Source: an optimization exercise on an open RTL-to-GDS flow (aim: small area). Production flows keep margins and buffers that such runs may drop. Only simulation tests tie the RTL to the original design; equivalence was not proved. The series may have gaps, and a smaller design here may also do less where the tests do not look. Power is estimated from default activity; no workload was simulated.

[flow/config.mk]
export PLATFORM = sky130hd
export DESIGN_NAME = LedMatrix
export DESIGN_NICKNAME = LedMatrix
export VERILOG_FILES = /design/flow/design.v
export SDC_FILE = /design/flow/constraint.sdc
export NUM_CORES = 4
export LEC_CHECK = 0
export CAP_MARGIN = 5
export CORE_MARGIN = 2
export CORE_UTILIZATION = 55
export CTS_BUF_LIST = sky130_fd_sc_hd__clkbuf_16
export CTS_CLUSTER_DIAMETER = 100
export CTS_CLUSTER_SIZE = 28
export PLACE_DENSITY = 0.7
export SLEW_MARGIN = 5
[flow/constraint.sdc]
create_clock -name core_clock -period 10.0 [get_ports {clk}]
set_input_delay 2.0000 -clock core_clock [delete_from_list [all_inputs] [get_ports {clk}]]
set_output_delay 2.0000 -clock core_clock [all_outputs]
set_load 0.01 [all_outputs]
[flow/design.v]
module LedMatrix (
  output     [34:0]   io_col,
  output     [5:0]    io_row,
  input               bus_write,
  input      [6:0]    bus_address,
  input      [31:0]   bus_writeData,
  input               clk,
  input               reset
);
  reg [12:0] pwmPre;
  reg [7:0]  pwm;
  reg [9:0]  rowPre;
  reg [5:0]  rowHot;  
  wire pwmStep = (pwmPre == 13'd622);
  wire rowStep = (rowPre == 10'd247);
  always @(posedge clk or posedge reset) begin
    if (reset) begin
      pwmPre <= 13'd0; pwm <= 8'd0;
      rowPre <= 10'd0; rowHot <= 6'b000001;
    end else begin
      pwmPre <= pwmStep ? 13'd1 : {pwmPre[11:0], ~(pwmPre[12] ^ pwmPre[0])};
      if (pwmStep) pwm <= pwm + 8'd1;
      rowPre <= rowStep ? 10'd1 : {rowPre[8:0], ~(rowPre[9] ^ rowPre[0])};
      if (rowStep) rowHot <= {rowHot[4:0], rowHot[5]};
    end
  end
  assign io_row = ~rowHot;
  reg [7:0] r0;
  reg [7:0] r1;
  reg [7:0] r2;
  reg [7:0] r3;
  reg [7:0] r4;
  reg [7:0] r5;
  reg [7:0] r6;
  reg [7:0] r7;
  reg [7:0] r8;
  reg [7:0] r9;
  reg [7:0] r10;
  reg [7:0] r11;
  reg [7:0] r12;
  reg [7:0] r13;
  reg [7:0] r14;
  reg [7:0] r15;
  reg [7:0] r16;
  reg [7:0] r17;
  reg [7:0] r18;
  reg [7:0] r19;
  reg [7:0] r20;
  reg [7:0] r21;
  reg [7:0] r22;
  reg [7:0] r23;
  reg [7:0] r24;
  reg [7:0] r25;
  reg [7:0] r26;
  reg [7:0] r27;
  reg [7:0] r28;
  reg [7:0] r29;
  reg [7:0] r30;
  reg [7:0] r31;
  reg [7:0] r32;
  reg [7:0] r33;
  reg [7:0] r34;
  reg [7:0] r35;
  reg [7:0] r36;
  reg [7:0] r37;
  reg [7:0] r38;
  reg [7:0] r39;
  reg [7:0] r40;
  reg [7:0] r41;
  reg [7:0] r42;
  reg [7:0] r43;
  reg [7:0] r44;
  reg [7:0] r45;
  reg [7:0] r46;
  reg [7:0] r47;
  reg [7:0] r48;
  reg [7:0] r49;
  reg [7:0] r50;
  reg [7:0] r51;
  reg [7:0] r52;
  reg [7:0] r53;
  reg [7:0] r54;
  reg [7:0] r55;
  reg [7:0] r56;
  reg [7:0] r57;
  reg [7:0] r58;
  reg [7:0] r59;
  reg [7:0] r60;
  reg [7:0] r61;
  reg [7:0] r62;
  reg [7:0] r63;
  reg [7:0] r64;
  reg [7:0] r65;
  reg [7:0] r66;
  reg [7:0] r67;
  reg [7:0] r68;
  reg [7:0] r69;
  reg [7:0] r70;
  reg [7:0] r71;
  reg [7:0] r72;
  reg [15:0] r73;
  reg [23:0] r74;
  reg [23:0] r75;
  reg [23:0] r76;
  reg [23:0] r77;
  reg [23:0] r78;
  reg [23:0] r79;
  reg [23:0] r80;
  reg [23:0] r81;
  reg [23:0] r82;
  reg [23:0] r83;
  reg [23:0] r84;
  reg [23:0] r85;
  reg [23:0] r86;
  reg [23:0] r87;
  reg [23:0] r88;
  reg [23:0] r89;
  reg [23:0] r90;
  reg [23:0] r91;
  reg [23:0] r92;
  reg [23:0] r93;
  reg [23:0] r94;
  reg [23:0] r95;
  reg [23:0] r96;
  reg [23:0] r97;
  reg [23:0] r98;
  reg [23:0] r99;
  reg [23:0] r100;
  reg [23:0] r101;
  reg [23:0] r102;
  reg [23:0] r103;
  reg [7:0] r104;
  reg [7:0] r105;
  reg [7:0] r106;
  reg       v0;
  reg       v1;
  reg       v2;
  reg       v3;
  reg       v4;
  reg       v5;
  reg       v6;
  reg       v7;
  reg       v8;
  reg       v9;
  reg       v10;
  reg       v11;
  reg       v12;
  reg       v13;
  reg       v14;
  reg       v15;
  reg       v16;
  reg       v17;
  reg       v18;
  reg       v19;
  reg       v20;
  reg       v21;
  reg       v22;
  reg       v23;
  reg       v24;
  reg       v25;
  reg       v26;
  reg       v27;
  reg       v28;
  reg       v29;
  reg       v30;
  reg       v31;
  reg       v32;
  reg       v33;
  reg       v34;
  reg       v35;
  reg       v36;
  reg       v37;
  reg       v38;
  reg       v39;
  reg       v40;
  reg       v41;
  reg       v42;
  reg       v43;
  reg       v44;
  reg       v45;
  reg       v46;
  reg       v47;
  reg       v48;
  reg       v49;
  reg       v50;
  reg       v51;
  reg       v52;
  reg       v53;
  reg       v54;
  reg       v55;
  reg       v56;
  reg       v57;
  reg       v58;
  reg       v59;
  reg       v60;
  reg       v61;
  reg       v62;
  reg       v63;
  reg       v64;
  reg       v65;
  reg       v66;
  reg       v67;
  reg       v68;
  reg       v69;
  reg       v70;
  reg       v71;
  reg       v72;
  reg       v73;
  reg       v74;
  reg       v75;
  reg       v76;
  reg       v77;
  reg       v78;
  reg       v79;
  reg       v80;
  reg       v81;
  reg       v82;
  reg       v83;
  reg       v84;
  reg       v85;
  reg       v86;
  reg       v87;
  reg       v88;
  reg       v89;
  reg       v90;
  reg       v91;
  reg       v92;
  reg       v93;
  reg       v94;
  reg       v95;
  reg       v96;
  reg       v97;
  reg       v98;
  reg       v99;
  reg       v100;
  reg       v101;
  reg       v102;
  reg       v103;
  reg       v104;
  reg       v105;
  reg       v106;
  always @(posedge clk) begin
    if (bus_write && bus_address == 7'd0) r0 <= bus_writeData[7:0];
    if (bus_write && bus_address == 7'd1) r1 <= bus_writeData[7:0];
    if (bus_write && bus_address == 7'd2) r2 <= bus_writeData[7:0];
    if (bus_write && bus_address == 7'd3) r3 <= bus_writeData[7:0];
    if (bus_write && bus_address == 7'd4) r4 <= bus_writeData[7:0];
    if (bus_write && bus_address == 7'd5) r5 <= bus_writeData[7:0];
    if (bus_write && bus_address == 7'd6) r6 <= bus_writeData[7:0];
    if (bus_write && bus_address == 7'd7) r7 <= bus_writeData[7:0];
    if (bus_write && bus_address == 7'd8) r8 <= bus_writeData[7:0];
    if (bus_write && bus_address == 7'd9) r9 <= bus_writeData[7:0];
    if (bus_write && bus_address == 7'd10) r10 <= bus_writeData[7:0];
    if (bus_write && bus_address == 7'd11) r11 <= bus_writeData[7:0];
    if (bus_write && bus_address == 7'd12) r12 <= bus_writeData[7:0];
    if (bus_write && bus_address == 7'd13) r13 <= bus_writeData[7:0];
    if (bus_write && bus_address == 7'd14) r14 <= bus_writeData[7:0];
    if (bus_write && bus_address == 7'd15) r15 <= bus_writeData[7:0];
    if (bus_write && bus_address == 7'd16) r16 <= bus_writeData[7:0];
    if (bus_write && bus_address == 7'd17) r17 <= bus_writeData[7:0];
    if (bus_write && bus_address == 7'd18) r18 <= bus_writeData[7:0];
    if (bus_write && bus_address == 7'd19) r19 <= bus_writeData[7:0];
    if (bus_write && bus_address == 7'd20) r20 <= bus_writeData[7:0];
    if (bus_write && bus_address == 7'd21) r21 <= bus_writeData[7:0];
    if (bus_write && bus_address == 7'd22) r22 <= bus_writeData[7:0];
    if (bus_write && bus_address == 7'd23) r23 <= bus_writeData[7:0];
    if (bus_write && bus_address == 7'd24) r24 <= bus_writeData[7:0];
    if (bus_write && bus_address == 7'd25) r25 <= bus_writeData[7:0];
    if (bus_write && bus_address == 7'd26) r26 <= bus_writeData[7:0];
    if (bus_write && bus_address == 7'd27) r27 <= bus_writeData[7:0];
    if (bus_write && bus_address == 7'd28) r28 <= bus_writeData[7:0];
    if (bus_write && bus_address == 7'd29) r29 <= bus_writeData[7:0];
    if (bus_write && bus_address == 7'd30) r30 <= bus_writeData[7:0];
    if (bus_write && bus_address == 7'd31) r31 <= bus_writeData[7:0];
    if (bus_write && bus_address == 7'd32) r32 <= bus_writeData[7:0];
    if (bus_write && bus_address == 7'd33) r33 <= bus_writeData[7:0];
    if (bus_write && bus_address == 7'd34) r34 <= bus_writeData[7:0];
    if (bus_write && bus_address == 7'd35) r35 <= bus_writeData[7:0];
    if (bus_write && bus_address == 7'd36) r36 <= bus_writeData[7:0];
    if (bus_write && bus_address == 7'd37) r37 <= bus_writeData[7:0];
    if (bus_write && bus_address == 7'd38) r38 <= bus_writeData[7:0];
    if (bus_write && bus_address == 7'd39) r39 <= bus_writeData[7:0];
    if (bus_write && bus_address == 7'd40) r40 <= bus_writeData[7:0];
    if (bus_write && bus_address == 7'd41) r41 <= bus_writeData[7:0];
    if (bus_write && bus_address == 7'd42) r42 <= bus_writeData[7:0];
    if (bus_write && bus_address == 7'd43) r43 <= bus_writeData[7:0];
    if (bus_write && bus_address == 7'd44) r44 <= bus_writeData[7:0];
    if (bus_write && bus_address == 7'd45) r45 <= bus_writeData[7:0];
    if (bus_write && bus_address == 7'd46) r46 <= bus_writeData[7:0];
    if (bus_write && bus_address == 7'd47) r47 <= bus_writeData[7:0];
    if (bus_write && bus_address == 7'd48) r48 <= bus_writeData[7:0];
    if (bus_write && bus_address == 7'd49) r49 <= bus_writeData[7:0];
    if (bus_write && bus_address == 7'd50) r50 <= bus_writeData[7:0];
    if (bus_write && bus_address == 7'd51) r51 <= bus_writeData[7:0];
    if (bus_write && bus_address == 7'd52) r52 <= bus_writeData[7:0];
    if (bus_write && bus_address == 7'd53) r53 <= bus_writeData[7:0];
    if (bus_write && bus_address == 7'd54) r54 <= bus_writeData[7:0];
    if (bus_write && bus_address == 7'd55) r55 <= bus_writeData[7:0];
    if (bus_write && bus_address == 7'd56) r56 <= bus_writeData[7:0];
    if (bus_write && bus_address == 7'd57) r57 <= bus_writeData[7:0];
    if (bus_write && bus_address == 7'd58) r58 <= bus_writeData[7:0];
    if (bus_write && bus_address == 7'd59) r59 <= bus_writeData[7:0];
    if (bus_write && bus_address == 7'd60) r60 <= bus_writeData[7:0];
    if (bus_write && bus_address == 7'd61) r61 <= bus_writeData[7:0];
    if (bus_write && bus_address == 7'd62) r62 <= bus_writeData[7:0];
    if (bus_write && bus_address == 7'd63) r63 <= bus_writeData[7:0];
    if (bus_write && bus_address == 7'd64) r64 <= bus_writeData[7:0];
    if (bus_write && bus_address == 7'd65) r65 <= bus_writeData[7:0];
    if (bus_write && bus_address == 7'd66) r66 <= bus_writeData[7:0];
    if (bus_write && bus_address == 7'd67) r67 <= bus_writeData[7:0];
    if (bus_write && bus_address == 7'd68) r68 <= bus_writeData[7:0];
    if (bus_write && bus_address == 7'd69) r69 <= bus_writeData[7:0];
    if (bus_write && bus_address == 7'd70) r70 <= bus_writeData[7:0];
    if (bus_write && bus_address == 7'd71) r71 <= bus_writeData[7:0];
    if (bus_write && bus_address == 7'd72) r72 <= bus_writeData[7:0];
    if (bus_write && bus_address == 7'd73) r73 <= bus_writeData[15:0];
    if (bus_write && bus_address == 7'd74) r74 <= bus_writeData[23:0];
    if (bus_write && bus_address == 7'd75) r75 <= bus_writeData[23:0];
    if (bus_write && bus_address == 7'd76) r76 <= bus_writeData[23:0];
    if (bus_write && bus_address == 7'd77) r77 <= bus_writeData[23:0];
    if (bus_write && bus_address == 7'd78) r78 <= bus_writeData[23:0];
    if (bus_write && bus_address == 7'd79) r79 <= bus_writeData[23:0];
    if (bus_write && bus_address == 7'd80) r80 <= bus_writeData[23:0];
    if (bus_write && bus_address == 7'd81) r81 <= bus_writeData[23:0];
    if (bus_write && bus_address == 7'd82) r82 <= bus_writeData[23:0];
    if (bus_write && bus_address == 7'd83) r83 <= bus_writeData[23:0];
    if (bus_write && bus_address == 7'd84) r84 <= bus_writeData[23:0];
    if (bus_write && bus_address == 7'd85) r85 <= bus_writeData[23:0];
    if (bus_write && bus_address == 7'd86) r86 <= bus_writeData[23:0];
    if (bus_write && bus_address == 7'd87) r87 <= bus_writeData[23:0];
    if (bus_write && bus_address == 7'd88) r88 <= bus_writeData[23:0];
    if (bus_write && bus_address == 7'd89) r89 <= bus_writeData[23:0];
    if (bus_write && bus_address == 7'd90) r90 <= bus_writeData[23:0];
    if (bus_write && bus_address == 7'd91) r91 <= bus_writeData[23:0];
    if (bus_write && bus_address == 7'd92) r92 <= bus_writeData[23:0];
    if (bus_write && bus_address == 7'd93) r93 <= bus_writeData[23:0];
    if (bus_write && bus_address == 7'd94) r94 <= bus_writeData[23:0];
    if (bus_write && bus_address == 7'd95) r95 <= bus_writeData[23:0];
    if (bus_write && bus_address == 7'd96) r96 <= bus_writeData[23:0];
    if (bus_write && bus_address == 7'd97) r97 <= bus_writeData[23:0];
    if (bus_write && bus_address == 7'd98) r98 <= bus_writeData[23:0];
    if (bus_write && bus_address == 7'd99) r99 <= bus_writeData[23:0];
    if (bus_write && bus_address == 7'd100) r100 <= bus_writeData[23:0];
    if (bus_write && bus_address == 7'd101) r101 <= bus_writeData[23:0];
    if (bus_write && bus_address == 7'd102) r102 <= bus_writeData[23:0];
    if (bus_write && bus_address == 7'd103) r103 <= bus_writeData[23:0];
    if (bus_write && bus_address == 7'd104) r104 <= bus_writeData[7:0];
    if (bus_write && bus_address == 7'd105) r105 <= bus_writeData[7:0];
    if (bus_write && bus_address == 7'd106) r106 <= bus_writeData[7:0];
  end
  always @(posedge clk or posedge reset) begin
    if (reset) begin
      v0 <= 1'b0;
      v1 <= 1'b0;
      v2 <= 1'b0;
      v3 <= 1'b0;
      v4 <= 1'b0;
      v5 <= 1'b0;
      v6 <= 1'b0;
      v7 <= 1'b0;
      v8 <= 1'b0;
      v9 <= 1'b0;
      v10 <= 1'b0;
      v11 <= 1'b0;
      v12 <= 1'b0;
      v13 <= 1'b0;
      v14 <= 1'b0;
      v15 <= 1'b0;
      v16 <= 1'b0;
      v17 <= 1'b0;
      v18 <= 1'b0;
      v19 <= 1'b0;
      v20 <= 1'b0;
      v21 <= 1'b0;
      v22 <= 1'b0;
      v23 <= 1'b0;
      v24 <= 1'b0;
      v25 <= 1'b0;
      v26 <= 1'b0;
      v27 <= 1'b0;
      v28 <= 1'b0;
      v29 <= 1'b0;
      v30 <= 1'b0;
      v31 <= 1'b0;
      v32 <= 1'b0;
      v33 <= 1'b0;
      v34 <= 1'b0;
      v35 <= 1'b0;
      v36 <= 1'b0;
      v37 <= 1'b0;
      v38 <= 1'b0;
      v39 <= 1'b0;
      v40 <= 1'b0;
      v41 <= 1'b0;
      v42 <= 1'b0;
      v43 <= 1'b0;
      v44 <= 1'b0;
      v45 <= 1'b0;
      v46 <= 1'b0;
      v47 <= 1'b0;
      v48 <= 1'b0;
      v49 <= 1'b0;
      v50 <= 1'b0;
      v51 <= 1'b0;
      v52 <= 1'b0;
      v53 <= 1'b0;
      v54 <= 1'b0;
      v55 <= 1'b0;
      v56 <= 1'b0;
      v57 <= 1'b0;
      v58 <= 1'b0;
      v59 <= 1'b0;
      v60 <= 1'b0;
      v61 <= 1'b0;
      v62 <= 1'b0;
      v63 <= 1'b0;
      v64 <= 1'b0;
      v65 <= 1'b0;
      v66 <= 1'b0;
      v67 <= 1'b0;
      v68 <= 1'b0;
      v69 <= 1'b0;
      v70 <= 1'b0;
      v71 <= 1'b0;
      v72 <= 1'b0;
      v73 <= 1'b0;
      v74 <= 1'b0;
      v75 <= 1'b0;
      v76 <= 1'b0;
      v77 <= 1'b0;
      v78 <= 1'b0;
      v79 <= 1'b0;
      v80 <= 1'b0;
      v81 <= 1'b0;
      v82 <= 1'b0;
      v83 <= 1'b0;
      v84 <= 1'b0;
      v85 <= 1'b0;
      v86 <= 1'b0;
      v87 <= 1'b0;
      v88 <= 1'b0;
      v89 <= 1'b0;
      v90 <= 1'b0;
      v91 <= 1'b0;
      v92 <= 1'b0;
      v93 <= 1'b0;
      v94 <= 1'b0;
      v95 <= 1'b0;
      v96 <= 1'b0;
      v97 <= 1'b0;
      v98 <= 1'b0;
      v99 <= 1'b0;
      v100 <= 1'b0;
      v101 <= 1'b0;
      v102 <= 1'b0;
      v103 <= 1'b0;
      v104 <= 1'b0;
      v105 <= 1'b0;
      v106 <= 1'b0;
    end else begin
      if (bus_write && bus_address == 7'd0) v0 <= 1'b1;
      if (bus_write && bus_address == 7'd1) v1 <= 1'b1;
      if (bus_write && bus_address == 7'd2) v2 <= 1'b1;
      if (bus_write && bus_address == 7'd3) v3 <= 1'b1;
      if (bus_write && bus_address == 7'd4) v4 <= 1'b1;
      if (bus_write && bus_address == 7'd5) v5 <= 1'b1;
      if (bus_write && bus_address == 7'd6) v6 <= 1'b1;
      if (bus_write && bus_address == 7'd7) v7 <= 1'b1;
      if (bus_write && bus_address == 7'd8) v8 <= 1'b1;
      if (bus_write && bus_address == 7'd9) v9 <= 1'b1;
      if (bus_write && bus_address == 7'd10) v10 <= 1'b1;
      if (bus_write && bus_address == 7'd11) v11 <= 1'b1;
      if (bus_write && bus_address == 7'd12) v12 <= 1'b1;
      if (bus_write && bus_address == 7'd13) v13 <= 1'b1;
      if (bus_write && bus_address == 7'd14) v14 <= 1'b1;
      if (bus_write && bus_address == 7'd15) v15 <= 1'b1;
      if (bus_write && bus_address == 7'd16) v16 <= 1'b1;
      if (bus_write && bus_address == 7'd17) v17 <= 1'b1;
      if (bus_write && bus_address == 7'd18) v18 <= 1'b1;
      if (bus_write && bus_address == 7'd19) v19 <= 1'b1;
      if (bus_write && bus_address == 7'd20) v20 <= 1'b1;
      if (bus_write && bus_address == 7'd21) v21 <= 1'b1;
      if (bus_write && bus_address == 7'd22) v22 <= 1'b1;
      if (bus_write && bus_address == 7'd23) v23 <= 1'b1;
      if (bus_write && bus_address == 7'd24) v24 <= 1'b1;
      if (bus_write && bus_address == 7'd25) v25 <= 1'b1;
      if (bus_write && bus_address == 7'd26) v26 <= 1'b1;
      if (bus_write && bus_address == 7'd27) v27 <= 1'b1;
      if (bus_write && bus_address == 7'd28) v28 <= 1'b1;
      if (bus_write && bus_address == 7'd29) v29 <= 1'b1;
      if (bus_write && bus_address == 7'd30) v30 <= 1'b1;
      if (bus_write && bus_address == 7'd31) v31 <= 1'b1;
      if (bus_write && bus_address == 7'd32) v32 <= 1'b1;
      if (bus_write && bus_address == 7'd33) v33 <= 1'b1;
      if (bus_write && bus_address == 7'd34) v34 <= 1'b1;
      if (bus_write && bus_address == 7'd35) v35 <= 1'b1;
      if (bus_write && bus_address == 7'd36) v36 <= 1'b1;
      if (bus_write && bus_address == 7'd37) v37 <= 1'b1;
      if (bus_write && bus_address == 7'd38) v38 <= 1'b1;
      if (bus_write && bus_address == 7'd39) v39 <= 1'b1;
      if (bus_write && bus_address == 7'd40) v40 <= 1'b1;
      if (bus_write && bus_address == 7'd41) v41 <= 1'b1;
      if (bus_write && bus_address == 7'd42) v42 <= 1'b1;
      if (bus_write && bus_address == 7'd43) v43 <= 1'b1;
      if (bus_write && bus_address == 7'd44) v44 <= 1'b1;
      if (bus_write && bus_address == 7'd45) v45 <= 1'b1;
      if (bus_write && bus_address == 7'd46) v46 <= 1'b1;
      if (bus_write && bus_address == 7'd47) v47 <= 1'b1;
      if (bus_write && bus_address == 7'd48) v48 <= 1'b1;
      if (bus_write && bus_address == 7'd49) v49 <= 1'b1;
      if (bus_write && bus_address == 7'd50) v50 <= 1'b1;
      if (bus_write && bus_address == 7'd51) v51 <= 1'b1;
      if (bus_write && bus_address == 7'd52) v52 <= 1'b1;
      if (bus_write && bus_address == 7'd53) v53 <= 1'b1;
      if (bus_write && bus_address == 7'd54) v54 <= 1'b1;
      if (bus_write && bus_address == 7'd55) v55 <= 1'b1;
      if (bus_write && bus_address == 7'd56) v56 <= 1'b1;
      if (bus_write && bus_address == 7'd57) v57 <= 1'b1;
      if (bus_write && bus_address == 7'd58) v58 <= 1'b1;
      if (bus_write && bus_address == 7'd59) v59 <= 1'b1;
      if (bus_write && bus_address == 7'd60) v60 <= 1'b1;
      if (bus_write && bus_address == 7'd61) v61 <= 1'b1;
      if (bus_write && bus_address == 7'd62) v62 <= 1'b1;
      if (bus_write && bus_address == 7'd63) v63 <= 1'b1;
      if (bus_write && bus_address == 7'd64) v64 <= 1'b1;
      if (bus_write && bus_address == 7'd65) v65 <= 1'b1;
      if (bus_write && bus_address == 7'd66) v66 <= 1'b1;
      if (bus_write && bus_address == 7'd67) v67 <= 1'b1;
      if (bus_write && bus_address == 7'd68) v68 <= 1'b1;
      if (bus_write && bus_address == 7'd69) v69 <= 1'b1;
      if (bus_write && bus_address == 7'd70) v70 <= 1'b1;
      if (bus_write && bus_address == 7'd71) v71 <= 1'b1;
      if (bus_write && bus_address == 7'd72) v72 <= 1'b1;
      if (bus_write && bus_address == 7'd73) v73 <= 1'b1;
      if (bus_write && bus_address == 7'd74) v74 <= 1'b1;
      if (bus_write && bus_address == 7'd75) v75 <= 1'b1;
      if (bus_write && bus_address == 7'd76) v76 <= 1'b1;
      if (bus_write && bus_address == 7'd77) v77 <= 1'b1;
      if (bus_write && bus_address == 7'd78) v78 <= 1'b1;
      if (bus_write && bus_address == 7'd79) v79 <= 1'b1;
      if (bus_write && bus_address == 7'd80) v80 <= 1'b1;
      if (bus_write && bus_address == 7'd81) v81 <= 1'b1;
      if (bus_write && bus_address == 7'd82) v82 <= 1'b1;
      if (bus_write && bus_address == 7'd83) v83 <= 1'b1;
      if (bus_write && bus_address == 7'd84) v84 <= 1'b1;
      if (bus_write && bus_address == 7'd85) v85 <= 1'b1;
      if (bus_write && bus_address == 7'd86) v86 <= 1'b1;
      if (bus_write && bus_address == 7'd87) v87 <= 1'b1;
      if (bus_write && bus_address == 7'd88) v88 <= 1'b1;
      if (bus_write && bus_address == 7'd89) v89 <= 1'b1;
      if (bus_write && bus_address == 7'd90) v90 <= 1'b1;
      if (bus_write && bus_address == 7'd91) v91 <= 1'b1;
      if (bus_write && bus_address == 7'd92) v92 <= 1'b1;
      if (bus_write && bus_address == 7'd93) v93 <= 1'b1;
      if (bus_write && bus_address == 7'd94) v94 <= 1'b1;
      if (bus_write && bus_address == 7'd95) v95 <= 1'b1;
      if (bus_write && bus_address == 7'd96) v96 <= 1'b1;
      if (bus_write && bus_address == 7'd97) v97 <= 1'b1;
      if (bus_write && bus_address == 7'd98) v98 <= 1'b1;
      if (bus_write && bus_address == 7'd99) v99 <= 1'b1;
      if (bus_write && bus_address == 7'd100) v100 <= 1'b1;
      if (bus_write && bus_address == 7'd101) v101 <= 1'b1;
      if (bus_write && bus_address == 7'd102) v102 <= 1'b1;
      if (bus_write && bus_address == 7'd103) v103 <= 1'b1;
      if (bus_write && bus_address == 7'd104) v104 <= 1'b1;
      if (bus_write && bus_address == 7'd105) v105 <= 1'b1;
      if (bus_write && bus_address == 7'd106) v106 <= 1'b1;
    end
  end
  wire s0_0 = rowHot[0] & v0;
  wire s0_1 = rowHot[0] & v1;
  wire s0_2 = rowHot[0] & v2;
  wire s0_3 = rowHot[0] & v3;
  wire s0_4 = rowHot[0] & v4;
  wire s0_5 = rowHot[0] & v5;
  wire s0_6 = rowHot[0] & v6;
  wire s0_7 = rowHot[0] & v7;
  wire s0_8 = rowHot[0] & v8;
  wire s0_9 = rowHot[0] & v9;
  wire s0_10 = rowHot[0] & v10;
  wire s0_11 = rowHot[0] & v11;
  wire s0_12 = rowHot[0] & v12;
  wire s0_74 = rowHot[0] & v74;
  wire s0_75 = rowHot[0] & v75;
  wire s0_76 = rowHot[0] & v76;
  wire s0_104 = rowHot[0] & v104;
  wire s0_105 = rowHot[0] & v105;
  wire s0_106 = rowHot[0] & v106;
  wire s1_13 = rowHot[1] & v13;
  wire s1_14 = rowHot[1] & v14;
  wire s1_15 = rowHot[1] & v15;
  wire s1_16 = rowHot[1] & v16;
  wire s1_17 = rowHot[1] & v17;
  wire s1_18 = rowHot[1] & v18;
  wire s1_19 = rowHot[1] & v19;
  wire s1_20 = rowHot[1] & v20;
  wire s1_21 = rowHot[1] & v21;
  wire s1_22 = rowHot[1] & v22;
  wire s1_23 = rowHot[1] & v23;
  wire s1_24 = rowHot[1] & v24;
  wire s1_25 = rowHot[1] & v25;
  wire s1_26 = rowHot[1] & v26;
  wire s1_77 = rowHot[1] & v77;
  wire s1_78 = rowHot[1] & v78;
  wire s1_79 = rowHot[1] & v79;
  wire s1_80 = rowHot[1] & v80;
  wire s1_81 = rowHot[1] & v81;
  wire s1_82 = rowHot[1] & v82;
  wire s1_83 = rowHot[1] & v83;
  wire s2_27 = rowHot[2] & v27;
  wire s2_28 = rowHot[2] & v28;
  wire s2_29 = rowHot[2] & v29;
  wire s2_30 = rowHot[2] & v30;
  wire s2_31 = rowHot[2] & v31;
  wire s2_32 = rowHot[2] & v32;
  wire s2_33 = rowHot[2] & v33;
  wire s2_34 = rowHot[2] & v34;
  wire s2_35 = rowHot[2] & v35;
  wire s2_36 = rowHot[2] & v36;
  wire s2_37 = rowHot[2] & v37;
  wire s2_38 = rowHot[2] & v38;
  wire s2_39 = rowHot[2] & v39;
  wire s2_40 = rowHot[2] & v40;
  wire s2_84 = rowHot[2] & v84;
  wire s2_85 = rowHot[2] & v85;
  wire s2_86 = rowHot[2] & v86;
  wire s2_87 = rowHot[2] & v87;
  wire s2_88 = rowHot[2] & v88;
  wire s2_89 = rowHot[2] & v89;
  wire s2_90 = rowHot[2] & v90;
  wire s3_41 = rowHot[3] & v41;
  wire s3_42 = rowHot[3] & v42;
  wire s3_43 = rowHot[3] & v43;
  wire s3_44 = rowHot[3] & v44;
  wire s3_45 = rowHot[3] & v45;
  wire s3_46 = rowHot[3] & v46;
  wire s3_47 = rowHot[3] & v47;
  wire s3_48 = rowHot[3] & v48;
  wire s3_49 = rowHot[3] & v49;
  wire s3_50 = rowHot[3] & v50;
  wire s3_51 = rowHot[3] & v51;
  wire s3_52 = rowHot[3] & v52;
  wire s3_53 = rowHot[3] & v53;
  wire s3_91 = rowHot[3] & v91;
  wire s3_92 = rowHot[3] & v92;
  wire s3_93 = rowHot[3] & v93;
  wire s4_54 = rowHot[4] & v54;
  wire s4_55 = rowHot[4] & v55;
  wire s4_56 = rowHot[4] & v56;
  wire s4_57 = rowHot[4] & v57;
  wire s4_58 = rowHot[4] & v58;
  wire s4_59 = rowHot[4] & v59;
  wire s4_60 = rowHot[4] & v60;
  wire s4_61 = rowHot[4] & v61;
  wire s4_62 = rowHot[4] & v62;
  wire s4_63 = rowHot[4] & v63;
  wire s4_64 = rowHot[4] & v64;
  wire s4_65 = rowHot[4] & v65;
  wire s4_94 = rowHot[4] & v94;
  wire s4_95 = rowHot[4] & v95;
  wire s4_96 = rowHot[4] & v96;
  wire s4_97 = rowHot[4] & v97;
  wire s5_66 = rowHot[5] & v66;
  wire s5_67 = rowHot[5] & v67;
  wire s5_68 = rowHot[5] & v68;
  wire s5_69 = rowHot[5] & v69;
  wire s5_70 = rowHot[5] & v70;
  wire s5_71 = rowHot[5] & v71;
  wire s5_72 = rowHot[5] & v72;
  wire s5_73 = rowHot[5] & v73;
  wire s5_98 = rowHot[5] & v98;
  wire s5_99 = rowHot[5] & v99;
  wire s5_100 = rowHot[5] & v100;
  wire s5_101 = rowHot[5] & v101;
  wire s5_102 = rowHot[5] & v102;
  wire s5_103 = rowHot[5] & v103;
  wire [34:0] lt;
  wire [7:0] val0 = ({8{s0_0}} & r0[7:0]) | ({8{s1_13}} & r13[7:0]) | ({8{s2_27}} & r27[7:0]) | ({8{s3_41}} & r41[7:0]) | ({8{s4_54}} & r54[7:0]) | ({8{s5_66}} & r66[7:0]);
  wire [7:0] cc0;
  assign cc0[0] = pwm[0] & ~val0[0];
  assign cc0[1] = (pwm[1] & ~val0[1]) | (cc0[0] & (pwm[1] | ~val0[1]));
  assign cc0[2] = (pwm[2] & ~val0[2]) | (cc0[1] & (pwm[2] | ~val0[2]));
  assign cc0[3] = (pwm[3] & ~val0[3]) | (cc0[2] & (pwm[3] | ~val0[3]));
  assign cc0[4] = (pwm[4] & ~val0[4]) | (cc0[3] & (pwm[4] | ~val0[4]));
  assign cc0[5] = (pwm[5] & ~val0[5]) | (cc0[4] & (pwm[5] | ~val0[5]));
  assign cc0[6] = (pwm[6] & ~val0[6]) | (cc0[5] & (pwm[6] | ~val0[6]));
  assign cc0[7] = (pwm[7] & ~val0[7]) | (cc0[6] & (pwm[7] | ~val0[7]));
  assign lt[0] = cc0[7];
  assign io_col[0] = lt[0];
  wire [7:0] val1 = ({8{s1_14}} & r14[7:0]) | ({8{s2_28}} & r28[7:0]) | ({8{s3_42}} & r42[7:0]) | ({8{s4_55}} & r55[7:0]) | ({8{s5_67}} & r67[7:0]);
  wire [7:0] cc1;
  assign cc1[0] = pwm[0] & ~val1[0];
  assign cc1[1] = (pwm[1] & ~val1[1]) | (cc1[0] & (pwm[1] | ~val1[1]));
  assign cc1[2] = (pwm[2] & ~val1[2]) | (cc1[1] & (pwm[2] | ~val1[2]));
  assign cc1[3] = (pwm[3] & ~val1[3]) | (cc1[2] & (pwm[3] | ~val1[3]));
  assign cc1[4] = (pwm[4] & ~val1[4]) | (cc1[3] & (pwm[4] | ~val1[4]));
  assign cc1[5] = (pwm[5] & ~val1[5]) | (cc1[4] & (pwm[5] | ~val1[5]));
  assign cc1[6] = (pwm[6] & ~val1[6]) | (cc1[5] & (pwm[6] | ~val1[6]));
  assign cc1[7] = (pwm[7] & ~val1[7]) | (cc1[6] & (pwm[7] | ~val1[7]));
  assign lt[1] = cc1[7];
  assign io_col[1] = lt[1] | rowHot[0];
  wire [7:0] val2 = ({8{s0_1}} & r1[7:0]) | ({8{s1_15}} & r15[7:0]) | ({8{s2_29}} & r29[7:0]) | ({8{s3_43}} & r43[7:0]) | ({8{s4_56}} & r56[7:0]) | ({8{s5_68}} & r68[7:0]);
  wire [7:0] cc2;
  assign cc2[0] = pwm[0] & ~val2[0];
  assign cc2[1] = (pwm[1] & ~val2[1]) | (cc2[0] & (pwm[1] | ~val2[1]));
  assign cc2[2] = (pwm[2] & ~val2[2]) | (cc2[1] & (pwm[2] | ~val2[2]));
  assign cc2[3] = (pwm[3] & ~val2[3]) | (cc2[2] & (pwm[3] | ~val2[3]));
  assign cc2[4] = (pwm[4] & ~val2[4]) | (cc2[3] & (pwm[4] | ~val2[4]));
  assign cc2[5] = (pwm[5] & ~val2[5]) | (cc2[4] & (pwm[5] | ~val2[5]));
  assign cc2[6] = (pwm[6] & ~val2[6]) | (cc2[5] & (pwm[6] | ~val2[6]));
  assign cc2[7] = (pwm[7] & ~val2[7]) | (cc2[6] & (pwm[7] | ~val2[7]));
  assign lt[2] = cc2[7];
  assign io_col[2] = lt[2];
  wire [7:0] val3 = ({8{s0_2}} & r2[7:0]) | ({8{s1_16}} & r16[7:0]) | ({8{s2_30}} & r30[7:0]) | ({8{s3_44}} & r44[7:0]) | ({8{s4_57}} & r57[7:0]);
  wire [7:0] cc3;
  assign cc3[0] = pwm[0] & ~val3[0];
  assign cc3[1] = (pwm[1] & ~val3[1]) | (cc3[0] & (pwm[1] | ~val3[1]));
  assign cc3[2] = (pwm[2] & ~val3[2]) | (cc3[1] & (pwm[2] | ~val3[2]));
  assign cc3[3] = (pwm[3] & ~val3[3]) | (cc3[2] & (pwm[3] | ~val3[3]));
  assign cc3[4] = (pwm[4] & ~val3[4]) | (cc3[3] & (pwm[4] | ~val3[4]));
  assign cc3[5] = (pwm[5] & ~val3[5]) | (cc3[4] & (pwm[5] | ~val3[5]));
  assign cc3[6] = (pwm[6] & ~val3[6]) | (cc3[5] & (pwm[6] | ~val3[6]));
  assign cc3[7] = (pwm[7] & ~val3[7]) | (cc3[6] & (pwm[7] | ~val3[7]));
  assign lt[3] = cc3[7];
  assign io_col[3] = lt[3] | rowHot[5];
  wire [7:0] val4 = ({8{s0_3}} & r3[7:0]) | ({8{s1_17}} & r17[7:0]) | ({8{s2_31}} & r31[7:0]) | ({8{s3_45}} & r45[7:0]) | ({8{s4_58}} & r58[7:0]);
  wire [7:0] cc4;
  assign cc4[0] = pwm[0] & ~val4[0];
  assign cc4[1] = (pwm[1] & ~val4[1]) | (cc4[0] & (pwm[1] | ~val4[1]));
  assign cc4[2] = (pwm[2] & ~val4[2]) | (cc4[1] & (pwm[2] | ~val4[2]));
  assign cc4[3] = (pwm[3] & ~val4[3]) | (cc4[2] & (pwm[3] | ~val4[3]));
  assign cc4[4] = (pwm[4] & ~val4[4]) | (cc4[3] & (pwm[4] | ~val4[4]));
  assign cc4[5] = (pwm[5] & ~val4[5]) | (cc4[4] & (pwm[5] | ~val4[5]));
  assign cc4[6] = (pwm[6] & ~val4[6]) | (cc4[5] & (pwm[6] | ~val4[6]));
  assign cc4[7] = (pwm[7] & ~val4[7]) | (cc4[6] & (pwm[7] | ~val4[7]));
  assign lt[4] = cc4[7];
  assign io_col[4] = lt[4] | rowHot[5];
  wire [7:0] val5 = ({8{s0_4}} & r4[7:0]) | ({8{s1_18}} & r18[7:0]) | ({8{s2_32}} & r32[7:0]) | ({8{s3_46}} & r46[7:0]) | ({8{s4_59}} & r59[7:0]) | ({8{s5_69}} & r69[7:0]);
  wire [7:0] cc5;
  assign cc5[0] = pwm[0] & ~val5[0];
  assign cc5[1] = (pwm[1] & ~val5[1]) | (cc5[0] & (pwm[1] | ~val5[1]));
  assign cc5[2] = (pwm[2] & ~val5[2]) | (cc5[1] & (pwm[2] | ~val5[2]));
  assign cc5[3] = (pwm[3] & ~val5[3]) | (cc5[2] & (pwm[3] | ~val5[3]));
  assign cc5[4] = (pwm[4] & ~val5[4]) | (cc5[3] & (pwm[4] | ~val5[4]));
  assign cc5[5] = (pwm[5] & ~val5[5]) | (cc5[4] & (pwm[5] | ~val5[5]));
  assign cc5[6] = (pwm[6] & ~val5[6]) | (cc5[5] & (pwm[6] | ~val5[6]));
  assign cc5[7] = (pwm[7] & ~val5[7]) | (cc5[6] & (pwm[7] | ~val5[7]));
  assign lt[5] = cc5[7];
  assign io_col[5] = lt[5];
  wire [7:0] val6 = ({8{s0_5}} & r5[7:0]) | ({8{s1_19}} & r19[7:0]) | ({8{s2_33}} & r33[7:0]) | ({8{s3_47}} & r47[7:0]) | ({8{s4_60}} & r60[7:0]);
  wire [7:0] cc6;
  assign cc6[0] = pwm[0] & ~val6[0];
  assign cc6[1] = (pwm[1] & ~val6[1]) | (cc6[0] & (pwm[1] | ~val6[1]));
  assign cc6[2] = (pwm[2] & ~val6[2]) | (cc6[1] & (pwm[2] | ~val6[2]));
  assign cc6[3] = (pwm[3] & ~val6[3]) | (cc6[2] & (pwm[3] | ~val6[3]));
  assign cc6[4] = (pwm[4] & ~val6[4]) | (cc6[3] & (pwm[4] | ~val6[4]));
  assign cc6[5] = (pwm[5] & ~val6[5]) | (cc6[4] & (pwm[5] | ~val6[5]));
  assign cc6[6] = (pwm[6] & ~val6[6]) | (cc6[5] & (pwm[6] | ~val6[6]));
  assign cc6[7] = (pwm[7] & ~val6[7]) | (cc6[6] & (pwm[7] | ~val6[7]));
  assign lt[6] = cc6[7];
  assign io_col[6] = lt[6] | rowHot[5];
  wire [7:0] val7 = ({8{s0_6}} & r6[7:0]) | ({8{s1_20}} & r20[7:0]) | ({8{s2_34}} & r34[7:0]) | ({8{s3_48}} & r48[7:0]) | ({8{s4_61}} & r61[7:0]);
  wire [7:0] cc7;
  assign cc7[0] = pwm[0] & ~val7[0];
  assign cc7[1] = (pwm[1] & ~val7[1]) | (cc7[0] & (pwm[1] | ~val7[1]));
  assign cc7[2] = (pwm[2] & ~val7[2]) | (cc7[1] & (pwm[2] | ~val7[2]));
  assign cc7[3] = (pwm[3] & ~val7[3]) | (cc7[2] & (pwm[3] | ~val7[3]));
  assign cc7[4] = (pwm[4] & ~val7[4]) | (cc7[3] & (pwm[4] | ~val7[4]));
  assign cc7[5] = (pwm[5] & ~val7[5]) | (cc7[4] & (pwm[5] | ~val7[5]));
  assign cc7[6] = (pwm[6] & ~val7[6]) | (cc7[5] & (pwm[6] | ~val7[6]));
  assign cc7[7] = (pwm[7] & ~val7[7]) | (cc7[6] & (pwm[7] | ~val7[7]));
  assign lt[7] = cc7[7];
  assign io_col[7] = lt[7] | rowHot[5];
  wire [7:0] val8 = ({8{s0_7}} & r7[7:0]) | ({8{s1_21}} & r21[7:0]) | ({8{s2_35}} & r35[7:0]) | ({8{s3_49}} & r49[7:0]) | ({8{s4_62}} & r62[7:0]);
  wire [7:0] cc8;
  assign cc8[0] = pwm[0] & ~val8[0];
  assign cc8[1] = (pwm[1] & ~val8[1]) | (cc8[0] & (pwm[1] | ~val8[1]));
  assign cc8[2] = (pwm[2] & ~val8[2]) | (cc8[1] & (pwm[2] | ~val8[2]));
  assign cc8[3] = (pwm[3] & ~val8[3]) | (cc8[2] & (pwm[3] | ~val8[3]));
  assign cc8[4] = (pwm[4] & ~val8[4]) | (cc8[3] & (pwm[4] | ~val8[4]));
  assign cc8[5] = (pwm[5] & ~val8[5]) | (cc8[4] & (pwm[5] | ~val8[5]));
  assign cc8[6] = (pwm[6] & ~val8[6]) | (cc8[5] & (pwm[6] | ~val8[6]));
  assign cc8[7] = (pwm[7] & ~val8[7]) | (cc8[6] & (pwm[7] | ~val8[7]));
  assign lt[8] = cc8[7];
  assign io_col[8] = lt[8] | rowHot[5];
  wire [7:0] val9 = ({8{s0_8}} & r8[7:0]) | ({8{s1_22}} & r22[7:0]) | ({8{s2_36}} & r36[7:0]) | ({8{s3_50}} & r50[7:0]) | ({8{s4_63}} & r63[7:0]) | ({8{s5_70}} & r70[7:0]);
  wire [7:0] cc9;
  assign cc9[0] = pwm[0] & ~val9[0];
  assign cc9[1] = (pwm[1] & ~val9[1]) | (cc9[0] & (pwm[1] | ~val9[1]));
  assign cc9[2] = (pwm[2] & ~val9[2]) | (cc9[1] & (pwm[2] | ~val9[2]));
  assign cc9[3] = (pwm[3] & ~val9[3]) | (cc9[2] & (pwm[3] | ~val9[3]));
  assign cc9[4] = (pwm[4] & ~val9[4]) | (cc9[3] & (pwm[4] | ~val9[4]));
  assign cc9[5] = (pwm[5] & ~val9[5]) | (cc9[4] & (pwm[5] | ~val9[5]));
  assign cc9[6] = (pwm[6] & ~val9[6]) | (cc9[5] & (pwm[6] | ~val9[6]));
  assign cc9[7] = (pwm[7] & ~val9[7]) | (cc9[6] & (pwm[7] | ~val9[7]));
  assign lt[9] = cc9[7];
  assign io_col[9] = lt[9];
  wire [7:0] val10 = ({8{s0_9}} & r9[7:0]) | ({8{s1_23}} & r23[7:0]) | ({8{s2_37}} & r37[7:0]) | ({8{s3_51}} & r51[7:0]) | ({8{s4_64}} & r64[7:0]) | ({8{s5_71}} & r71[7:0]);
  wire [7:0] cc10;
  assign cc10[0] = pwm[0] & ~val10[0];
  assign cc10[1] = (pwm[1] & ~val10[1]) | (cc10[0] & (pwm[1] | ~val10[1]));
  assign cc10[2] = (pwm[2] & ~val10[2]) | (cc10[1] & (pwm[2] | ~val10[2]));
  assign cc10[3] = (pwm[3] & ~val10[3]) | (cc10[2] & (pwm[3] | ~val10[3]));
  assign cc10[4] = (pwm[4] & ~val10[4]) | (cc10[3] & (pwm[4] | ~val10[4]));
  assign cc10[5] = (pwm[5] & ~val10[5]) | (cc10[4] & (pwm[5] | ~val10[5]));
  assign cc10[6] = (pwm[6] & ~val10[6]) | (cc10[5] & (pwm[6] | ~val10[6]));
  assign cc10[7] = (pwm[7] & ~val10[7]) | (cc10[6] & (pwm[7] | ~val10[7]));
  assign lt[10] = cc10[7];
  assign io_col[10] = lt[10];
  wire [7:0] val11 = ({8{s0_10}} & r10[7:0]) | ({8{s1_24}} & r24[7:0]) | ({8{s2_38}} & r38[7:0]) | ({8{s3_52}} & r52[7:0]) | ({8{s5_73}} & r73[15:8]);
  wire [7:0] cc11;
  assign cc11[0] = pwm[0] & ~val11[0];
  assign cc11[1] = (pwm[1] & ~val11[1]) | (cc11[0] & (pwm[1] | ~val11[1]));
  assign cc11[2] = (pwm[2] & ~val11[2]) | (cc11[1] & (pwm[2] | ~val11[2]));
  assign cc11[3] = (pwm[3] & ~val11[3]) | (cc11[2] & (pwm[3] | ~val11[3]));
  assign cc11[4] = (pwm[4] & ~val11[4]) | (cc11[3] & (pwm[4] | ~val11[4]));
  assign cc11[5] = (pwm[5] & ~val11[5]) | (cc11[4] & (pwm[5] | ~val11[5]));
  assign cc11[6] = (pwm[6] & ~val11[6]) | (cc11[5] & (pwm[6] | ~val11[6]));
  assign cc11[7] = (pwm[7] & ~val11[7]) | (cc11[6] & (pwm[7] | ~val11[7]));
  assign lt[11] = cc11[7];
  assign io_col[11] = lt[11] | rowHot[4];
  wire [7:0] val12 = ({8{s0_11}} & r11[7:0]) | ({8{s1_25}} & r25[7:0]) | ({8{s2_39}} & r39[7:0]) | ({8{s5_73}} & r73[7:0]);
  wire [7:0] cc12;
  assign cc12[0] = pwm[0] & ~val12[0];
  assign cc12[1] = (pwm[1] & ~val12[1]) | (cc12[0] & (pwm[1] | ~val12[1]));
  assign cc12[2] = (pwm[2] & ~val12[2]) | (cc12[1] & (pwm[2] | ~val12[2]));
  assign cc12[3] = (pwm[3] & ~val12[3]) | (cc12[2] & (pwm[3] | ~val12[3]));
  assign cc12[4] = (pwm[4] & ~val12[4]) | (cc12[3] & (pwm[4] | ~val12[4]));
  assign cc12[5] = (pwm[5] & ~val12[5]) | (cc12[4] & (pwm[5] | ~val12[5]));
  assign cc12[6] = (pwm[6] & ~val12[6]) | (cc12[5] & (pwm[6] | ~val12[6]));
  assign cc12[7] = (pwm[7] & ~val12[7]) | (cc12[6] & (pwm[7] | ~val12[7]));
  assign lt[12] = cc12[7];
  assign io_col[12] = lt[12] | rowHot[3] | rowHot[4];
  wire [7:0] val13 = ({8{s0_12}} & r12[7:0]) | ({8{s1_26}} & r26[7:0]) | ({8{s2_40}} & r40[7:0]) | ({8{s3_53}} & r53[7:0]) | ({8{s4_65}} & r65[7:0]) | ({8{s5_72}} & r72[7:0]);
  wire [7:0] cc13;
  assign cc13[0] = pwm[0] & ~val13[0];
  assign cc13[1] = (pwm[1] & ~val13[1]) | (cc13[0] & (pwm[1] | ~val13[1]));
  assign cc13[2] = (pwm[2] & ~val13[2]) | (cc13[1] & (pwm[2] | ~val13[2]));
  assign cc13[3] = (pwm[3] & ~val13[3]) | (cc13[2] & (pwm[3] | ~val13[3]));
  assign cc13[4] = (pwm[4] & ~val13[4]) | (cc13[3] & (pwm[4] | ~val13[4]));
  assign cc13[5] = (pwm[5] & ~val13[5]) | (cc13[4] & (pwm[5] | ~val13[5]));
  assign cc13[6] = (pwm[6] & ~val13[6]) | (cc13[5] & (pwm[6] | ~val13[6]));
  assign cc13[7] = (pwm[7] & ~val13[7]) | (cc13[6] & (pwm[7] | ~val13[7]));
  assign lt[13] = cc13[7];
  assign io_col[13] = lt[13];
  wire [7:0] val14 = ({8{s0_74}} & r74[23:16]) | ({8{s1_77}} & r77[23:16]) | ({8{s2_84}} & r84[23:16]) | ({8{s5_98}} & r98[23:16]);
  wire [7:0] cc14;
  assign cc14[0] = pwm[0] & ~val14[0];
  assign cc14[1] = (pwm[1] & ~val14[1]) | (cc14[0] & (pwm[1] | ~val14[1]));
  assign cc14[2] = (pwm[2] & ~val14[2]) | (cc14[1] & (pwm[2] | ~val14[2]));
  assign cc14[3] = (pwm[3] & ~val14[3]) | (cc14[2] & (pwm[3] | ~val14[3]));
  assign cc14[4] = (pwm[4] & ~val14[4]) | (cc14[3] & (pwm[4] | ~val14[4]));
  assign cc14[5] = (pwm[5] & ~val14[5]) | (cc14[4] & (pwm[5] | ~val14[5]));
  assign cc14[6] = (pwm[6] & ~val14[6]) | (cc14[5] & (pwm[6] | ~val14[6]));
  assign cc14[7] = (pwm[7] & ~val14[7]) | (cc14[6] & (pwm[7] | ~val14[7]));
  assign lt[14] = cc14[7];
  assign io_col[14] = lt[14] | rowHot[3] | rowHot[4];
  wire [7:0] val15 = ({8{s0_74}} & r74[15:8]) | ({8{s1_77}} & r77[15:8]) | ({8{s2_84}} & r84[15:8]) | ({8{s5_98}} & r98[15:8]);
  wire [7:0] cc15;
  assign cc15[0] = pwm[0] & ~val15[0];
  assign cc15[1] = (pwm[1] & ~val15[1]) | (cc15[0] & (pwm[1] | ~val15[1]));
  assign cc15[2] = (pwm[2] & ~val15[2]) | (cc15[1] & (pwm[2] | ~val15[2]));
  assign cc15[3] = (pwm[3] & ~val15[3]) | (cc15[2] & (pwm[3] | ~val15[3]));
  assign cc15[4] = (pwm[4] & ~val15[4]) | (cc15[3] & (pwm[4] | ~val15[4]));
  assign cc15[5] = (pwm[5] & ~val15[5]) | (cc15[4] & (pwm[5] | ~val15[5]));
  assign cc15[6] = (pwm[6] & ~val15[6]) | (cc15[5] & (pwm[6] | ~val15[6]));
  assign cc15[7] = (pwm[7] & ~val15[7]) | (cc15[6] & (pwm[7] | ~val15[7]));
  assign lt[15] = cc15[7];
  assign io_col[15] = lt[15] | rowHot[3] | rowHot[4];
  wire [7:0] val16 = ({8{s0_74}} & r74[7:0]) | ({8{s1_77}} & r77[7:0]) | ({8{s2_84}} & r84[7:0]) | ({8{s5_98}} & r98[7:0]);
  wire [7:0] cc16;
  assign cc16[0] = pwm[0] & ~val16[0];
  assign cc16[1] = (pwm[1] & ~val16[1]) | (cc16[0] & (pwm[1] | ~val16[1]));
  assign cc16[2] = (pwm[2] & ~val16[2]) | (cc16[1] & (pwm[2] | ~val16[2]));
  assign cc16[3] = (pwm[3] & ~val16[3]) | (cc16[2] & (pwm[3] | ~val16[3]));
  assign cc16[4] = (pwm[4] & ~val16[4]) | (cc16[3] & (pwm[4] | ~val16[4]));
  assign cc16[5] = (pwm[5] & ~val16[5]) | (cc16[4] & (pwm[5] | ~val16[5]));
  assign cc16[6] = (pwm[6] & ~val16[6]) | (cc16[5] & (pwm[6] | ~val16[6]));
  assign cc16[7] = (pwm[7] & ~val16[7]) | (cc16[6] & (pwm[7] | ~val16[7]));
  assign lt[16] = cc16[7];
  assign io_col[16] = lt[16] | rowHot[3] | rowHot[4];
  wire [7:0] val17 = ({8{s0_75}} & r75[23:16]) | ({8{s1_78}} & r78[23:16]) | ({8{s2_85}} & r85[23:16]) | ({8{s4_94}} & r94[23:16]) | ({8{s5_99}} & r99[23:16]);
  wire [7:0] cc17;
  assign cc17[0] = pwm[0] & ~val17[0];
  assign cc17[1] = (pwm[1] & ~val17[1]) | (cc17[0] & (pwm[1] | ~val17[1]));
  assign cc17[2] = (pwm[2] & ~val17[2]) | (cc17[1] & (pwm[2] | ~val17[2]));
  assign cc17[3] = (pwm[3] & ~val17[3]) | (cc17[2] & (pwm[3] | ~val17[3]));
  assign cc17[4] = (pwm[4] & ~val17[4]) | (cc17[3] & (pwm[4] | ~val17[4]));
  assign cc17[5] = (pwm[5] & ~val17[5]) | (cc17[4] & (pwm[5] | ~val17[5]));
  assign cc17[6] = (pwm[6] & ~val17[6]) | (cc17[5] & (pwm[6] | ~val17[6]));
  assign cc17[7] = (pwm[7] & ~val17[7]) | (cc17[6] & (pwm[7] | ~val17[7]));
  assign lt[17] = cc17[7];
  assign io_col[17] = lt[17] | rowHot[3];
  wire [7:0] val18 = ({8{s0_75}} & r75[15:8]) | ({8{s1_78}} & r78[15:8]) | ({8{s2_85}} & r85[15:8]) | ({8{s4_94}} & r94[15:8]) | ({8{s5_99}} & r99[15:8]);
  wire [7:0] cc18;
  assign cc18[0] = pwm[0] & ~val18[0];
  assign cc18[1] = (pwm[1] & ~val18[1]) | (cc18[0] & (pwm[1] | ~val18[1]));
  assign cc18[2] = (pwm[2] & ~val18[2]) | (cc18[1] & (pwm[2] | ~val18[2]));
  assign cc18[3] = (pwm[3] & ~val18[3]) | (cc18[2] & (pwm[3] | ~val18[3]));
  assign cc18[4] = (pwm[4] & ~val18[4]) | (cc18[3] & (pwm[4] | ~val18[4]));
  assign cc18[5] = (pwm[5] & ~val18[5]) | (cc18[4] & (pwm[5] | ~val18[5]));
  assign cc18[6] = (pwm[6] & ~val18[6]) | (cc18[5] & (pwm[6] | ~val18[6]));
  assign cc18[7] = (pwm[7] & ~val18[7]) | (cc18[6] & (pwm[7] | ~val18[7]));
  assign lt[18] = cc18[7];
  assign io_col[18] = lt[18] | rowHot[3];
  wire [7:0] val19 = ({8{s0_75}} & r75[7:0]) | ({8{s1_78}} & r78[7:0]) | ({8{s2_85}} & r85[7:0]) | ({8{s4_94}} & r94[7:0]) | ({8{s5_99}} & r99[7:0]);
  wire [7:0] cc19;
  assign cc19[0] = pwm[0] & ~val19[0];
  assign cc19[1] = (pwm[1] & ~val19[1]) | (cc19[0] & (pwm[1] | ~val19[1]));
  assign cc19[2] = (pwm[2] & ~val19[2]) | (cc19[1] & (pwm[2] | ~val19[2]));
  assign cc19[3] = (pwm[3] & ~val19[3]) | (cc19[2] & (pwm[3] | ~val19[3]));
  assign cc19[4] = (pwm[4] & ~val19[4]) | (cc19[3] & (pwm[4] | ~val19[4]));
  assign cc19[5] = (pwm[5] & ~val19[5]) | (cc19[4] & (pwm[5] | ~val19[5]));
  assign cc19[6] = (pwm[6] & ~val19[6]) | (cc19[5] & (pwm[6] | ~val19[6]));
  assign cc19[7] = (pwm[7] & ~val19[7]) | (cc19[6] & (pwm[7] | ~val19[7]));
  assign lt[19] = cc19[7];
  assign io_col[19] = lt[19] | rowHot[3];
  wire [7:0] val20 = ({8{s0_76}} & r76[23:16]) | ({8{s1_79}} & r79[23:16]) | ({8{s2_86}} & r86[23:16]) | ({8{s5_100}} & r100[23:16]);
  wire [7:0] cc20;
  assign cc20[0] = pwm[0] & ~val20[0];
  assign cc20[1] = (pwm[1] & ~val20[1]) | (cc20[0] & (pwm[1] | ~val20[1]));
  assign cc20[2] = (pwm[2] & ~val20[2]) | (cc20[1] & (pwm[2] | ~val20[2]));
  assign cc20[3] = (pwm[3] & ~val20[3]) | (cc20[2] & (pwm[3] | ~val20[3]));
  assign cc20[4] = (pwm[4] & ~val20[4]) | (cc20[3] & (pwm[4] | ~val20[4]));
  assign cc20[5] = (pwm[5] & ~val20[5]) | (cc20[4] & (pwm[5] | ~val20[5]));
  assign cc20[6] = (pwm[6] & ~val20[6]) | (cc20[5] & (pwm[6] | ~val20[6]));
  assign cc20[7] = (pwm[7] & ~val20[7]) | (cc20[6] & (pwm[7] | ~val20[7]));
  assign lt[20] = cc20[7];
  assign io_col[20] = lt[20] | rowHot[3] | rowHot[4];
  wire [7:0] val21 = ({8{s0_76}} & r76[15:8]) | ({8{s1_79}} & r79[15:8]) | ({8{s2_86}} & r86[15:8]) | ({8{s5_100}} & r100[15:8]);
  wire [7:0] cc21;
  assign cc21[0] = pwm[0] & ~val21[0];
  assign cc21[1] = (pwm[1] & ~val21[1]) | (cc21[0] & (pwm[1] | ~val21[1]));
  assign cc21[2] = (pwm[2] & ~val21[2]) | (cc21[1] & (pwm[2] | ~val21[2]));
  assign cc21[3] = (pwm[3] & ~val21[3]) | (cc21[2] & (pwm[3] | ~val21[3]));
  assign cc21[4] = (pwm[4] & ~val21[4]) | (cc21[3] & (pwm[4] | ~val21[4]));
  assign cc21[5] = (pwm[5] & ~val21[5]) | (cc21[4] & (pwm[5] | ~val21[5]));
  assign cc21[6] = (pwm[6] & ~val21[6]) | (cc21[5] & (pwm[6] | ~val21[6]));
  assign cc21[7] = (pwm[7] & ~val21[7]) | (cc21[6] & (pwm[7] | ~val21[7]));
  assign lt[21] = cc21[7];
  assign io_col[21] = lt[21] | rowHot[3] | rowHot[4];
  wire [7:0] val22 = ({8{s0_76}} & r76[7:0]) | ({8{s1_79}} & r79[7:0]) | ({8{s2_86}} & r86[7:0]) | ({8{s5_100}} & r100[7:0]);
  wire [7:0] cc22;
  assign cc22[0] = pwm[0] & ~val22[0];
  assign cc22[1] = (pwm[1] & ~val22[1]) | (cc22[0] & (pwm[1] | ~val22[1]));
  assign cc22[2] = (pwm[2] & ~val22[2]) | (cc22[1] & (pwm[2] | ~val22[2]));
  assign cc22[3] = (pwm[3] & ~val22[3]) | (cc22[2] & (pwm[3] | ~val22[3]));
  assign cc22[4] = (pwm[4] & ~val22[4]) | (cc22[3] & (pwm[4] | ~val22[4]));
  assign cc22[5] = (pwm[5] & ~val22[5]) | (cc22[4] & (pwm[5] | ~val22[5]));
  assign cc22[6] = (pwm[6] & ~val22[6]) | (cc22[5] & (pwm[6] | ~val22[6]));
  assign cc22[7] = (pwm[7] & ~val22[7]) | (cc22[6] & (pwm[7] | ~val22[7]));
  assign lt[22] = cc22[7];
  assign io_col[22] = lt[22] | rowHot[3] | rowHot[4];
  wire [7:0] val23 = ({8{s1_80}} & r80[23:16]) | ({8{s2_87}} & r87[23:16]) | ({8{s3_91}} & r91[23:16]) | ({8{s4_95}} & r95[23:16]) | ({8{s5_101}} & r101[23:16]);
  wire [7:0] cc23;
  assign cc23[0] = pwm[0] & ~val23[0];
  assign cc23[1] = (pwm[1] & ~val23[1]) | (cc23[0] & (pwm[1] | ~val23[1]));
  assign cc23[2] = (pwm[2] & ~val23[2]) | (cc23[1] & (pwm[2] | ~val23[2]));
  assign cc23[3] = (pwm[3] & ~val23[3]) | (cc23[2] & (pwm[3] | ~val23[3]));
  assign cc23[4] = (pwm[4] & ~val23[4]) | (cc23[3] & (pwm[4] | ~val23[4]));
  assign cc23[5] = (pwm[5] & ~val23[5]) | (cc23[4] & (pwm[5] | ~val23[5]));
  assign cc23[6] = (pwm[6] & ~val23[6]) | (cc23[5] & (pwm[6] | ~val23[6]));
  assign cc23[7] = (pwm[7] & ~val23[7]) | (cc23[6] & (pwm[7] | ~val23[7]));
  assign lt[23] = cc23[7];
  assign io_col[23] = lt[23] | rowHot[0];
  wire [7:0] val24 = ({8{s1_80}} & r80[15:8]) | ({8{s2_87}} & r87[15:8]) | ({8{s3_91}} & r91[15:8]) | ({8{s4_95}} & r95[15:8]) | ({8{s5_101}} & r101[15:8]);
  wire [7:0] cc24;
  assign cc24[0] = pwm[0] & ~val24[0];
  assign cc24[1] = (pwm[1] & ~val24[1]) | (cc24[0] & (pwm[1] | ~val24[1]));
  assign cc24[2] = (pwm[2] & ~val24[2]) | (cc24[1] & (pwm[2] | ~val24[2]));
  assign cc24[3] = (pwm[3] & ~val24[3]) | (cc24[2] & (pwm[3] | ~val24[3]));
  assign cc24[4] = (pwm[4] & ~val24[4]) | (cc24[3] & (pwm[4] | ~val24[4]));
  assign cc24[5] = (pwm[5] & ~val24[5]) | (cc24[4] & (pwm[5] | ~val24[5]));
  assign cc24[6] = (pwm[6] & ~val24[6]) | (cc24[5] & (pwm[6] | ~val24[6]));
  assign cc24[7] = (pwm[7] & ~val24[7]) | (cc24[6] & (pwm[7] | ~val24[7]));
  assign lt[24] = cc24[7];
  assign io_col[24] = lt[24] | rowHot[0];
  wire [7:0] val25 = ({8{s1_80}} & r80[7:0]) | ({8{s2_87}} & r87[7:0]) | ({8{s3_91}} & r91[7:0]) | ({8{s4_95}} & r95[7:0]) | ({8{s5_101}} & r101[7:0]);
  wire [7:0] cc25;
  assign cc25[0] = pwm[0] & ~val25[0];
  assign cc25[1] = (pwm[1] & ~val25[1]) | (cc25[0] & (pwm[1] | ~val25[1]));
  assign cc25[2] = (pwm[2] & ~val25[2]) | (cc25[1] & (pwm[2] | ~val25[2]));
  assign cc25[3] = (pwm[3] & ~val25[3]) | (cc25[2] & (pwm[3] | ~val25[3]));
  assign cc25[4] = (pwm[4] & ~val25[4]) | (cc25[3] & (pwm[4] | ~val25[4]));
  assign cc25[5] = (pwm[5] & ~val25[5]) | (cc25[4] & (pwm[5] | ~val25[5]));
  assign cc25[6] = (pwm[6] & ~val25[6]) | (cc25[5] & (pwm[6] | ~val25[6]));
  assign cc25[7] = (pwm[7] & ~val25[7]) | (cc25[6] & (pwm[7] | ~val25[7]));
  assign lt[25] = cc25[7];
  assign io_col[25] = lt[25] | rowHot[0];
  wire [7:0] val26 = ({8{s1_81}} & r81[23:16]) | ({8{s2_88}} & r88[23:16]) | ({8{s3_92}} & r92[23:16]) | ({8{s4_96}} & r96[23:16]);
  wire [7:0] cc26;
  assign cc26[0] = pwm[0] & ~val26[0];
  assign cc26[1] = (pwm[1] & ~val26[1]) | (cc26[0] & (pwm[1] | ~val26[1]));
  assign cc26[2] = (pwm[2] & ~val26[2]) | (cc26[1] & (pwm[2] | ~val26[2]));
  assign cc26[3] = (pwm[3] & ~val26[3]) | (cc26[2] & (pwm[3] | ~val26[3]));
  assign cc26[4] = (pwm[4] & ~val26[4]) | (cc26[3] & (pwm[4] | ~val26[4]));
  assign cc26[5] = (pwm[5] & ~val26[5]) | (cc26[4] & (pwm[5] | ~val26[5]));
  assign cc26[6] = (pwm[6] & ~val26[6]) | (cc26[5] & (pwm[6] | ~val26[6]));
  assign cc26[7] = (pwm[7] & ~val26[7]) | (cc26[6] & (pwm[7] | ~val26[7]));
  assign lt[26] = cc26[7];
  assign io_col[26] = lt[26] | rowHot[0] | rowHot[5];
  wire [7:0] val27 = ({8{s1_81}} & r81[15:8]) | ({8{s2_88}} & r88[15:8]) | ({8{s3_92}} & r92[15:8]) | ({8{s4_96}} & r96[15:8]);
  wire [7:0] cc27;
  assign cc27[0] = pwm[0] & ~val27[0];
  assign cc27[1] = (pwm[1] & ~val27[1]) | (cc27[0] & (pwm[1] | ~val27[1]));
  assign cc27[2] = (pwm[2] & ~val27[2]) | (cc27[1] & (pwm[2] | ~val27[2]));
  assign cc27[3] = (pwm[3] & ~val27[3]) | (cc27[2] & (pwm[3] | ~val27[3]));
  assign cc27[4] = (pwm[4] & ~val27[4]) | (cc27[3] & (pwm[4] | ~val27[4]));
  assign cc27[5] = (pwm[5] & ~val27[5]) | (cc27[4] & (pwm[5] | ~val27[5]));
  assign cc27[6] = (pwm[6] & ~val27[6]) | (cc27[5] & (pwm[6] | ~val27[6]));
  assign cc27[7] = (pwm[7] & ~val27[7]) | (cc27[6] & (pwm[7] | ~val27[7]));
  assign lt[27] = cc27[7];
  assign io_col[27] = lt[27] | rowHot[0] | rowHot[5];
  wire [7:0] val28 = ({8{s0_104}} & r104[7:0]) | ({8{s1_81}} & r81[7:0]) | ({8{s2_88}} & r88[7:0]) | ({8{s3_92}} & r92[7:0]) | ({8{s4_96}} & r96[7:0]);
  wire [7:0] cc28;
  assign cc28[0] = pwm[0] & ~val28[0];
  assign cc28[1] = (pwm[1] & ~val28[1]) | (cc28[0] & (pwm[1] | ~val28[1]));
  assign cc28[2] = (pwm[2] & ~val28[2]) | (cc28[1] & (pwm[2] | ~val28[2]));
  assign cc28[3] = (pwm[3] & ~val28[3]) | (cc28[2] & (pwm[3] | ~val28[3]));
  assign cc28[4] = (pwm[4] & ~val28[4]) | (cc28[3] & (pwm[4] | ~val28[4]));
  assign cc28[5] = (pwm[5] & ~val28[5]) | (cc28[4] & (pwm[5] | ~val28[5]));
  assign cc28[6] = (pwm[6] & ~val28[6]) | (cc28[5] & (pwm[6] | ~val28[6]));
  assign cc28[7] = (pwm[7] & ~val28[7]) | (cc28[6] & (pwm[7] | ~val28[7]));
  assign lt[28] = cc28[7];
  assign io_col[28] = lt[28] | rowHot[5];
  wire [7:0] val29 = ({8{s1_82}} & r82[23:16]) | ({8{s2_89}} & r89[23:16]) | ({8{s3_93}} & r93[23:16]) | ({8{s4_97}} & r97[23:16]) | ({8{s5_102}} & r102[23:16]);
  wire [7:0] cc29;
  assign cc29[0] = pwm[0] & ~val29[0];
  assign cc29[1] = (pwm[1] & ~val29[1]) | (cc29[0] & (pwm[1] | ~val29[1]));
  assign cc29[2] = (pwm[2] & ~val29[2]) | (cc29[1] & (pwm[2] | ~val29[2]));
  assign cc29[3] = (pwm[3] & ~val29[3]) | (cc29[2] & (pwm[3] | ~val29[3]));
  assign cc29[4] = (pwm[4] & ~val29[4]) | (cc29[3] & (pwm[4] | ~val29[4]));
  assign cc29[5] = (pwm[5] & ~val29[5]) | (cc29[4] & (pwm[5] | ~val29[5]));
  assign cc29[6] = (pwm[6] & ~val29[6]) | (cc29[5] & (pwm[6] | ~val29[6]));
  assign cc29[7] = (pwm[7] & ~val29[7]) | (cc29[6] & (pwm[7] | ~val29[7]));
  assign lt[29] = cc29[7];
  assign io_col[29] = lt[29] | rowHot[0];
  wire [7:0] val30 = ({8{s1_82}} & r82[15:8]) | ({8{s2_89}} & r89[15:8]) | ({8{s3_93}} & r93[15:8]) | ({8{s4_97}} & r97[15:8]) | ({8{s5_102}} & r102[15:8]);
  wire [7:0] cc30;
  assign cc30[0] = pwm[0] & ~val30[0];
  assign cc30[1] = (pwm[1] & ~val30[1]) | (cc30[0] & (pwm[1] | ~val30[1]));
  assign cc30[2] = (pwm[2] & ~val30[2]) | (cc30[1] & (pwm[2] | ~val30[2]));
  assign cc30[3] = (pwm[3] & ~val30[3]) | (cc30[2] & (pwm[3] | ~val30[3]));
  assign cc30[4] = (pwm[4] & ~val30[4]) | (cc30[3] & (pwm[4] | ~val30[4]));
  assign cc30[5] = (pwm[5] & ~val30[5]) | (cc30[4] & (pwm[5] | ~val30[5]));
  assign cc30[6] = (pwm[6] & ~val30[6]) | (cc30[5] & (pwm[6] | ~val30[6]));
  assign cc30[7] = (pwm[7] & ~val30[7]) | (cc30[6] & (pwm[7] | ~val30[7]));
  assign lt[30] = cc30[7];
  assign io_col[30] = lt[30] | rowHot[0];
  wire [7:0] val31 = ({8{s0_105}} & r105[7:0]) | ({8{s1_82}} & r82[7:0]) | ({8{s2_89}} & r89[7:0]) | ({8{s3_93}} & r93[7:0]) | ({8{s4_97}} & r97[7:0]) | ({8{s5_102}} & r102[7:0]);
  wire [7:0] cc31;
  assign cc31[0] = pwm[0] & ~val31[0];
  assign cc31[1] = (pwm[1] & ~val31[1]) | (cc31[0] & (pwm[1] | ~val31[1]));
  assign cc31[2] = (pwm[2] & ~val31[2]) | (cc31[1] & (pwm[2] | ~val31[2]));
  assign cc31[3] = (pwm[3] & ~val31[3]) | (cc31[2] & (pwm[3] | ~val31[3]));
  assign cc31[4] = (pwm[4] & ~val31[4]) | (cc31[3] & (pwm[4] | ~val31[4]));
  assign cc31[5] = (pwm[5] & ~val31[5]) | (cc31[4] & (pwm[5] | ~val31[5]));
  assign cc31[6] = (pwm[6] & ~val31[6]) | (cc31[5] & (pwm[6] | ~val31[6]));
  assign cc31[7] = (pwm[7] & ~val31[7]) | (cc31[6] & (pwm[7] | ~val31[7]));
  assign lt[31] = cc31[7];
  assign io_col[31] = lt[31];
  wire [7:0] val32 = ({8{s1_83}} & r83[23:16]) | ({8{s2_90}} & r90[23:16]) | ({8{s5_103}} & r103[23:16]);
  wire [7:0] cc32;
  assign cc32[0] = pwm[0] & ~val32[0];
  assign cc32[1] = (pwm[1] & ~val32[1]) | (cc32[0] & (pwm[1] | ~val32[1]));
  assign cc32[2] = (pwm[2] & ~val32[2]) | (cc32[1] & (pwm[2] | ~val32[2]));
  assign cc32[3] = (pwm[3] & ~val32[3]) | (cc32[2] & (pwm[3] | ~val32[3]));
  assign cc32[4] = (pwm[4] & ~val32[4]) | (cc32[3] & (pwm[4] | ~val32[4]));
  assign cc32[5] = (pwm[5] & ~val32[5]) | (cc32[4] & (pwm[5] | ~val32[5]));
  assign cc32[6] = (pwm[6] & ~val32[6]) | (cc32[5] & (pwm[6] | ~val32[6]));
  assign cc32[7] = (pwm[7] & ~val32[7]) | (cc32[6] & (pwm[7] | ~val32[7]));
  assign lt[32] = cc32[7];
  assign io_col[32] = lt[32] | rowHot[0] | rowHot[3] | rowHot[4];
  wire [7:0] val33 = ({8{s1_83}} & r83[15:8]) | ({8{s2_90}} & r90[15:8]) | ({8{s5_103}} & r103[15:8]);
  wire [7:0] cc33;
  assign cc33[0] = pwm[0] & ~val33[0];
  assign cc33[1] = (pwm[1] & ~val33[1]) | (cc33[0] & (pwm[1] | ~val33[1]));
  assign cc33[2] = (pwm[2] & ~val33[2]) | (cc33[1] & (pwm[2] | ~val33[2]));
  assign cc33[3] = (pwm[3] & ~val33[3]) | (cc33[2] & (pwm[3] | ~val33[3]));
  assign cc33[4] = (pwm[4] & ~val33[4]) | (cc33[3] & (pwm[4] | ~val33[4]));
  assign cc33[5] = (pwm[5] & ~val33[5]) | (cc33[4] & (pwm[5] | ~val33[5]));
  assign cc33[6] = (pwm[6] & ~val33[6]) | (cc33[5] & (pwm[6] | ~val33[6]));
  assign cc33[7] = (pwm[7] & ~val33[7]) | (cc33[6] & (pwm[7] | ~val33[7]));
  assign lt[33] = cc33[7];
  assign io_col[33] = lt[33] | rowHot[0] | rowHot[3] | rowHot[4];
  wire [7:0] val34 = ({8{s0_106}} & r106[7:0]) | ({8{s1_83}} & r83[7:0]) | ({8{s2_90}} & r90[7:0]) | ({8{s5_103}} & r103[7:0]);
  wire [7:0] cc34;
  assign cc34[0] = pwm[0] & ~val34[0];
  assign cc34[1] = (pwm[1] & ~val34[1]) | (cc34[0] & (pwm[1] | ~val34[1]));
  assign cc34[2] = (pwm[2] & ~val34[2]) | (cc34[1] & (pwm[2] | ~val34[2]));
  assign cc34[3] = (pwm[3] & ~val34[3]) | (cc34[2] & (pwm[3] | ~val34[3]));
  assign cc34[4] = (pwm[4] & ~val34[4]) | (cc34[3] & (pwm[4] | ~val34[4]));
  assign cc34[5] = (pwm[5] & ~val34[5]) | (cc34[4] & (pwm[5] | ~val34[5]));
  assign cc34[6] = (pwm[6] & ~val34[6]) | (cc34[5] & (pwm[6] | ~val34[6]));
  assign cc34[7] = (pwm[7] & ~val34[7]) | (cc34[6] & (pwm[7] | ~val34[7]));
  assign lt[34] = cc34[7];
  assign io_col[34] = lt[34] | rowHot[3] | rowHot[4];
endmodule
[flow/flow/run.sh]
#!/bin/bash
# The standard layout (standard.sh), with one change to synthesis: Yosys's abc call maps the
# combinational logic with flow/area.abc, an area-oriented script, in place of ORFS's speed
# script. Everything else in synth_recipe.tcl (and so every register) is as the standard
# synthesis makes it.
# Port buffers are buf_1 cells.
set -euo pipefail
W=$(pwd)
cat > "$W/own_synth.tcl" <<TCL
# synth_recipe.tcl, with the -script of every abc call pointing at flow/area.abc
proc abc {args} {
  set i [lsearch -exact \$args -script]
  if {\$i >= 0} { lset args [expr {\$i + 1}] $W/flow/area.abc }
  yosys abc {*}\$args
}
source $W/synth_recipe.tcl
TCL
sed "s|SYNTH_SCRIPT=[^ ]*|SYNTH_SCRIPT=$W/own_synth.tcl|" standard.sh > own_standard.sh
grep -q "SYNTH_SCRIPT=$W/own_synth.tcl" own_standard.sh
# port buffers: the smallest buffer (ORFS otherwise picks clkdlybuf4s50_1)
bash own_standard.sh "BUFFER_PORTS_ARGS=-buffer_cell sky130_fd_sc_hd__buf_1" finish > "$W/flow_make.log" 2>&1
[flow/flow/area.abc]
strash
&get -n
&dch
&nf -R 1000
&put
strash
&get -n
&dch
&nf -R 1000
&put
[flow/standard.sh]
#!/bin/bash
# synth_recipe.tcl (not shown) runs the flow's synth.tcl, then flattens the netlist and writes it again
# the make line also repeats each setting of config.mk as NAME=value (left out here)
make -C /OpenROAD-flow-scripts/flow DESIGN_CONFIG=/design/flow/config.mk WORK_HOME=/design/flow/orfs CLKGATE_MAP_FILE= SYNTH_SCRIPT=/design/flow/synth_recipe.tcl "${@:-finish}"
==> notes.md, run 1 <==
largest net degree at the start of global routing=between 100 and 150; mux cell area share after synthesis=0.0205%; Yosys top cell by area=edfxtp_1; synthesized flop and latch total=around 1,500; Worst Max-Slew Pin Slew=~1.2 ns; Layout clock buffers=~60; P_int=around 8.0 mW; sequential-to-total area share from yosys stat=about four fifths; total global-route track usage=between 20% and 30%; most frequent cells in the layout=edfxtp_1, a222oi_1, nand2_1; top cell category=sequential cells; top-count cell post-synth=edfxtp_1; drt wl/cell=about 28 um; worst path bufs/invs=1; n_diodes=4; CP Max Fanout=16; CTS tree=yes; CTS Buf Count=just under 60; count of hold-fix buffers inserted at cts=0; pre-CTS WS=between 3 and 4 ns; die width=approximately 320 um; Sw Pwr=1.97 mW; CP required=about 8 ns; # rows=about 120; status=no timing/DRC/antenna violations; M3 GR Usage=3.88%; Seq pwr share=69.0%; Seq. cell area=around 0.044 mm^2; H-tree levels=2
-- run 1: final timing paths --
check / startpoint / endpoint / slack [ns] / cells after the start
min in group asynchronous: reset / v0$_DFFE_PP0P_ / 1.52 / 2
max in group asynchronous: reset / pwm[7]$_DFFE_PP0P_ / 7.01 / 3
max: rowHot[5]$_DFFE_PP0P_ / io_col[12] / 2.65 / 12
max reg2reg: pwmPre[7]$_DFF_PP0_ / pwm[7]$_DFFE_PP0P_ / 7.64 / 7
min reg2reg: pwmPre[11]$_DFF_PP0_ / pwmPre[12]$_DFF_PP0_ / 0.38 / 0
min: pwmPre[11]$_DFF_PP0_ / pwmPre[12]$_DFF_PP0_ / 0.38 / 0
-- run 1: per-stage QoR --
stage | utilization, % | area (um^2) | power (mW)
5_1_grt | 60.2 | 59400 | 10.2
4_1_cts | 60.2 | 59400 | 10.0
6_report | 60.2 | 59400 | 9.97
2_1_floorplan | - | 54900 | 7.06
3_3_place_gp | 58.4 | 57700 | 7.20
3_5_place_dp | 58.4 | 57700 | 7.22
**Run 1: the metal 2 layer**

Scale: 2 px per um.
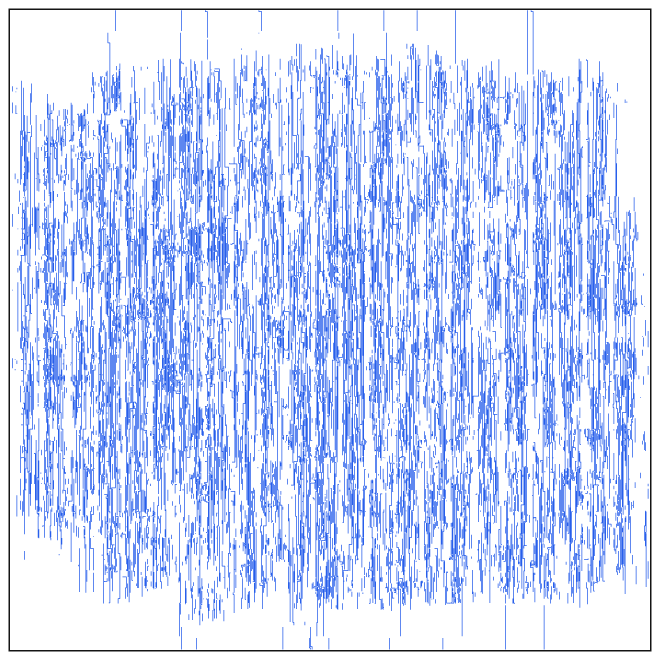
The layer carries 64.4 mm of wire. 2,875 nets have wire on it. The wires run mostly vertical.
routed vias: 31,500
met2 usage: 42.1%
final wirelength: 134,000 um

**Run 1: M4 wires**

Scale: 2 px per um.
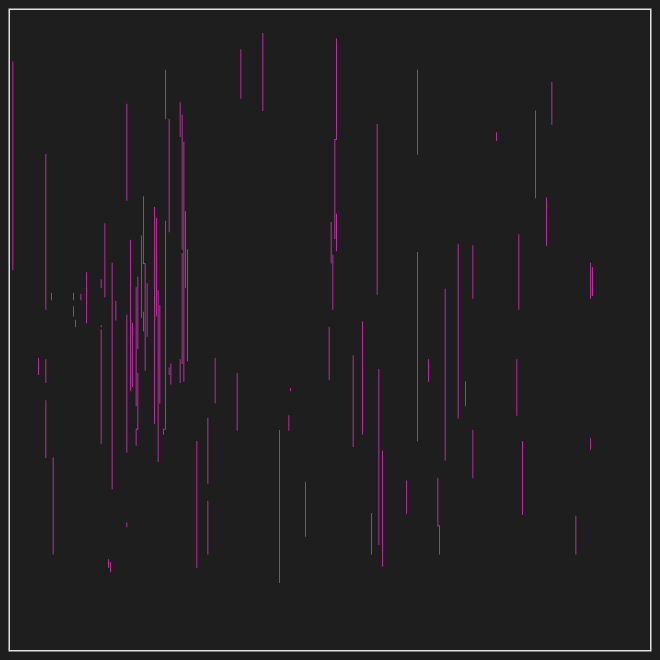
50 nets have wire on it. The layer holds 2.6% of the routed length.

**Run 1: clock wires, drivers and flops**

Scale: 2 px per um.
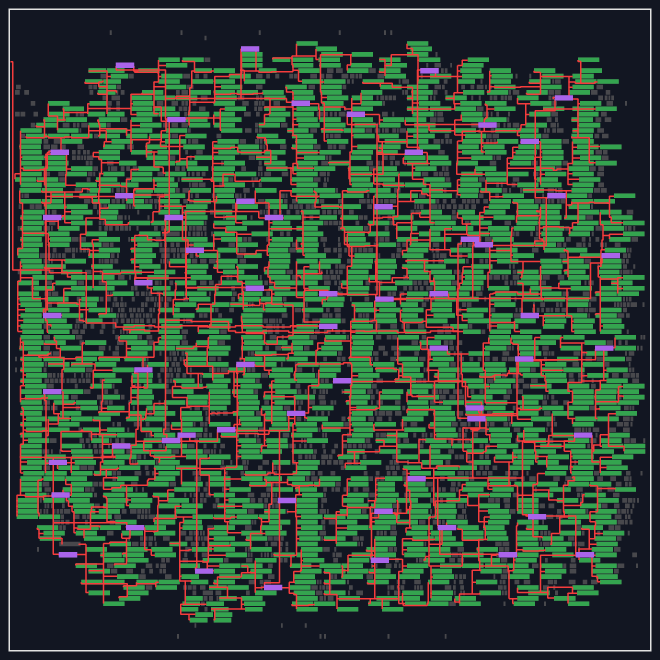
clock wires: marked red, length 13,200 um. cells driving clock nets: marked purple, count 59. flip-flops: marked green, count 1,488.
There are 60 routed clock nets.
Clk power: 2.89 mW
Clk pwr share: 29.0%
Clk Latency, worst-skew pair: 0.69 ns
Setup Skew: 0.00672 ns

**Run 1: logic cells by family**

Scale: 2 px per um.
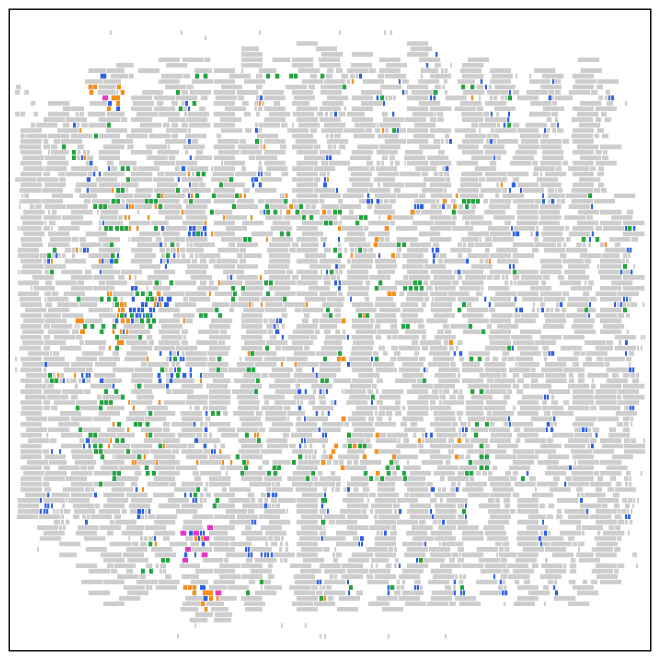

==> run 2: too many edits to list; what changed since run 1 <==
flow/design.v: 1098 -> 903 lines; modules unchanged: 0
  LedMatrix: edited, 1098 -> 903 lines
--- a/flow/config.mk
+++ b/flow/config.mk
@@ -9,7 +9,7 @@
 export CORE_MARGIN = 2
 export CORE_UTILIZATION = 55
-export CTS_BUF_LIST = sky130_fd_sc_hd__clkbuf_16
+export CTS_BUF_LIST = sky130_fd_sc_hd__clkbuf_8
 export CTS_CLUSTER_DIAMETER = 100
-export CTS_CLUSTER_SIZE = 28
+export CTS_CLUSTER_SIZE = 18
 export PLACE_DENSITY = 0.7
 export SLEW_MARGIN = 5
**Run 2: logic cells by family**

Scale: 2 px per um.
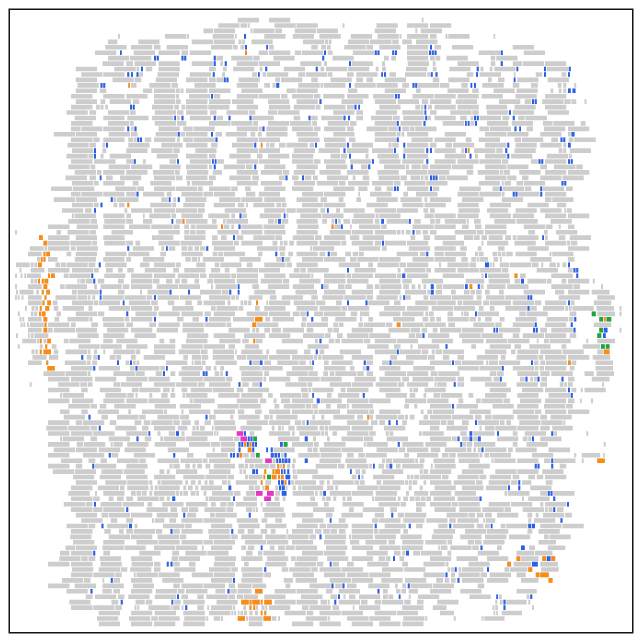
AND and OR gates: marked green, cells 11, most used and2_0. NOR gates: marked orange, cells 88, most used nor2_1. multiplexers: marked magenta, cells 6, most used mux2i_1, where south. NAND gates: marked blue, cells 400, most used nand2_1, where spread over the die.
most common cell after layout, fill and taps aside: edfxtp_1
non-filler cells, final: 4,540
multi-input combinational area share: 17.7%

**Run 2: M4 wires**

Scale: 2 px per um.
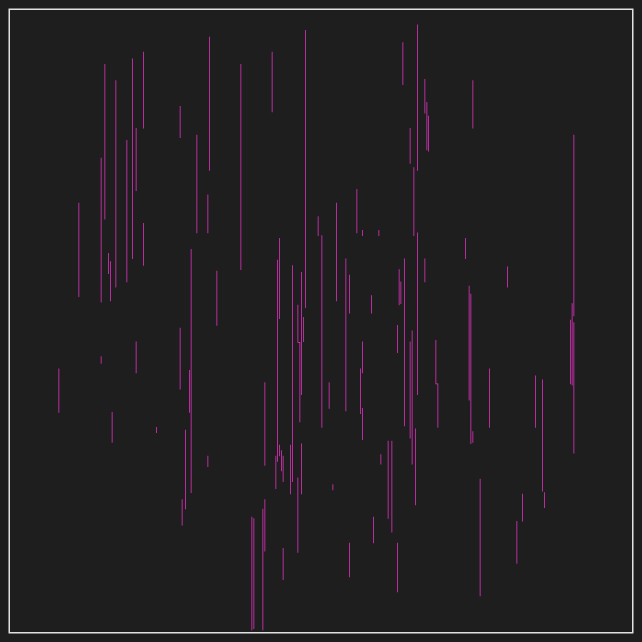
The longest straight run is 139 um. The wires run mostly vertical. 61 nets have wire on it. The layer holds 2.9% of the routed length.
routed vias: 30,900
final wirelength: 134,000 um

==> run 2 against run 1 <==
- still clean on timing, DRC and antenna
- global-route usage is 1.4 points higher
- power is 1.2% higher
- die area is 5.5% lower
- sequential power is 3.8% higher
- critical path depth stayed put
- synthesized cell count is 7.7% lower
- cell area is 4.7% lower
- register-to-register slack worse by 2.2 ns
- wire length is 0.31% lower
==> notes.md, run 2 <==
status=no timing/DRC/antenna violations; Comb. pwr=around 370 uW; WS Path Type=reg -> out; drt wl/cell=around 30 um; CP required=about 8.0 ns; Seq. cell area=around 0.042 mm^2; H-tree levels=3; Core ar.=slightly above 0.09 mm^2; total global-route track usage=a little over a quarter; die width=around 310 um; grt peak-use layer=met2; Post-synth EDFFs=~1,300; Worst Max-Slew Pin Slew=~1.3 ns; largest net degree at the start of global routing=120; most frequent cells in the layout=edfxtp_1, nand2_1, a222oi_1; final instance area=approximately 0.057 mm^2; Worst Setup SP=rowHot[1]$_DFFE_PP0P_; hold path cells=0; FF-to-FF path depth=9; Clk pwr share=25.6%; worst path bufs/invs=3; seq pwr=between 7 and 8 mW; Crit. End Element=output port; Synth async-reset ratio=between 2 and 3%; CTS Buf Count=88; top cell category=sequential cells; Setup Skew=roughly 0.030 ns; worst hold path type=reg -> reg; mux cell area share after synthesis=0.116%; combinational share of power=about 3.7%; met2 usage=44.5%; synthesized flop and latch total=1,414; M3 GR Usage=~4.6%; clock-pin slew on the worst setup and hold paths=~0.12 ns; Hold Slack=0.382 ns; top-count cell post-synth=edfxtp_1; Sw Pwr=2.15 mW; unrepaired setup endpoints after global routing=no; Pins Over Slew Limit=0; P_int=about 7.9 mW; R2R Path Start=addrQ[3]$_DFF_P_; sequential-to-total area share from yosys stat=between 80% and 90%; cell count along the critical path=12; placed instance area=0.0551 mm^2; count of hold-fix buffers inserted at cts=0; CP Max Fanout=44; CTS tree=yes; # rows=112; HPWL after detailed placement=approximately 71,000 um; main power-consuming group=sequential cells; Yosys top cell by area=edfxtp_1; n_diodes=8; Worst Min Path Start=pwmPre[7]$_DFF_PP0_; Clk power=2.59 mW; Clk Latency, worst-skew pair=0.78 ns; Layout clock buffers=93; Seq pwr share=between 70% and 80%; initial DRC count=just under 6,000
[run 2: cell count changes after synthesis, sizes merged, moves of 46 or more]
cell	delta
and3	-49
and2	-115
nor2	-52
nand2	+127
nand3	-54
a22oi	+78
o21ai	+132
a21oi	-85
or2	-106
a222oi	+46
dfrtp	-114
[run 2: worst paths after layout]
| check | end | slack (ns) |
|---|---|---|
| worst max-delay path | io_col[10] | 2.64 |
| worst min-delay path | pwmPre[8]$_DFF_PP0_ | 0.38 |
| worst max register to register | r3[1]$_DFFE_PP_ | 5.42 |
| worst min register to register | pwmPre[8]$_DFF_PP0_ | 0.38 |
| max in group asynchronous | rowHot[3]$_DFFE_PP0P_ | 7.78 |
| min in group asynchronous | pwmPre[8]$_DFF_PP0_ | 1.49 |
[run 2: through the flow]
step	util, %	std cells	total power, mW	setup slack, ns
after CTS	60.6	4529	10.1	2.62
after detailed placement	59.0	4382	7.64	3.48
after global placement	59.0	4381	7.58	3.47
final	60.6	4540	10.1	2.64
after floorplan	-	2919	7.40	1.54
after global routing	60.6	4538	10.4	2.43
**Run 2: the metal 2 layer**

Scale: 2 px per um.
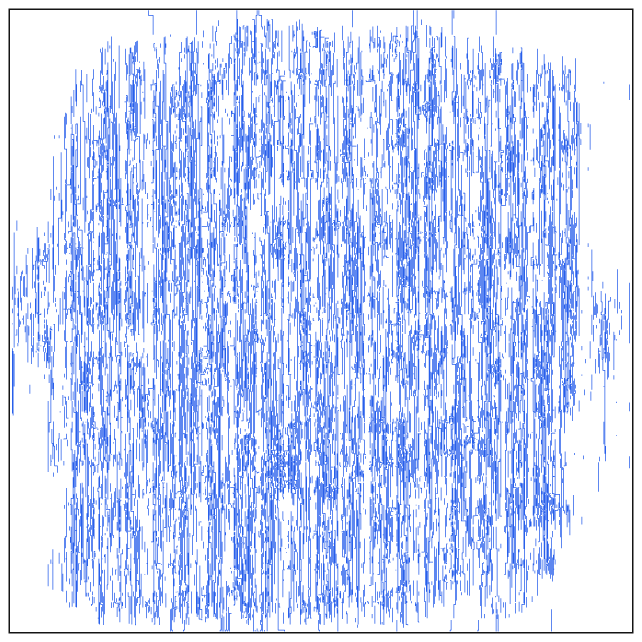

==> run 3: changes to the inputs <==
--- a/flow/design.v
+++ b/flow/design.v
@@ -158,110 +158,119 @@
   wire [23:0] wd  = clr ? 24'd0 : (useHeld ? dataQ : bus_writeData[23:0]);
+  wire [7:0]  preHi;
+  wire [15:0] preLo;
+  genvar gi;
+  generate for (gi = 0; gi < 8; gi = gi + 1) begin : gPreHi
+    assign preHi[gi] = clr | (wen & (wa[6:4] == gi));
+  end endgenerate
+  generate for (gi = 0; gi < 16; gi = gi + 1) begin : gPreLo
+    assign preLo[gi] = clr | (wa[3:0] == gi);
+  end endgenerate
   always @(posedge clk) begin
-    if (clr || (wen && wa == 7'd0)) r0 <= wd[7:0];
-    if (clr || (wen && wa == 7'd1)) r1 <= wd[7:0];
-    if (clr || (wen && wa == 7'd2)) r2 <= wd[7:0];
-    if (clr || (wen && wa == 7'd3)) r3 <= wd[7:0];
-    if (clr || (wen && wa == 7'd4)) r4 <= wd[7:0];
-    if (clr || (wen && wa == 7'd5)) r5 <= wd[7:0];
-    if (clr || (wen && wa == 7'd6)) r6 <= wd[7:0];
-    if (clr || (wen && wa == 7'd7)) r7 <= wd[7:0];
-    if (clr || (wen && wa == 7'd8)) r8 <= wd[7:0];
-    if (clr || (wen && wa == 7'd9)) r9 <= wd[7:0];
-    if (clr || (wen && wa == 7'd10)) r10 <= wd[7:0];
-    if (clr || (wen && wa == 7'd11)) r11 <= wd[7:0];
-    if (clr || (wen && wa == 7'd12)) r12 <= wd[7:0];
-    if (clr || (wen && wa == 7'd13)) r13 <= wd[7:0];
-    if (clr || (wen && wa == 7'd14)) r14 <= wd[7:0];
-    if (clr || (wen && wa == 7'd15)) r15 <= wd[7:0];
-    if (clr || (wen && wa == 7'd16)) r16 <= wd[7:0];
-    if (clr || (wen && wa == 7'd17)) r17 <= wd[7:0];
-    if (clr || (wen && wa == 7'd18)) r18 <= wd[7:0];
-    if (clr || (wen && wa == 7'd19)) r19 <= wd[7:0];
-    if (clr || (wen && wa == 7'd20)) r20 <= wd[7:0];
-    if (clr || (wen && wa == 7'd21)) r21 <= wd[7:0];
-    if (clr || (wen && wa == 7'd22)) r22 <= wd[7:0];
-    if (clr || (wen && wa == 7'd23)) r23 <= wd[7:0];
-    if (clr || (wen && wa == 7'd24)) r24 <= wd[7:0];
-    if (clr || (wen && wa == 7'd25)) r25 <= wd[7:0];
-    if (clr || (wen && wa == 7'd26)) r26 <= wd[7:0];
-    if (clr || (wen && wa == 7'd27)) r27 <= wd[7:0];
-    if (clr || (wen && wa == 7'd28)) r28 <= wd[7:0];
-    if (clr || (wen && wa == 7'd29)) r29 <= wd[7:0];
-    if (clr || (wen && wa == 7'd30)) r30 <= wd[7:0];
-    if (clr || (wen && wa == 7'd31)) r31 <= wd[7:0];
-    if (clr || (wen && wa == 7'd32)) r32 <= wd[7:0];
-    if (clr || (wen && wa == 7'd33)) r33 <= wd[7:0];
-    if (clr || (wen && wa == 7'd34)) r34 <= wd[7:0];
-    if (clr || (wen && wa == 7'd35)) r35 <= wd[7:0];
-    if (clr || (wen && wa == 7'd36)) r36 <= wd[7:0];
-    if (clr || (wen && wa == 7'd37)) r37 <= wd[7:0];
-    if (clr || (wen && wa == 7'd38)) r38 <= wd[7:0];
-    if (clr || (wen && wa == 7'd39)) r39 <= wd[7:0];
-    if (clr || (wen && wa == 7'd40)) r40 <= wd[7:0];
-    if (clr || (wen && wa == 7'd41)) r41 <= wd[7:0];
-    if (clr || (wen && wa == 7'd42)) r42 <= wd[7:0];
-    if (clr || (wen && wa == 7'd43)) r43 <= wd[7:0];
-    if (clr || (wen && wa == 7'd44)) r44 <= wd[7:0];
-    if (clr || (wen && wa == 7'd45)) r45 <= wd[7:0];
-    if (clr || (wen && wa == 7'd46)) r46 <= wd[7:0];
-    if (clr || (wen && wa == 7'd47)) r47 <= wd[7:0];
-    if (clr || (wen && wa == 7'd48)) r48 <= wd[7:0];
-    if (clr || (wen && wa == 7'd49)) r49 <= wd[7:0];
-    if (clr || (wen && wa == 7'd50)) r50 <= wd[7:0];
-    if (clr || (wen && wa == 7'd51)) r51 <= wd[7:0];
-    if (clr || (wen && wa == 7'd52)) r52 <= wd[7:0];
-    if (clr || (wen && wa == 7'd53)) r53 <= wd[7:0];
-    if (clr || (wen && wa == 7'd54)) r54 <= wd[7:0];
-    if (clr || (wen && wa == 7'd55)) r55 <= wd[7:0];
-    if (clr || (wen && wa == 7'd56)) r56 <= wd[7:0];
-    if (clr || (wen && wa == 7'd57)) r57 <= wd[7:0];
-    if (clr || (wen && wa == 7'd58)) r58 <= wd[7:0];
-    if (clr || (wen && wa == 7'd59)) r59 <= wd[7:0];
-    if (clr || (wen && wa == 7'd60)) r60 <= wd[7:0];
-    if (clr || (wen && wa == 7'd61)) r61 <= wd[7:0];
-    if (clr || (wen && wa == 7'd62)) r62 <= wd[7:0];
-    if (clr || (wen && wa == 7'd63)) r63 <= wd[7:0];
-    if (clr || (wen && wa == 7'd64)) r64 <= wd[7:0];
-    if (clr || (wen && wa == 7'd65)) r65 <= wd[7:0];
-    if (clr || (wen && wa == 7'd66)) r66 <= wd[7:0];
-    if (clr || (wen && wa == 7'd67)) r67 <= wd[7:0];
-    if (clr || (wen && wa == 7'd68)) r68 <= wd[7:0];
-    if (clr || (wen && wa == 7'd69)) r69 <= wd[7:0];
-    if (clr || (wen && wa == 7'd70)) r70 <= wd[7:0];
-    if (clr || (wen && wa == 7'd71)) r71 <= wd[7:0];
-    if (clr || (wen && wa == 7'd72)) r72 <= wd[7:0];
-    if (clr || (wen && wa == 7'd73)) r73 <= wd[15:0];
-    if (clr || (wen && wa == 7'd74)) r74 <= wd[23:0];
-    if (clr || (wen && wa == 7'd75)) r75 <= wd[23:0];
-    if (clr || (wen && wa == 7'd76)) r76 <= wd[23:0];
-    if (clr || (wen && wa == 7'd77)) r77 <= wd[23:0];
-    if (clr || (wen && wa == 7'd78)) r78 <= wd[23:0];
-    if (clr || (wen && wa == 7'd79)) r79 <= wd[23:0];
-    if (clr || (wen && wa == 7'd80)) r80 <= wd[23:0];
-    if (clr || (wen && wa == 7'd81)) r81 <= wd[23:0];
-    if (clr || (wen && wa == 7'd82)) r82 <= wd[23:0];
-    if (clr || (wen && wa == 7'd83)) r83 <= wd[23:0];
-    if (clr || (wen && wa == 7'd84)) r84 <= wd[23:0];
-    if (clr || (wen && wa == 7'd85)) r85 <= wd[23:0];
-    if (clr || (wen && wa == 7'd86)) r86 <= wd[23:0];
-    if (clr || (wen && wa == 7'd87)) r87 <= wd[23:0];
-    if (clr || (wen && wa == 7'd88)) r88 <= wd[23:0];
-    if (clr || (wen && wa == 7'd89)) r89 <= wd[23:0];
-    if (clr || (wen && wa == 7'd90)) r90 <= wd[23:0];
-    if (clr || (wen && wa == 7'd91)) r91 <= wd[23:0];
-    if (clr || (wen && wa == 7'd92)) r92 <= wd[23:0];
-    if (clr || (wen && wa == 7'd93)) r93 <= wd[23:0];
-    if (clr || (wen && wa == 7'd94)) r94 <= wd[23:0];
-    if (clr || (wen && wa == 7'd95)) r95 <= wd[23:0];
-    if (clr || (wen && wa == 7'd96)) r96 <= wd[23:0];
-    if (clr || (wen && wa == 7'd97)) r97 <= wd[23:0];
-    if (clr || (wen && wa == 7'd98)) r98 <= wd[23:0];
-    if (clr || (wen && wa == 7'd99)) r99 <= wd[23:0];
-    if (clr || (wen && wa == 7'd100)) r100 <= wd[23:0];
-    if (clr || (wen && wa == 7'd101)) r101 <= wd[23:0];
-    if (clr || (wen && wa == 7'd102)) r102 <= wd[23:0];
-    if (clr || (wen && wa == 7'd103)) r103 <= wd[23:0];
-    if (clr || (wen && wa == 7'd104)) r104 <= wd[7:0];
-    if (clr || (wen && wa == 7'd105)) r105 <= wd[7:0];
-    if (clr || (wen && wa == 7'd106)) r106 <= wd[7:0];
+    if (preHi[0] & preLo[0]) r0 <= wd[7:0];
+    if (preHi[0] & preLo[1]) r1 <= wd[7:0];
+    if (preHi[0] & preLo[2]) r2 <= wd[7:0];
+    if (preHi[0] & preLo[3]) r3 <= wd[7:0];
+    if (preHi[0] & preLo[4]) r4 <= wd[7:0];
+    if (preHi[0] & preLo[5]) r5 <= wd[7:0];
+    if (preHi[0] & preLo[6]) r6 <= wd[7:0];
+    if (preHi[0] & preLo[7]) r7 <= wd[7:0];
+    if (preHi[0] & preLo[8]) r8 <= wd[7:0];
+    if (preHi[0] & preLo[9]) r9 <= wd[7:0];
+    if (preHi[0] & preLo[10]) r10 <= wd[7:0];
+    if (preHi[0] & preLo[11]) r11 <= wd[7:0];
+    if (preHi[0] & preLo[12]) r12 <= wd[7:0];
+    if (preHi[0] & preLo[13]) r13 <= wd[7:0];
+    if (preHi[0] & preLo[14]) r14 <= wd[7:0];
+    if (preHi[0] & preLo[15]) r15 <= wd[7:0];
+    if (preHi[1] & preLo[0]) r16 <= wd[7:0];
+    if (preHi[1] & preLo[1]) r17 <= wd[7:0];
+    if (preHi[1] & preLo[2]) r18 <= wd[7:0];
+    if (preHi[1] & preLo[3]) r19 <= wd[7:0];
+    if (preHi[1] & preLo[4]) r20 <= wd[7:0];
+    if (preHi[1] & preLo[5]) r21 <= wd[7:0];
+    if (preHi[1] & preLo[6]) r22 <= wd[7:0];
+    if (preHi[1] & preLo[7]) r23 <= wd[7:0];
+    if (preHi[1] & preLo[8]) r24 <= wd[7:0];
+    if (preHi[1] & preLo[9]) r25 <= wd[7:0];
+    if (preHi[1] & preLo[10]) r26 <= wd[7:0];
+    if (preHi[1] & preLo[11]) r27 <= wd[7:0];
+    if (preHi[1] & preLo[12]) r28 <= wd[7:0];
+    if (preHi[1] & preLo[13]) r29 <= wd[7:0];
+    if (preHi[1] & preLo[14]) r30 <= wd[7:0];
+    if (preHi[1] & preLo[15]) r31 <= wd[7:0];
+    if (preHi[2] & preLo[0]) r32 <= wd[7:0];
+    if (preHi[2] & preLo[1]) r33 <= wd[7:0];
+    if (preHi[2] & preLo[2]) r34 <= wd[7:0];
+    if (preHi[2] & preLo[3]) r35 <= wd[7:0];
+    if (preHi[2] & preLo[4]) r36 <= wd[7:0];
+    if (preHi[2] & preLo[5]) r37 <= wd[7:0];
+    if (preHi[2] & preLo[6]) r38 <= wd[7:0];
+    if (preHi[2] & preLo[7]) r39 <= wd[7:0];
+    if (preHi[2] & preLo[8]) r40 <= wd[7:0];
+    if (preHi[2] & preLo[9]) r41 <= wd[7:0];
+    if (preHi[2] & preLo[10]) r42 <= wd[7:0];
+    if (preHi[2] & preLo[11]) r43 <= wd[7:0];
+    if (preHi[2] & preLo[12]) r44 <= wd[7:0];
+    if (preHi[2] & preLo[13]) r45 <= wd[7:0];
+    if (preHi[2] & preLo[14]) r46 <= wd[7:0];
+    if (preHi[2] & preLo[15]) r47 <= wd[7:0];
+    if (preHi[3] & preLo[0]) r48 <= wd[7:0];
+    if (preHi[3] & preLo[1]) r49 <= wd[7:0];
+    if (preHi[3] & preLo[2]) r50 <= wd[7:0];
+    if (preHi[3] & preLo[3]) r51 <= wd[7:0];
+    if (preHi[3] & preLo[4]) r52 <= wd[7:0];
+    if (preHi[3] & preLo[5]) r53 <= wd[7:0];
+    if (preHi[3] & preLo[6]) r54 <= wd[7:0];
+    if (preHi[3] & preLo[7]) r55 <= wd[7:0];
+    if (preHi[3] & preLo[8]) r56 <= wd[7:0];
+    if (preHi[3] & preLo[9]) r57 <= wd[7:0];
+    if (preHi[3] & preLo[10]) r58 <= wd[7:0];
+    if (preHi[3] & preLo[11]) r59 <= wd[7:0];
+    if (preHi[3] & preLo[12]) r60 <= wd[7:0];
+    if (preHi[3] & preLo[13]) r61 <= wd[7:0];
+    if (preHi[3] & preLo[14]) r62 <= wd[7:0];
+    if (preHi[3] & preLo[15]) r63 <= wd[7:0];
+    if (preHi[4] & preLo[0]) r64 <= wd[7:0];
+    if (preHi[4] & preLo[1]) r65 <= wd[7:0];
+    if (preHi[4] & preLo[2]) r66 <= wd[7:0];
+    if (preHi[4] & preLo[3]) r67 <= wd[7:0];
+    if (preHi[4] & preLo[4]) r68 <= wd[7:0];
+    if (preHi[4] & preLo[5]) r69 <= wd[7:0];
+    if (preHi[4] & preLo[6]) r70 <= wd[7:0];
+    if (preHi[4] & preLo[7]) r71 <= wd[7:0];
+    if (preHi[4] & preLo[8]) r72 <= wd[7:0];
+    if (preHi[4] & preLo[9]) r73 <= wd[15:0];
+    if (preHi[4] & preLo[10]) r74 <= wd[23:0];
+    if (preHi[4] & preLo[11]) r75 <= wd[23:0];
+    if (preHi[4] & preLo[12]) r76 <= wd[23:0];
+    if (preHi[4] & preLo[13]) r77 <= wd[23:0];
+    if (preHi[4] & preLo[14]) r78 <= wd[23:0];
+    if (preHi[4] & preLo[15]) r79 <= wd[23:0];
+    if (preHi[5] & preLo[0]) r80 <= wd[23:0];
+    if (preHi[5] & preLo[1]) r81 <= wd[23:0];
+    if (preHi[5] & preLo[2]) r82 <= wd[23:0];
+    if (preHi[5] & preLo[3]) r83 <= wd[23:0];
+    if (preHi[5] & preLo[4]) r84 <= wd[23:0];
+    if (preHi[5] & preLo[5]) r85 <= wd[23:0];
+    if (preHi[5] & preLo[6]) r86 <= wd[23:0];
+    if (preHi[5] & preLo[7]) r87 <= wd[23:0];
+    if (preHi[5] & preLo[8]) r88 <= wd[23:0];
+    if (preHi[5] & preLo[9]) r89 <= wd[23:0];
+    if (preHi[5] & preLo[10]) r90 <= wd[23:0];
+    if (preHi[5] & preLo[11]) r91 <= wd[23:0];
+    if (preHi[5] & preLo[12]) r92 <= wd[23:0];
+    if (preHi[5] & preLo[13]) r93 <= wd[23:0];
+    if (preHi[5] & preLo[14]) r94 <= wd[23:0];
+    if (preHi[5] & preLo[15]) r95 <= wd[23:0];
+    if (preHi[6] & preLo[0]) r96 <= wd[23:0];
+    if (preHi[6] & preLo[1]) r97 <= wd[23:0];
+    if (preHi[6] & preLo[2]) r98 <= wd[23:0];
+    if (preHi[6] & preLo[3]) r99 <= wd[23:0];
+    if (preHi[6] & preLo[4]) r100 <= wd[23:0];
+    if (preHi[6] & preLo[5]) r101 <= wd[23:0];
+    if (preHi[6] & preLo[6]) r102 <= wd[23:0];
+    if (preHi[6] & preLo[7]) r103 <= wd[23:0];
+    if (preHi[6] & preLo[8]) r104 <= wd[7:0];
+    if (preHi[6] & preLo[9]) r105 <= wd[7:0];
+    if (preHi[6] & preLo[10]) r106 <= wd[7:0];
   end
--- a/flow/config.mk
+++ b/flow/config.mk
@@ -9,3 +9,3 @@
 export CORE_MARGIN = 2
-export CORE_UTILIZATION = 55
+export CORE_UTILIZATION = 48
 export CTS_BUF_LIST = sky130_fd_sc_hd__clkbuf_8
@@ -13,3 +13,3 @@
 export CTS_CLUSTER_SIZE = 18
-export PLACE_DENSITY = 0.7
+export PLACE_DENSITY = 0.65
 export SLEW_MARGIN = 5
**Run 3: the metal 2 layer**

Scale: 1.5 px per um.
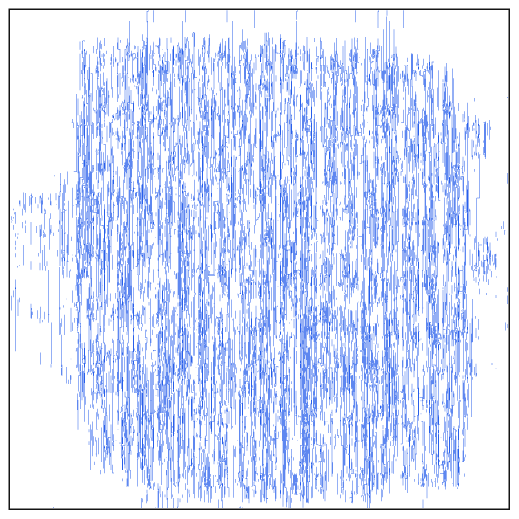
The longest straight run is 152 um. The wires run mostly vertical. The layer carries 62.2 mm of wire.
routed vias: 29,700
met2 usage: 38.2%
final wirelength: 131,000 um

**Run 3: M4 wires**

Scale: 1.5 px per um.
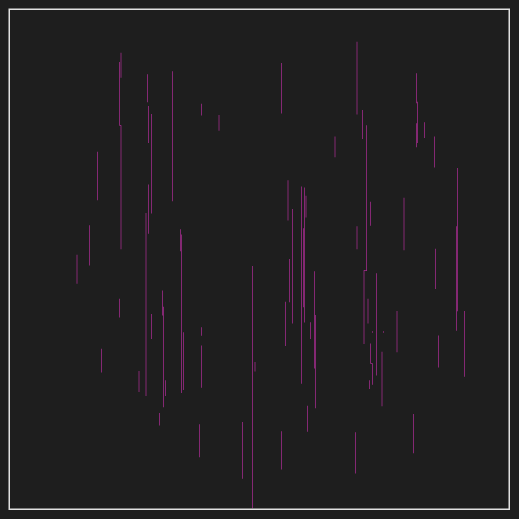
The layer carries 2,700 um of wire. The wires run mostly vertical. The longest straight run is 161 um. 38 nets have wire on it. The layer holds 2.1% of the routed length.

==> run 3 against run 2 <==
- still clean
- register-to-register slack improved by 0.57 ns
- clock power about the same
- sequential power increased by 2%
- critical endpoint is now io_col[31]
- largest power group unchanged
==> notes.md, run 3 <==
Core ar.=roughly 0.11 mm^2; count of hold-fix buffers inserted at cts=0; Seq. cell area=0.0420 mm^2; Post-synth EDFFs=1,344; Yosys top cell by area=edfxtp_1; CTS tree=yes; Worst Max-Slew Pin Slew=around 1.3 ns; H-tree levels=3; # placed instances=4,448; worst hold path type=reg -> reg; Clk power=roughly 2.6 mW; clock-pin slew on the worst setup and hold paths=~0.11 ns; worst path bufs/invs=3; unrepaired setup endpoints after global routing=no; Final Util=between 50% and 60%; Clk Latency, worst-skew pair=about 0.77 ns; sequential-to-total area share from yosys stat=81.1%; CP required=approximately 8.0 ns; R2R Path Start=addrQ[3]$_DFF_P_; Overall Power=10.4 mW; die width=332 um; Hold Slack=around 0.39 ns; initial DRC count=between 4,000 and 5,000; status=no timing/DRC/antenna violations; combinational share of power=about 4.5%; placed instance area=0.0548 mm^2; CTS Buf Count=between 80 and 90; mux cell area share after synthesis=less than 1%; hold path cells=0; HPWL after detailed placement=slightly below 70,000 um; FF-to-FF path depth=10; Sw Pwr=~2.3 mW; Crit. End Element=output port; largest net degree at the start of global routing=roughly 120; non-filler cells, final=4,600
[run 3: changes by cell type after synthesis, sizes merged, moves of 14 or more]
cell / change
o21ai: -132
mux2i: +26
nand2: -24
nor2: +78
maj3: +19
nand3: -14
a21oi: +20
[run 3: how the worst min path moves through the flow]
stage / from / to
after floorplan: pwmPre[10]$_DFF_PP0_ / pwmPre[11]$_DFF_PP0_
after global placement: rowPre[3]$_DFF_PP0_ / rowPre[4]$_DFF_PP0_
after detailed placement: pwmPre[4]$_DFF_PP0_ / pwmPre[5]$_DFF_PP0_
after CTS: rowPre[3]$_DFF_PP0_ / rowPre[4]$_DFF_PP0_
after global routing: rowPre[3]$_DFF_PP0_ / rowPre[4]$_DFF_PP0_
final: rowPre[3]$_DFF_PP0_ / rowPre[4]$_DFF_PP0_
[run 3: layout make-up]
class	instances	share of cell area, %
clock buffers	93	2.27
flip-flops and latches	1414	74.5
multi-input cells	1431	17.6
diodes	3	0.0133
inverters	23	0.153
clock inverters	55	0.388
repair buffers	178	1.97
well taps	1403	3.11
**Run 3: the routed nets**

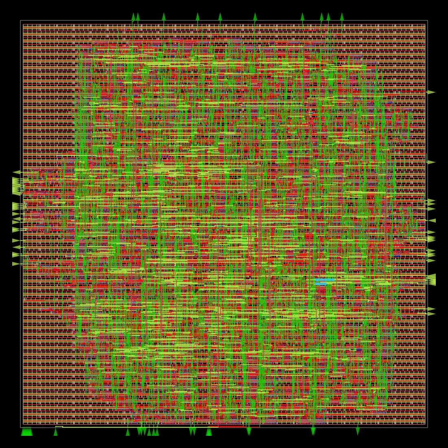

==> run 4: changes to the inputs <==
--- a/flow/config.mk
+++ b/flow/config.mk
@@ -9,3 +9,3 @@
 export CORE_MARGIN = 2
-export CORE_UTILIZATION = 48
+export CORE_UTILIZATION = 65
 export CTS_BUF_LIST = sky130_fd_sc_hd__clkbuf_8
@@ -13,3 +13,3 @@
 export CTS_CLUSTER_SIZE = 18
-export PLACE_DENSITY = 0.65
+export PLACE_DENSITY = 0.75
 export SLEW_MARGIN = 5
**Run 4: the routed nets**

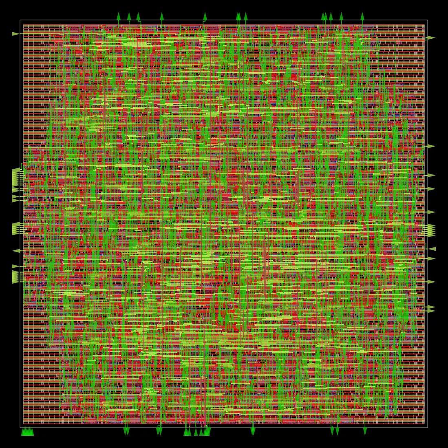
total global-route track usage: 30.7%
M1 WL: 46,300 um
final wirelength: 125,000 um
Met3 Wirelength: 14,800 um
highest metal used: met4

**Run 4: logic cells by family**

Scale: 2 px per um.
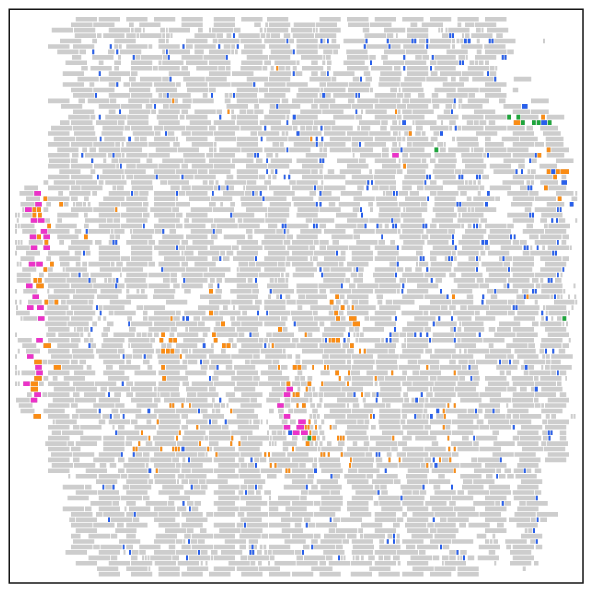
AND and OR gates: marked green, cells 9, most used and2_0, where north-east. NOR gates: marked orange, cells 167, most used nor2_1. NAND gates: marked blue, cells 362, most used nand2_1, where spread over the die. multiplexers: marked magenta, cells 34, most used mux2i_1.
non-filler cells, final: 4,253
multi-input combinational area share: 17.7%

==> run 4 against run 3 <==
- cell area fell by 0.80%
- cell count fell by 7.5%
- critical path type unchanged
- die area fell by 26%
- worst setup slack improved by 0.021 ns
==> notes.md, run 4 <==
Worst Min Path Start=rowPre[3]$_DFF_PP0_; M3 GR Usage=under 10%; hold path cells=0; R2R Path Start=addrQ[3]$_DFF_P_; Overall Power=10.3 mW; CTS Buf Count=88; Seq. cell area=0.0420 mm^2; P_int=~8.1 mW; WS Path Type=reg -> out; top-count cell post-synth=edfxtp_1; CTS tree=yes; HPWL after detailed placement=66,100 um; final instance area=roughly 0.056 mm^2; Clk Latency, worst-skew pair=between 0.7 and 0.8 ns; Comb. pwr=approximately 450 uW; Clk power=2.55 mW; initial DRC count=5,589; Clk pwr share=about a quarter; routed vias=between 30,000 and 40,000; Synth async-reset ratio=between 2 and 3%; status=no timing/DRC/antenna violations; combinational share of power=under 10%; drt wl/cell=between 20 and 30 um; sequential-to-total area share from yosys stat=81.1%; Final Util=around 71%; FF-to-FF End=r23[5]$_DFFE_PP_; grt peak-use layer=met2; post-route setup slack=2.61 ns; Sw Pwr=about 2.2 mW; Post-synth EDFFs=roughly 1,300; mux cell area share after synthesis=less than 1%; Seq pwr share=a little under three quarters
run 4: how the worst max path moves through the flow:
stage	start	end	slack (ns)
final	rowHot[4]$_DFFE_PP0P_	io_col[31]	2.61
after global routing	rowHot[4]$_DFFE_PP0P_	io_col[31]	2.45
after CTS	rowHot[4]$_DFFE_PP0P_	io_col[31]	2.66
after detailed placement	rowHot[4]$_DFFE_PP0P_	io_col[31]	3.48
after global placement	rowHot[4]$_DFFE_PP0P_	io_col[31]	3.48
after floorplan	bus_address[1]	r0[0]$_DFFE_PP_	1.10
run 4: layout make-up:
class / instances / area share, %
Sequential cell: 1414 / 75.1
Antenna cell: 7 / 0.0313
Clock buffer: 93 / 2.29
Tap cell: 1050 / 2.35
Timing Repair Buffer: 181 / 2.01
Clock inverter: 54 / 0.385
Multi-Input combinational cell: 1431 / 17.7
Inverter: 23 / 0.154
run 4: critical path, stage by stage, from the launching register on:
cell	delay (ns)
dfrtp_4	0.77
buf_4	0.41
a222oi_1	0.40
nand2_1	0.10
maj3_1	0.36
maj3_1	0.36
maj3_1	0.36
maj3_1	0.38
maj3_1	0.38
maj3_1	0.41
maj3_1	0.37
clkinv_1	0.10
buf_1	0.16
**Run 4: clock wires, drivers and flops**

Scale: 2 px per um.
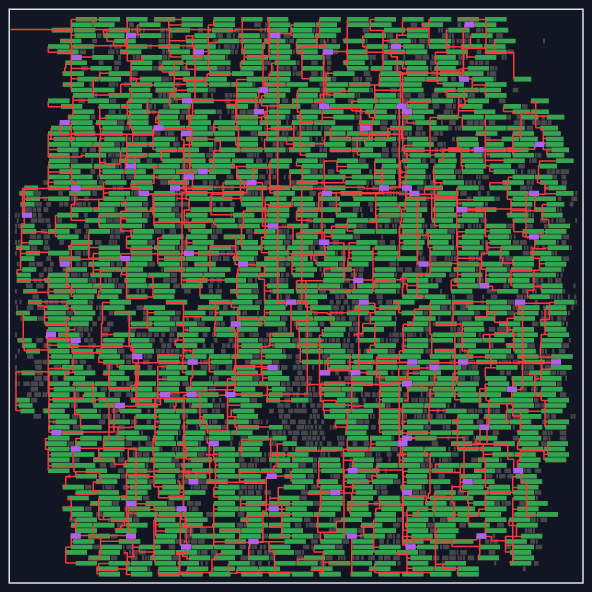

==> run 5: changes to the inputs <==
--- a/flow/config.mk
+++ b/flow/config.mk
@@ -9,3 +9,3 @@
 export CORE_MARGIN = 2
-export CORE_UTILIZATION = 65
+export CORE_UTILIZATION = 55
 export CTS_BUF_LIST = sky130_fd_sc_hd__clkbuf_8
@@ -13,3 +13,3 @@
 export CTS_CLUSTER_SIZE = 18
-export PLACE_DENSITY = 0.75
+export PLACE_DENSITY = 0.7
 export SLEW_MARGIN = 5
**Run 5: clock wires, drivers and flops**

Scale: 2 px per um.
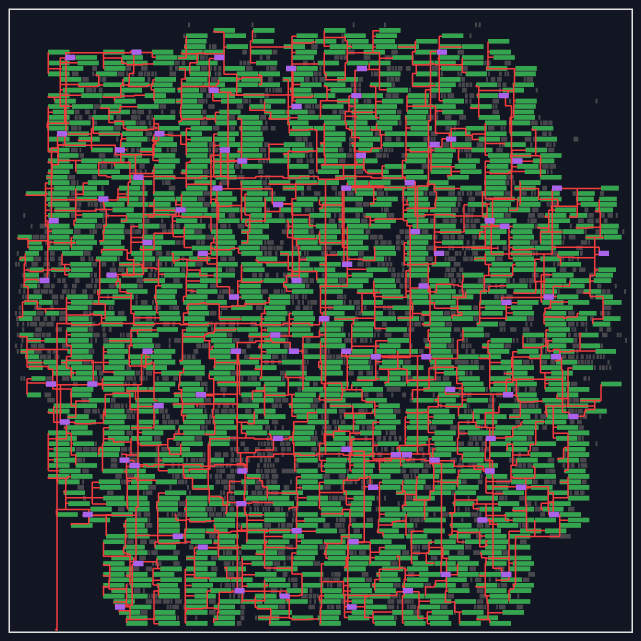
clock wires: marked red, length 13,400 um. cells driving clock nets: marked purple, count 88. flip-flops: marked green, count 1,414.
There are 89 routed clock nets. Position of the flops: spread over the die.
Setup Skew: 0.0374 ns
Clk power: 2.58 mW
Clk Latency, worst-skew pair: 0.77 ns
Clk pwr share: 24.9%

**Run 5: the metal 2 layer**

Scale: 2 px per um.
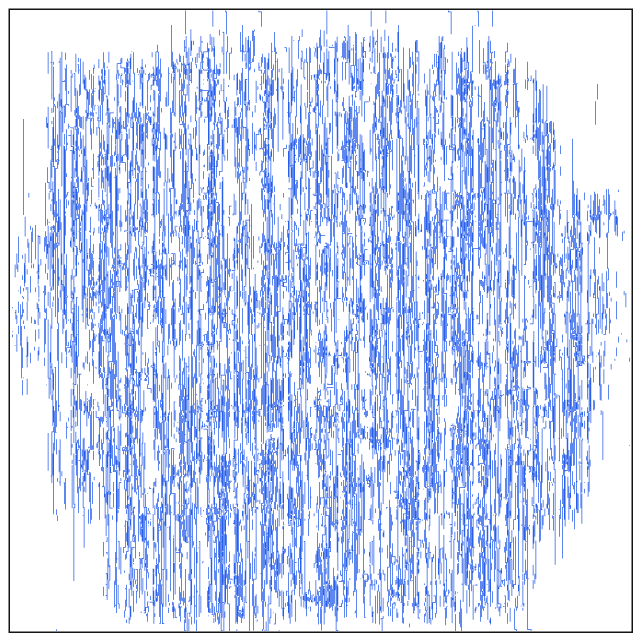
2,678 nets have wire on it. The wires run mostly vertical. The layer holds 48% of the routed length. The layer carries 62.3 mm of wire. The longest straight run is 105 um.
met2 usage: 42.9%
final wirelength: 130,000 um
routed vias: 30,200

==> run 5 against run 4 <==
- first-iteration DRC count is 9.0% lower
- largest cell class unchanged
- sequential cell count stayed put
- global-route usage shrank 4.2 points
- cell area grew 0.45%
- clock power is essentially flat
- worst hold slack improved by 0.0045 ns
- synthesized area unchanged
- highest routed layer unchanged
- combinational power is 3% higher
- via count about the same
- sequential share of layout area down 0.34 points
==> notes.md, run 5 <==
status=no timing/DRC/antenna violations; sequential-to-total area share from yosys stat=approximately 81%; largest net degree at the start of global routing=approximately 120; synthesized flop and latch total=1,414; CP max stage delay=approximately 0.78 ns; Seq. cell area=between 0.04 and 0.05 mm^2; n_diodes=1; multi-input combinational area share=between 10% and 20%; post-route setup slack=~2.6 ns; M1 WL=~50,000 um; unrepaired setup endpoints after global routing=no; Worst Max-Slew Pin Slew=1.24 ns; CTS tree=yes; worst hold path type=reg -> reg; placed instance area=0.0547 mm^2; seq pwr=7.31 mW; CP required=8.00 ns; top-count cell post-synth=edfxtp_1; highest metal used=met4; total global-route track usage=between 20% and 30%; M3 GR Usage=under 10%; clock-pin slew on the worst setup and hold paths=about 0.11 ns; Seq pwr share=approximately 71%; Seq cells=1,414; Hold Slack=0.388 ns; Overall Power=10.4 mW; Yosys top cell by area=edfxtp_1; #MultiIn Comb=approximately 1,400; sequential cell area share=74.8%; Crit-path slowest cell=dfrtp_4; Synth async-reset ratio=~2.8%; Data buffer area share=2.05%; count of hold-fix buffers inserted at cts=0; Crit. End Element=output port; critical path, cell by cell=buf_12 > a222oi_1 > nand2_1 > maj3_1 > maj3_1 > maj3_1 > maj3_1 > maj3_1 > maj3_1 > maj3_1 > clkinv_1 > buf_1; drt wl/cell=29.3 um; crit-path most repeated cell=maj3_1; CP Max Fanout=between 90 and 100; Layout clock buffers=between 90 and 100; most frequent cells in the layout=edfxtp_1, nand2_1, a222oi_1; Met3 Wirelength=between 10,000 and 15,000 um; H-tree levels=3; Final Util=60.2%; HPWL after detailed placement=slightly below 70,000 um; non-clock inverter count=23; Core ar.=0.0933 mm^2; non-filler cells, final=~4,400
run 5: path summary, 6_finish.rpt:
path / startpoint / endpoint / slack [ns] / depth (start not counted)
max reg2reg: addrQ[2]$_DFF_P_ / r36[6]$_DFFE_PP_ / 5.90 / 10
max in group asynchronous: reset / rowHot[3]$_DFFE_PP0P_ / 7.93 / 3
max: rowHot[1]$_DFFE_PP0P_ / io_col[31] / 2.63 / 12
min: pwmPre[10]$_DFF_PP0_ / pwmPre[11]$_DFF_PP0_ / 0.39 / 0
min in group asynchronous: reset / held$_DFF_PP0_ / 1.11 / 2
min reg2reg: pwmPre[10]$_DFF_PP0_ / pwmPre[11]$_DFF_PP0_ / 0.39 / 0
run 5: kinds of logic after synthesis:
family / count (synthesis) / synth area share, %
DFF: 1414 / 81.1
AOI/OAI and AO/OA: 715 / 11.1
and+or+nand+nor: 538 / 4.14
adders and majority gates: 127 / 2.46
muxes: 34 / 0.663
buffers and inverters: 31 / 0.225
xor gates and xnor gates: 16 / 0.271
other: 1 / 0.00725
run 5: worst max-delay path: cells and delay by family, from the launching register on:
family,cells,cell delay (ns)
compound gates,1,0.39
flops,1,0.78
buf+inv,3,0.61
fa+ha+maj,7,2.64
simple gates,1,0.10

==> notes/layouts.md <==
Pictures saved along the way, in no particular order.

The routed nets.
panel A
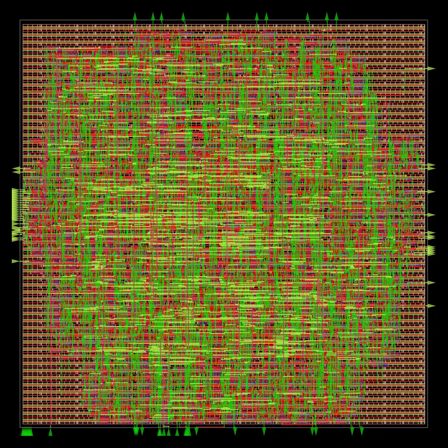
panel B
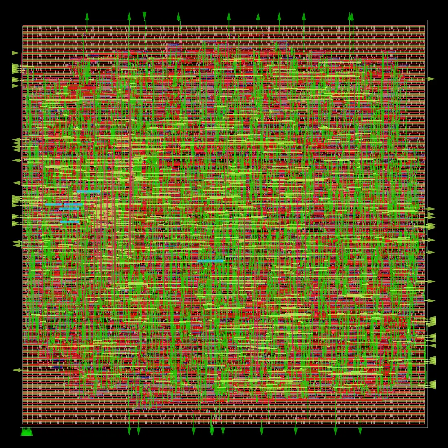
panel C
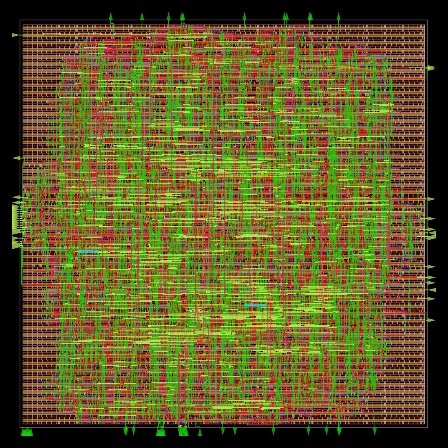
panel C -> run 2
panel B -> run 1
panel A -> run 5

==> port drivers added, routing unchanged <==
No port has a modelled driver above. Below, the same layouts with a new extraction and two added sets of constraints. Step 1 sets driving cells, clkbuf_16 on the clock port and buf_2 on the other inputs (assumed; they add their load-dependent delay and slew). Step 2 moves the port delays by t, midway between the first and last clock arrival at a register: inputs arrive t later, outputs are due t later. That takes back most of the time a late clock gives input paths. Three values: ideal ports, drivers, drivers and shift; two values: the first two.
run | t (ns) | slack for setup (ns) | worst register clock-pin slew, ns
run 1 | 0.746 | 2.650 / 2.582 / 3.328 | 0.11 / 0.11
run 2 | 0.826 | 2.636 / 2.568 / 3.394 | 0.12 / 0.12
run 3 | 0.809 | 2.590 / 2.528 / 3.337 | 0.12 / 0.12
run 4 | 0.801 | 2.611 / 2.543 / 3.344 | 0.12 / 0.12
run 5 | 0.826 | 2.630 / 2.559 / 3.385 | 0.12 / 0.12
After both steps setup and hold are still met in every run listed.
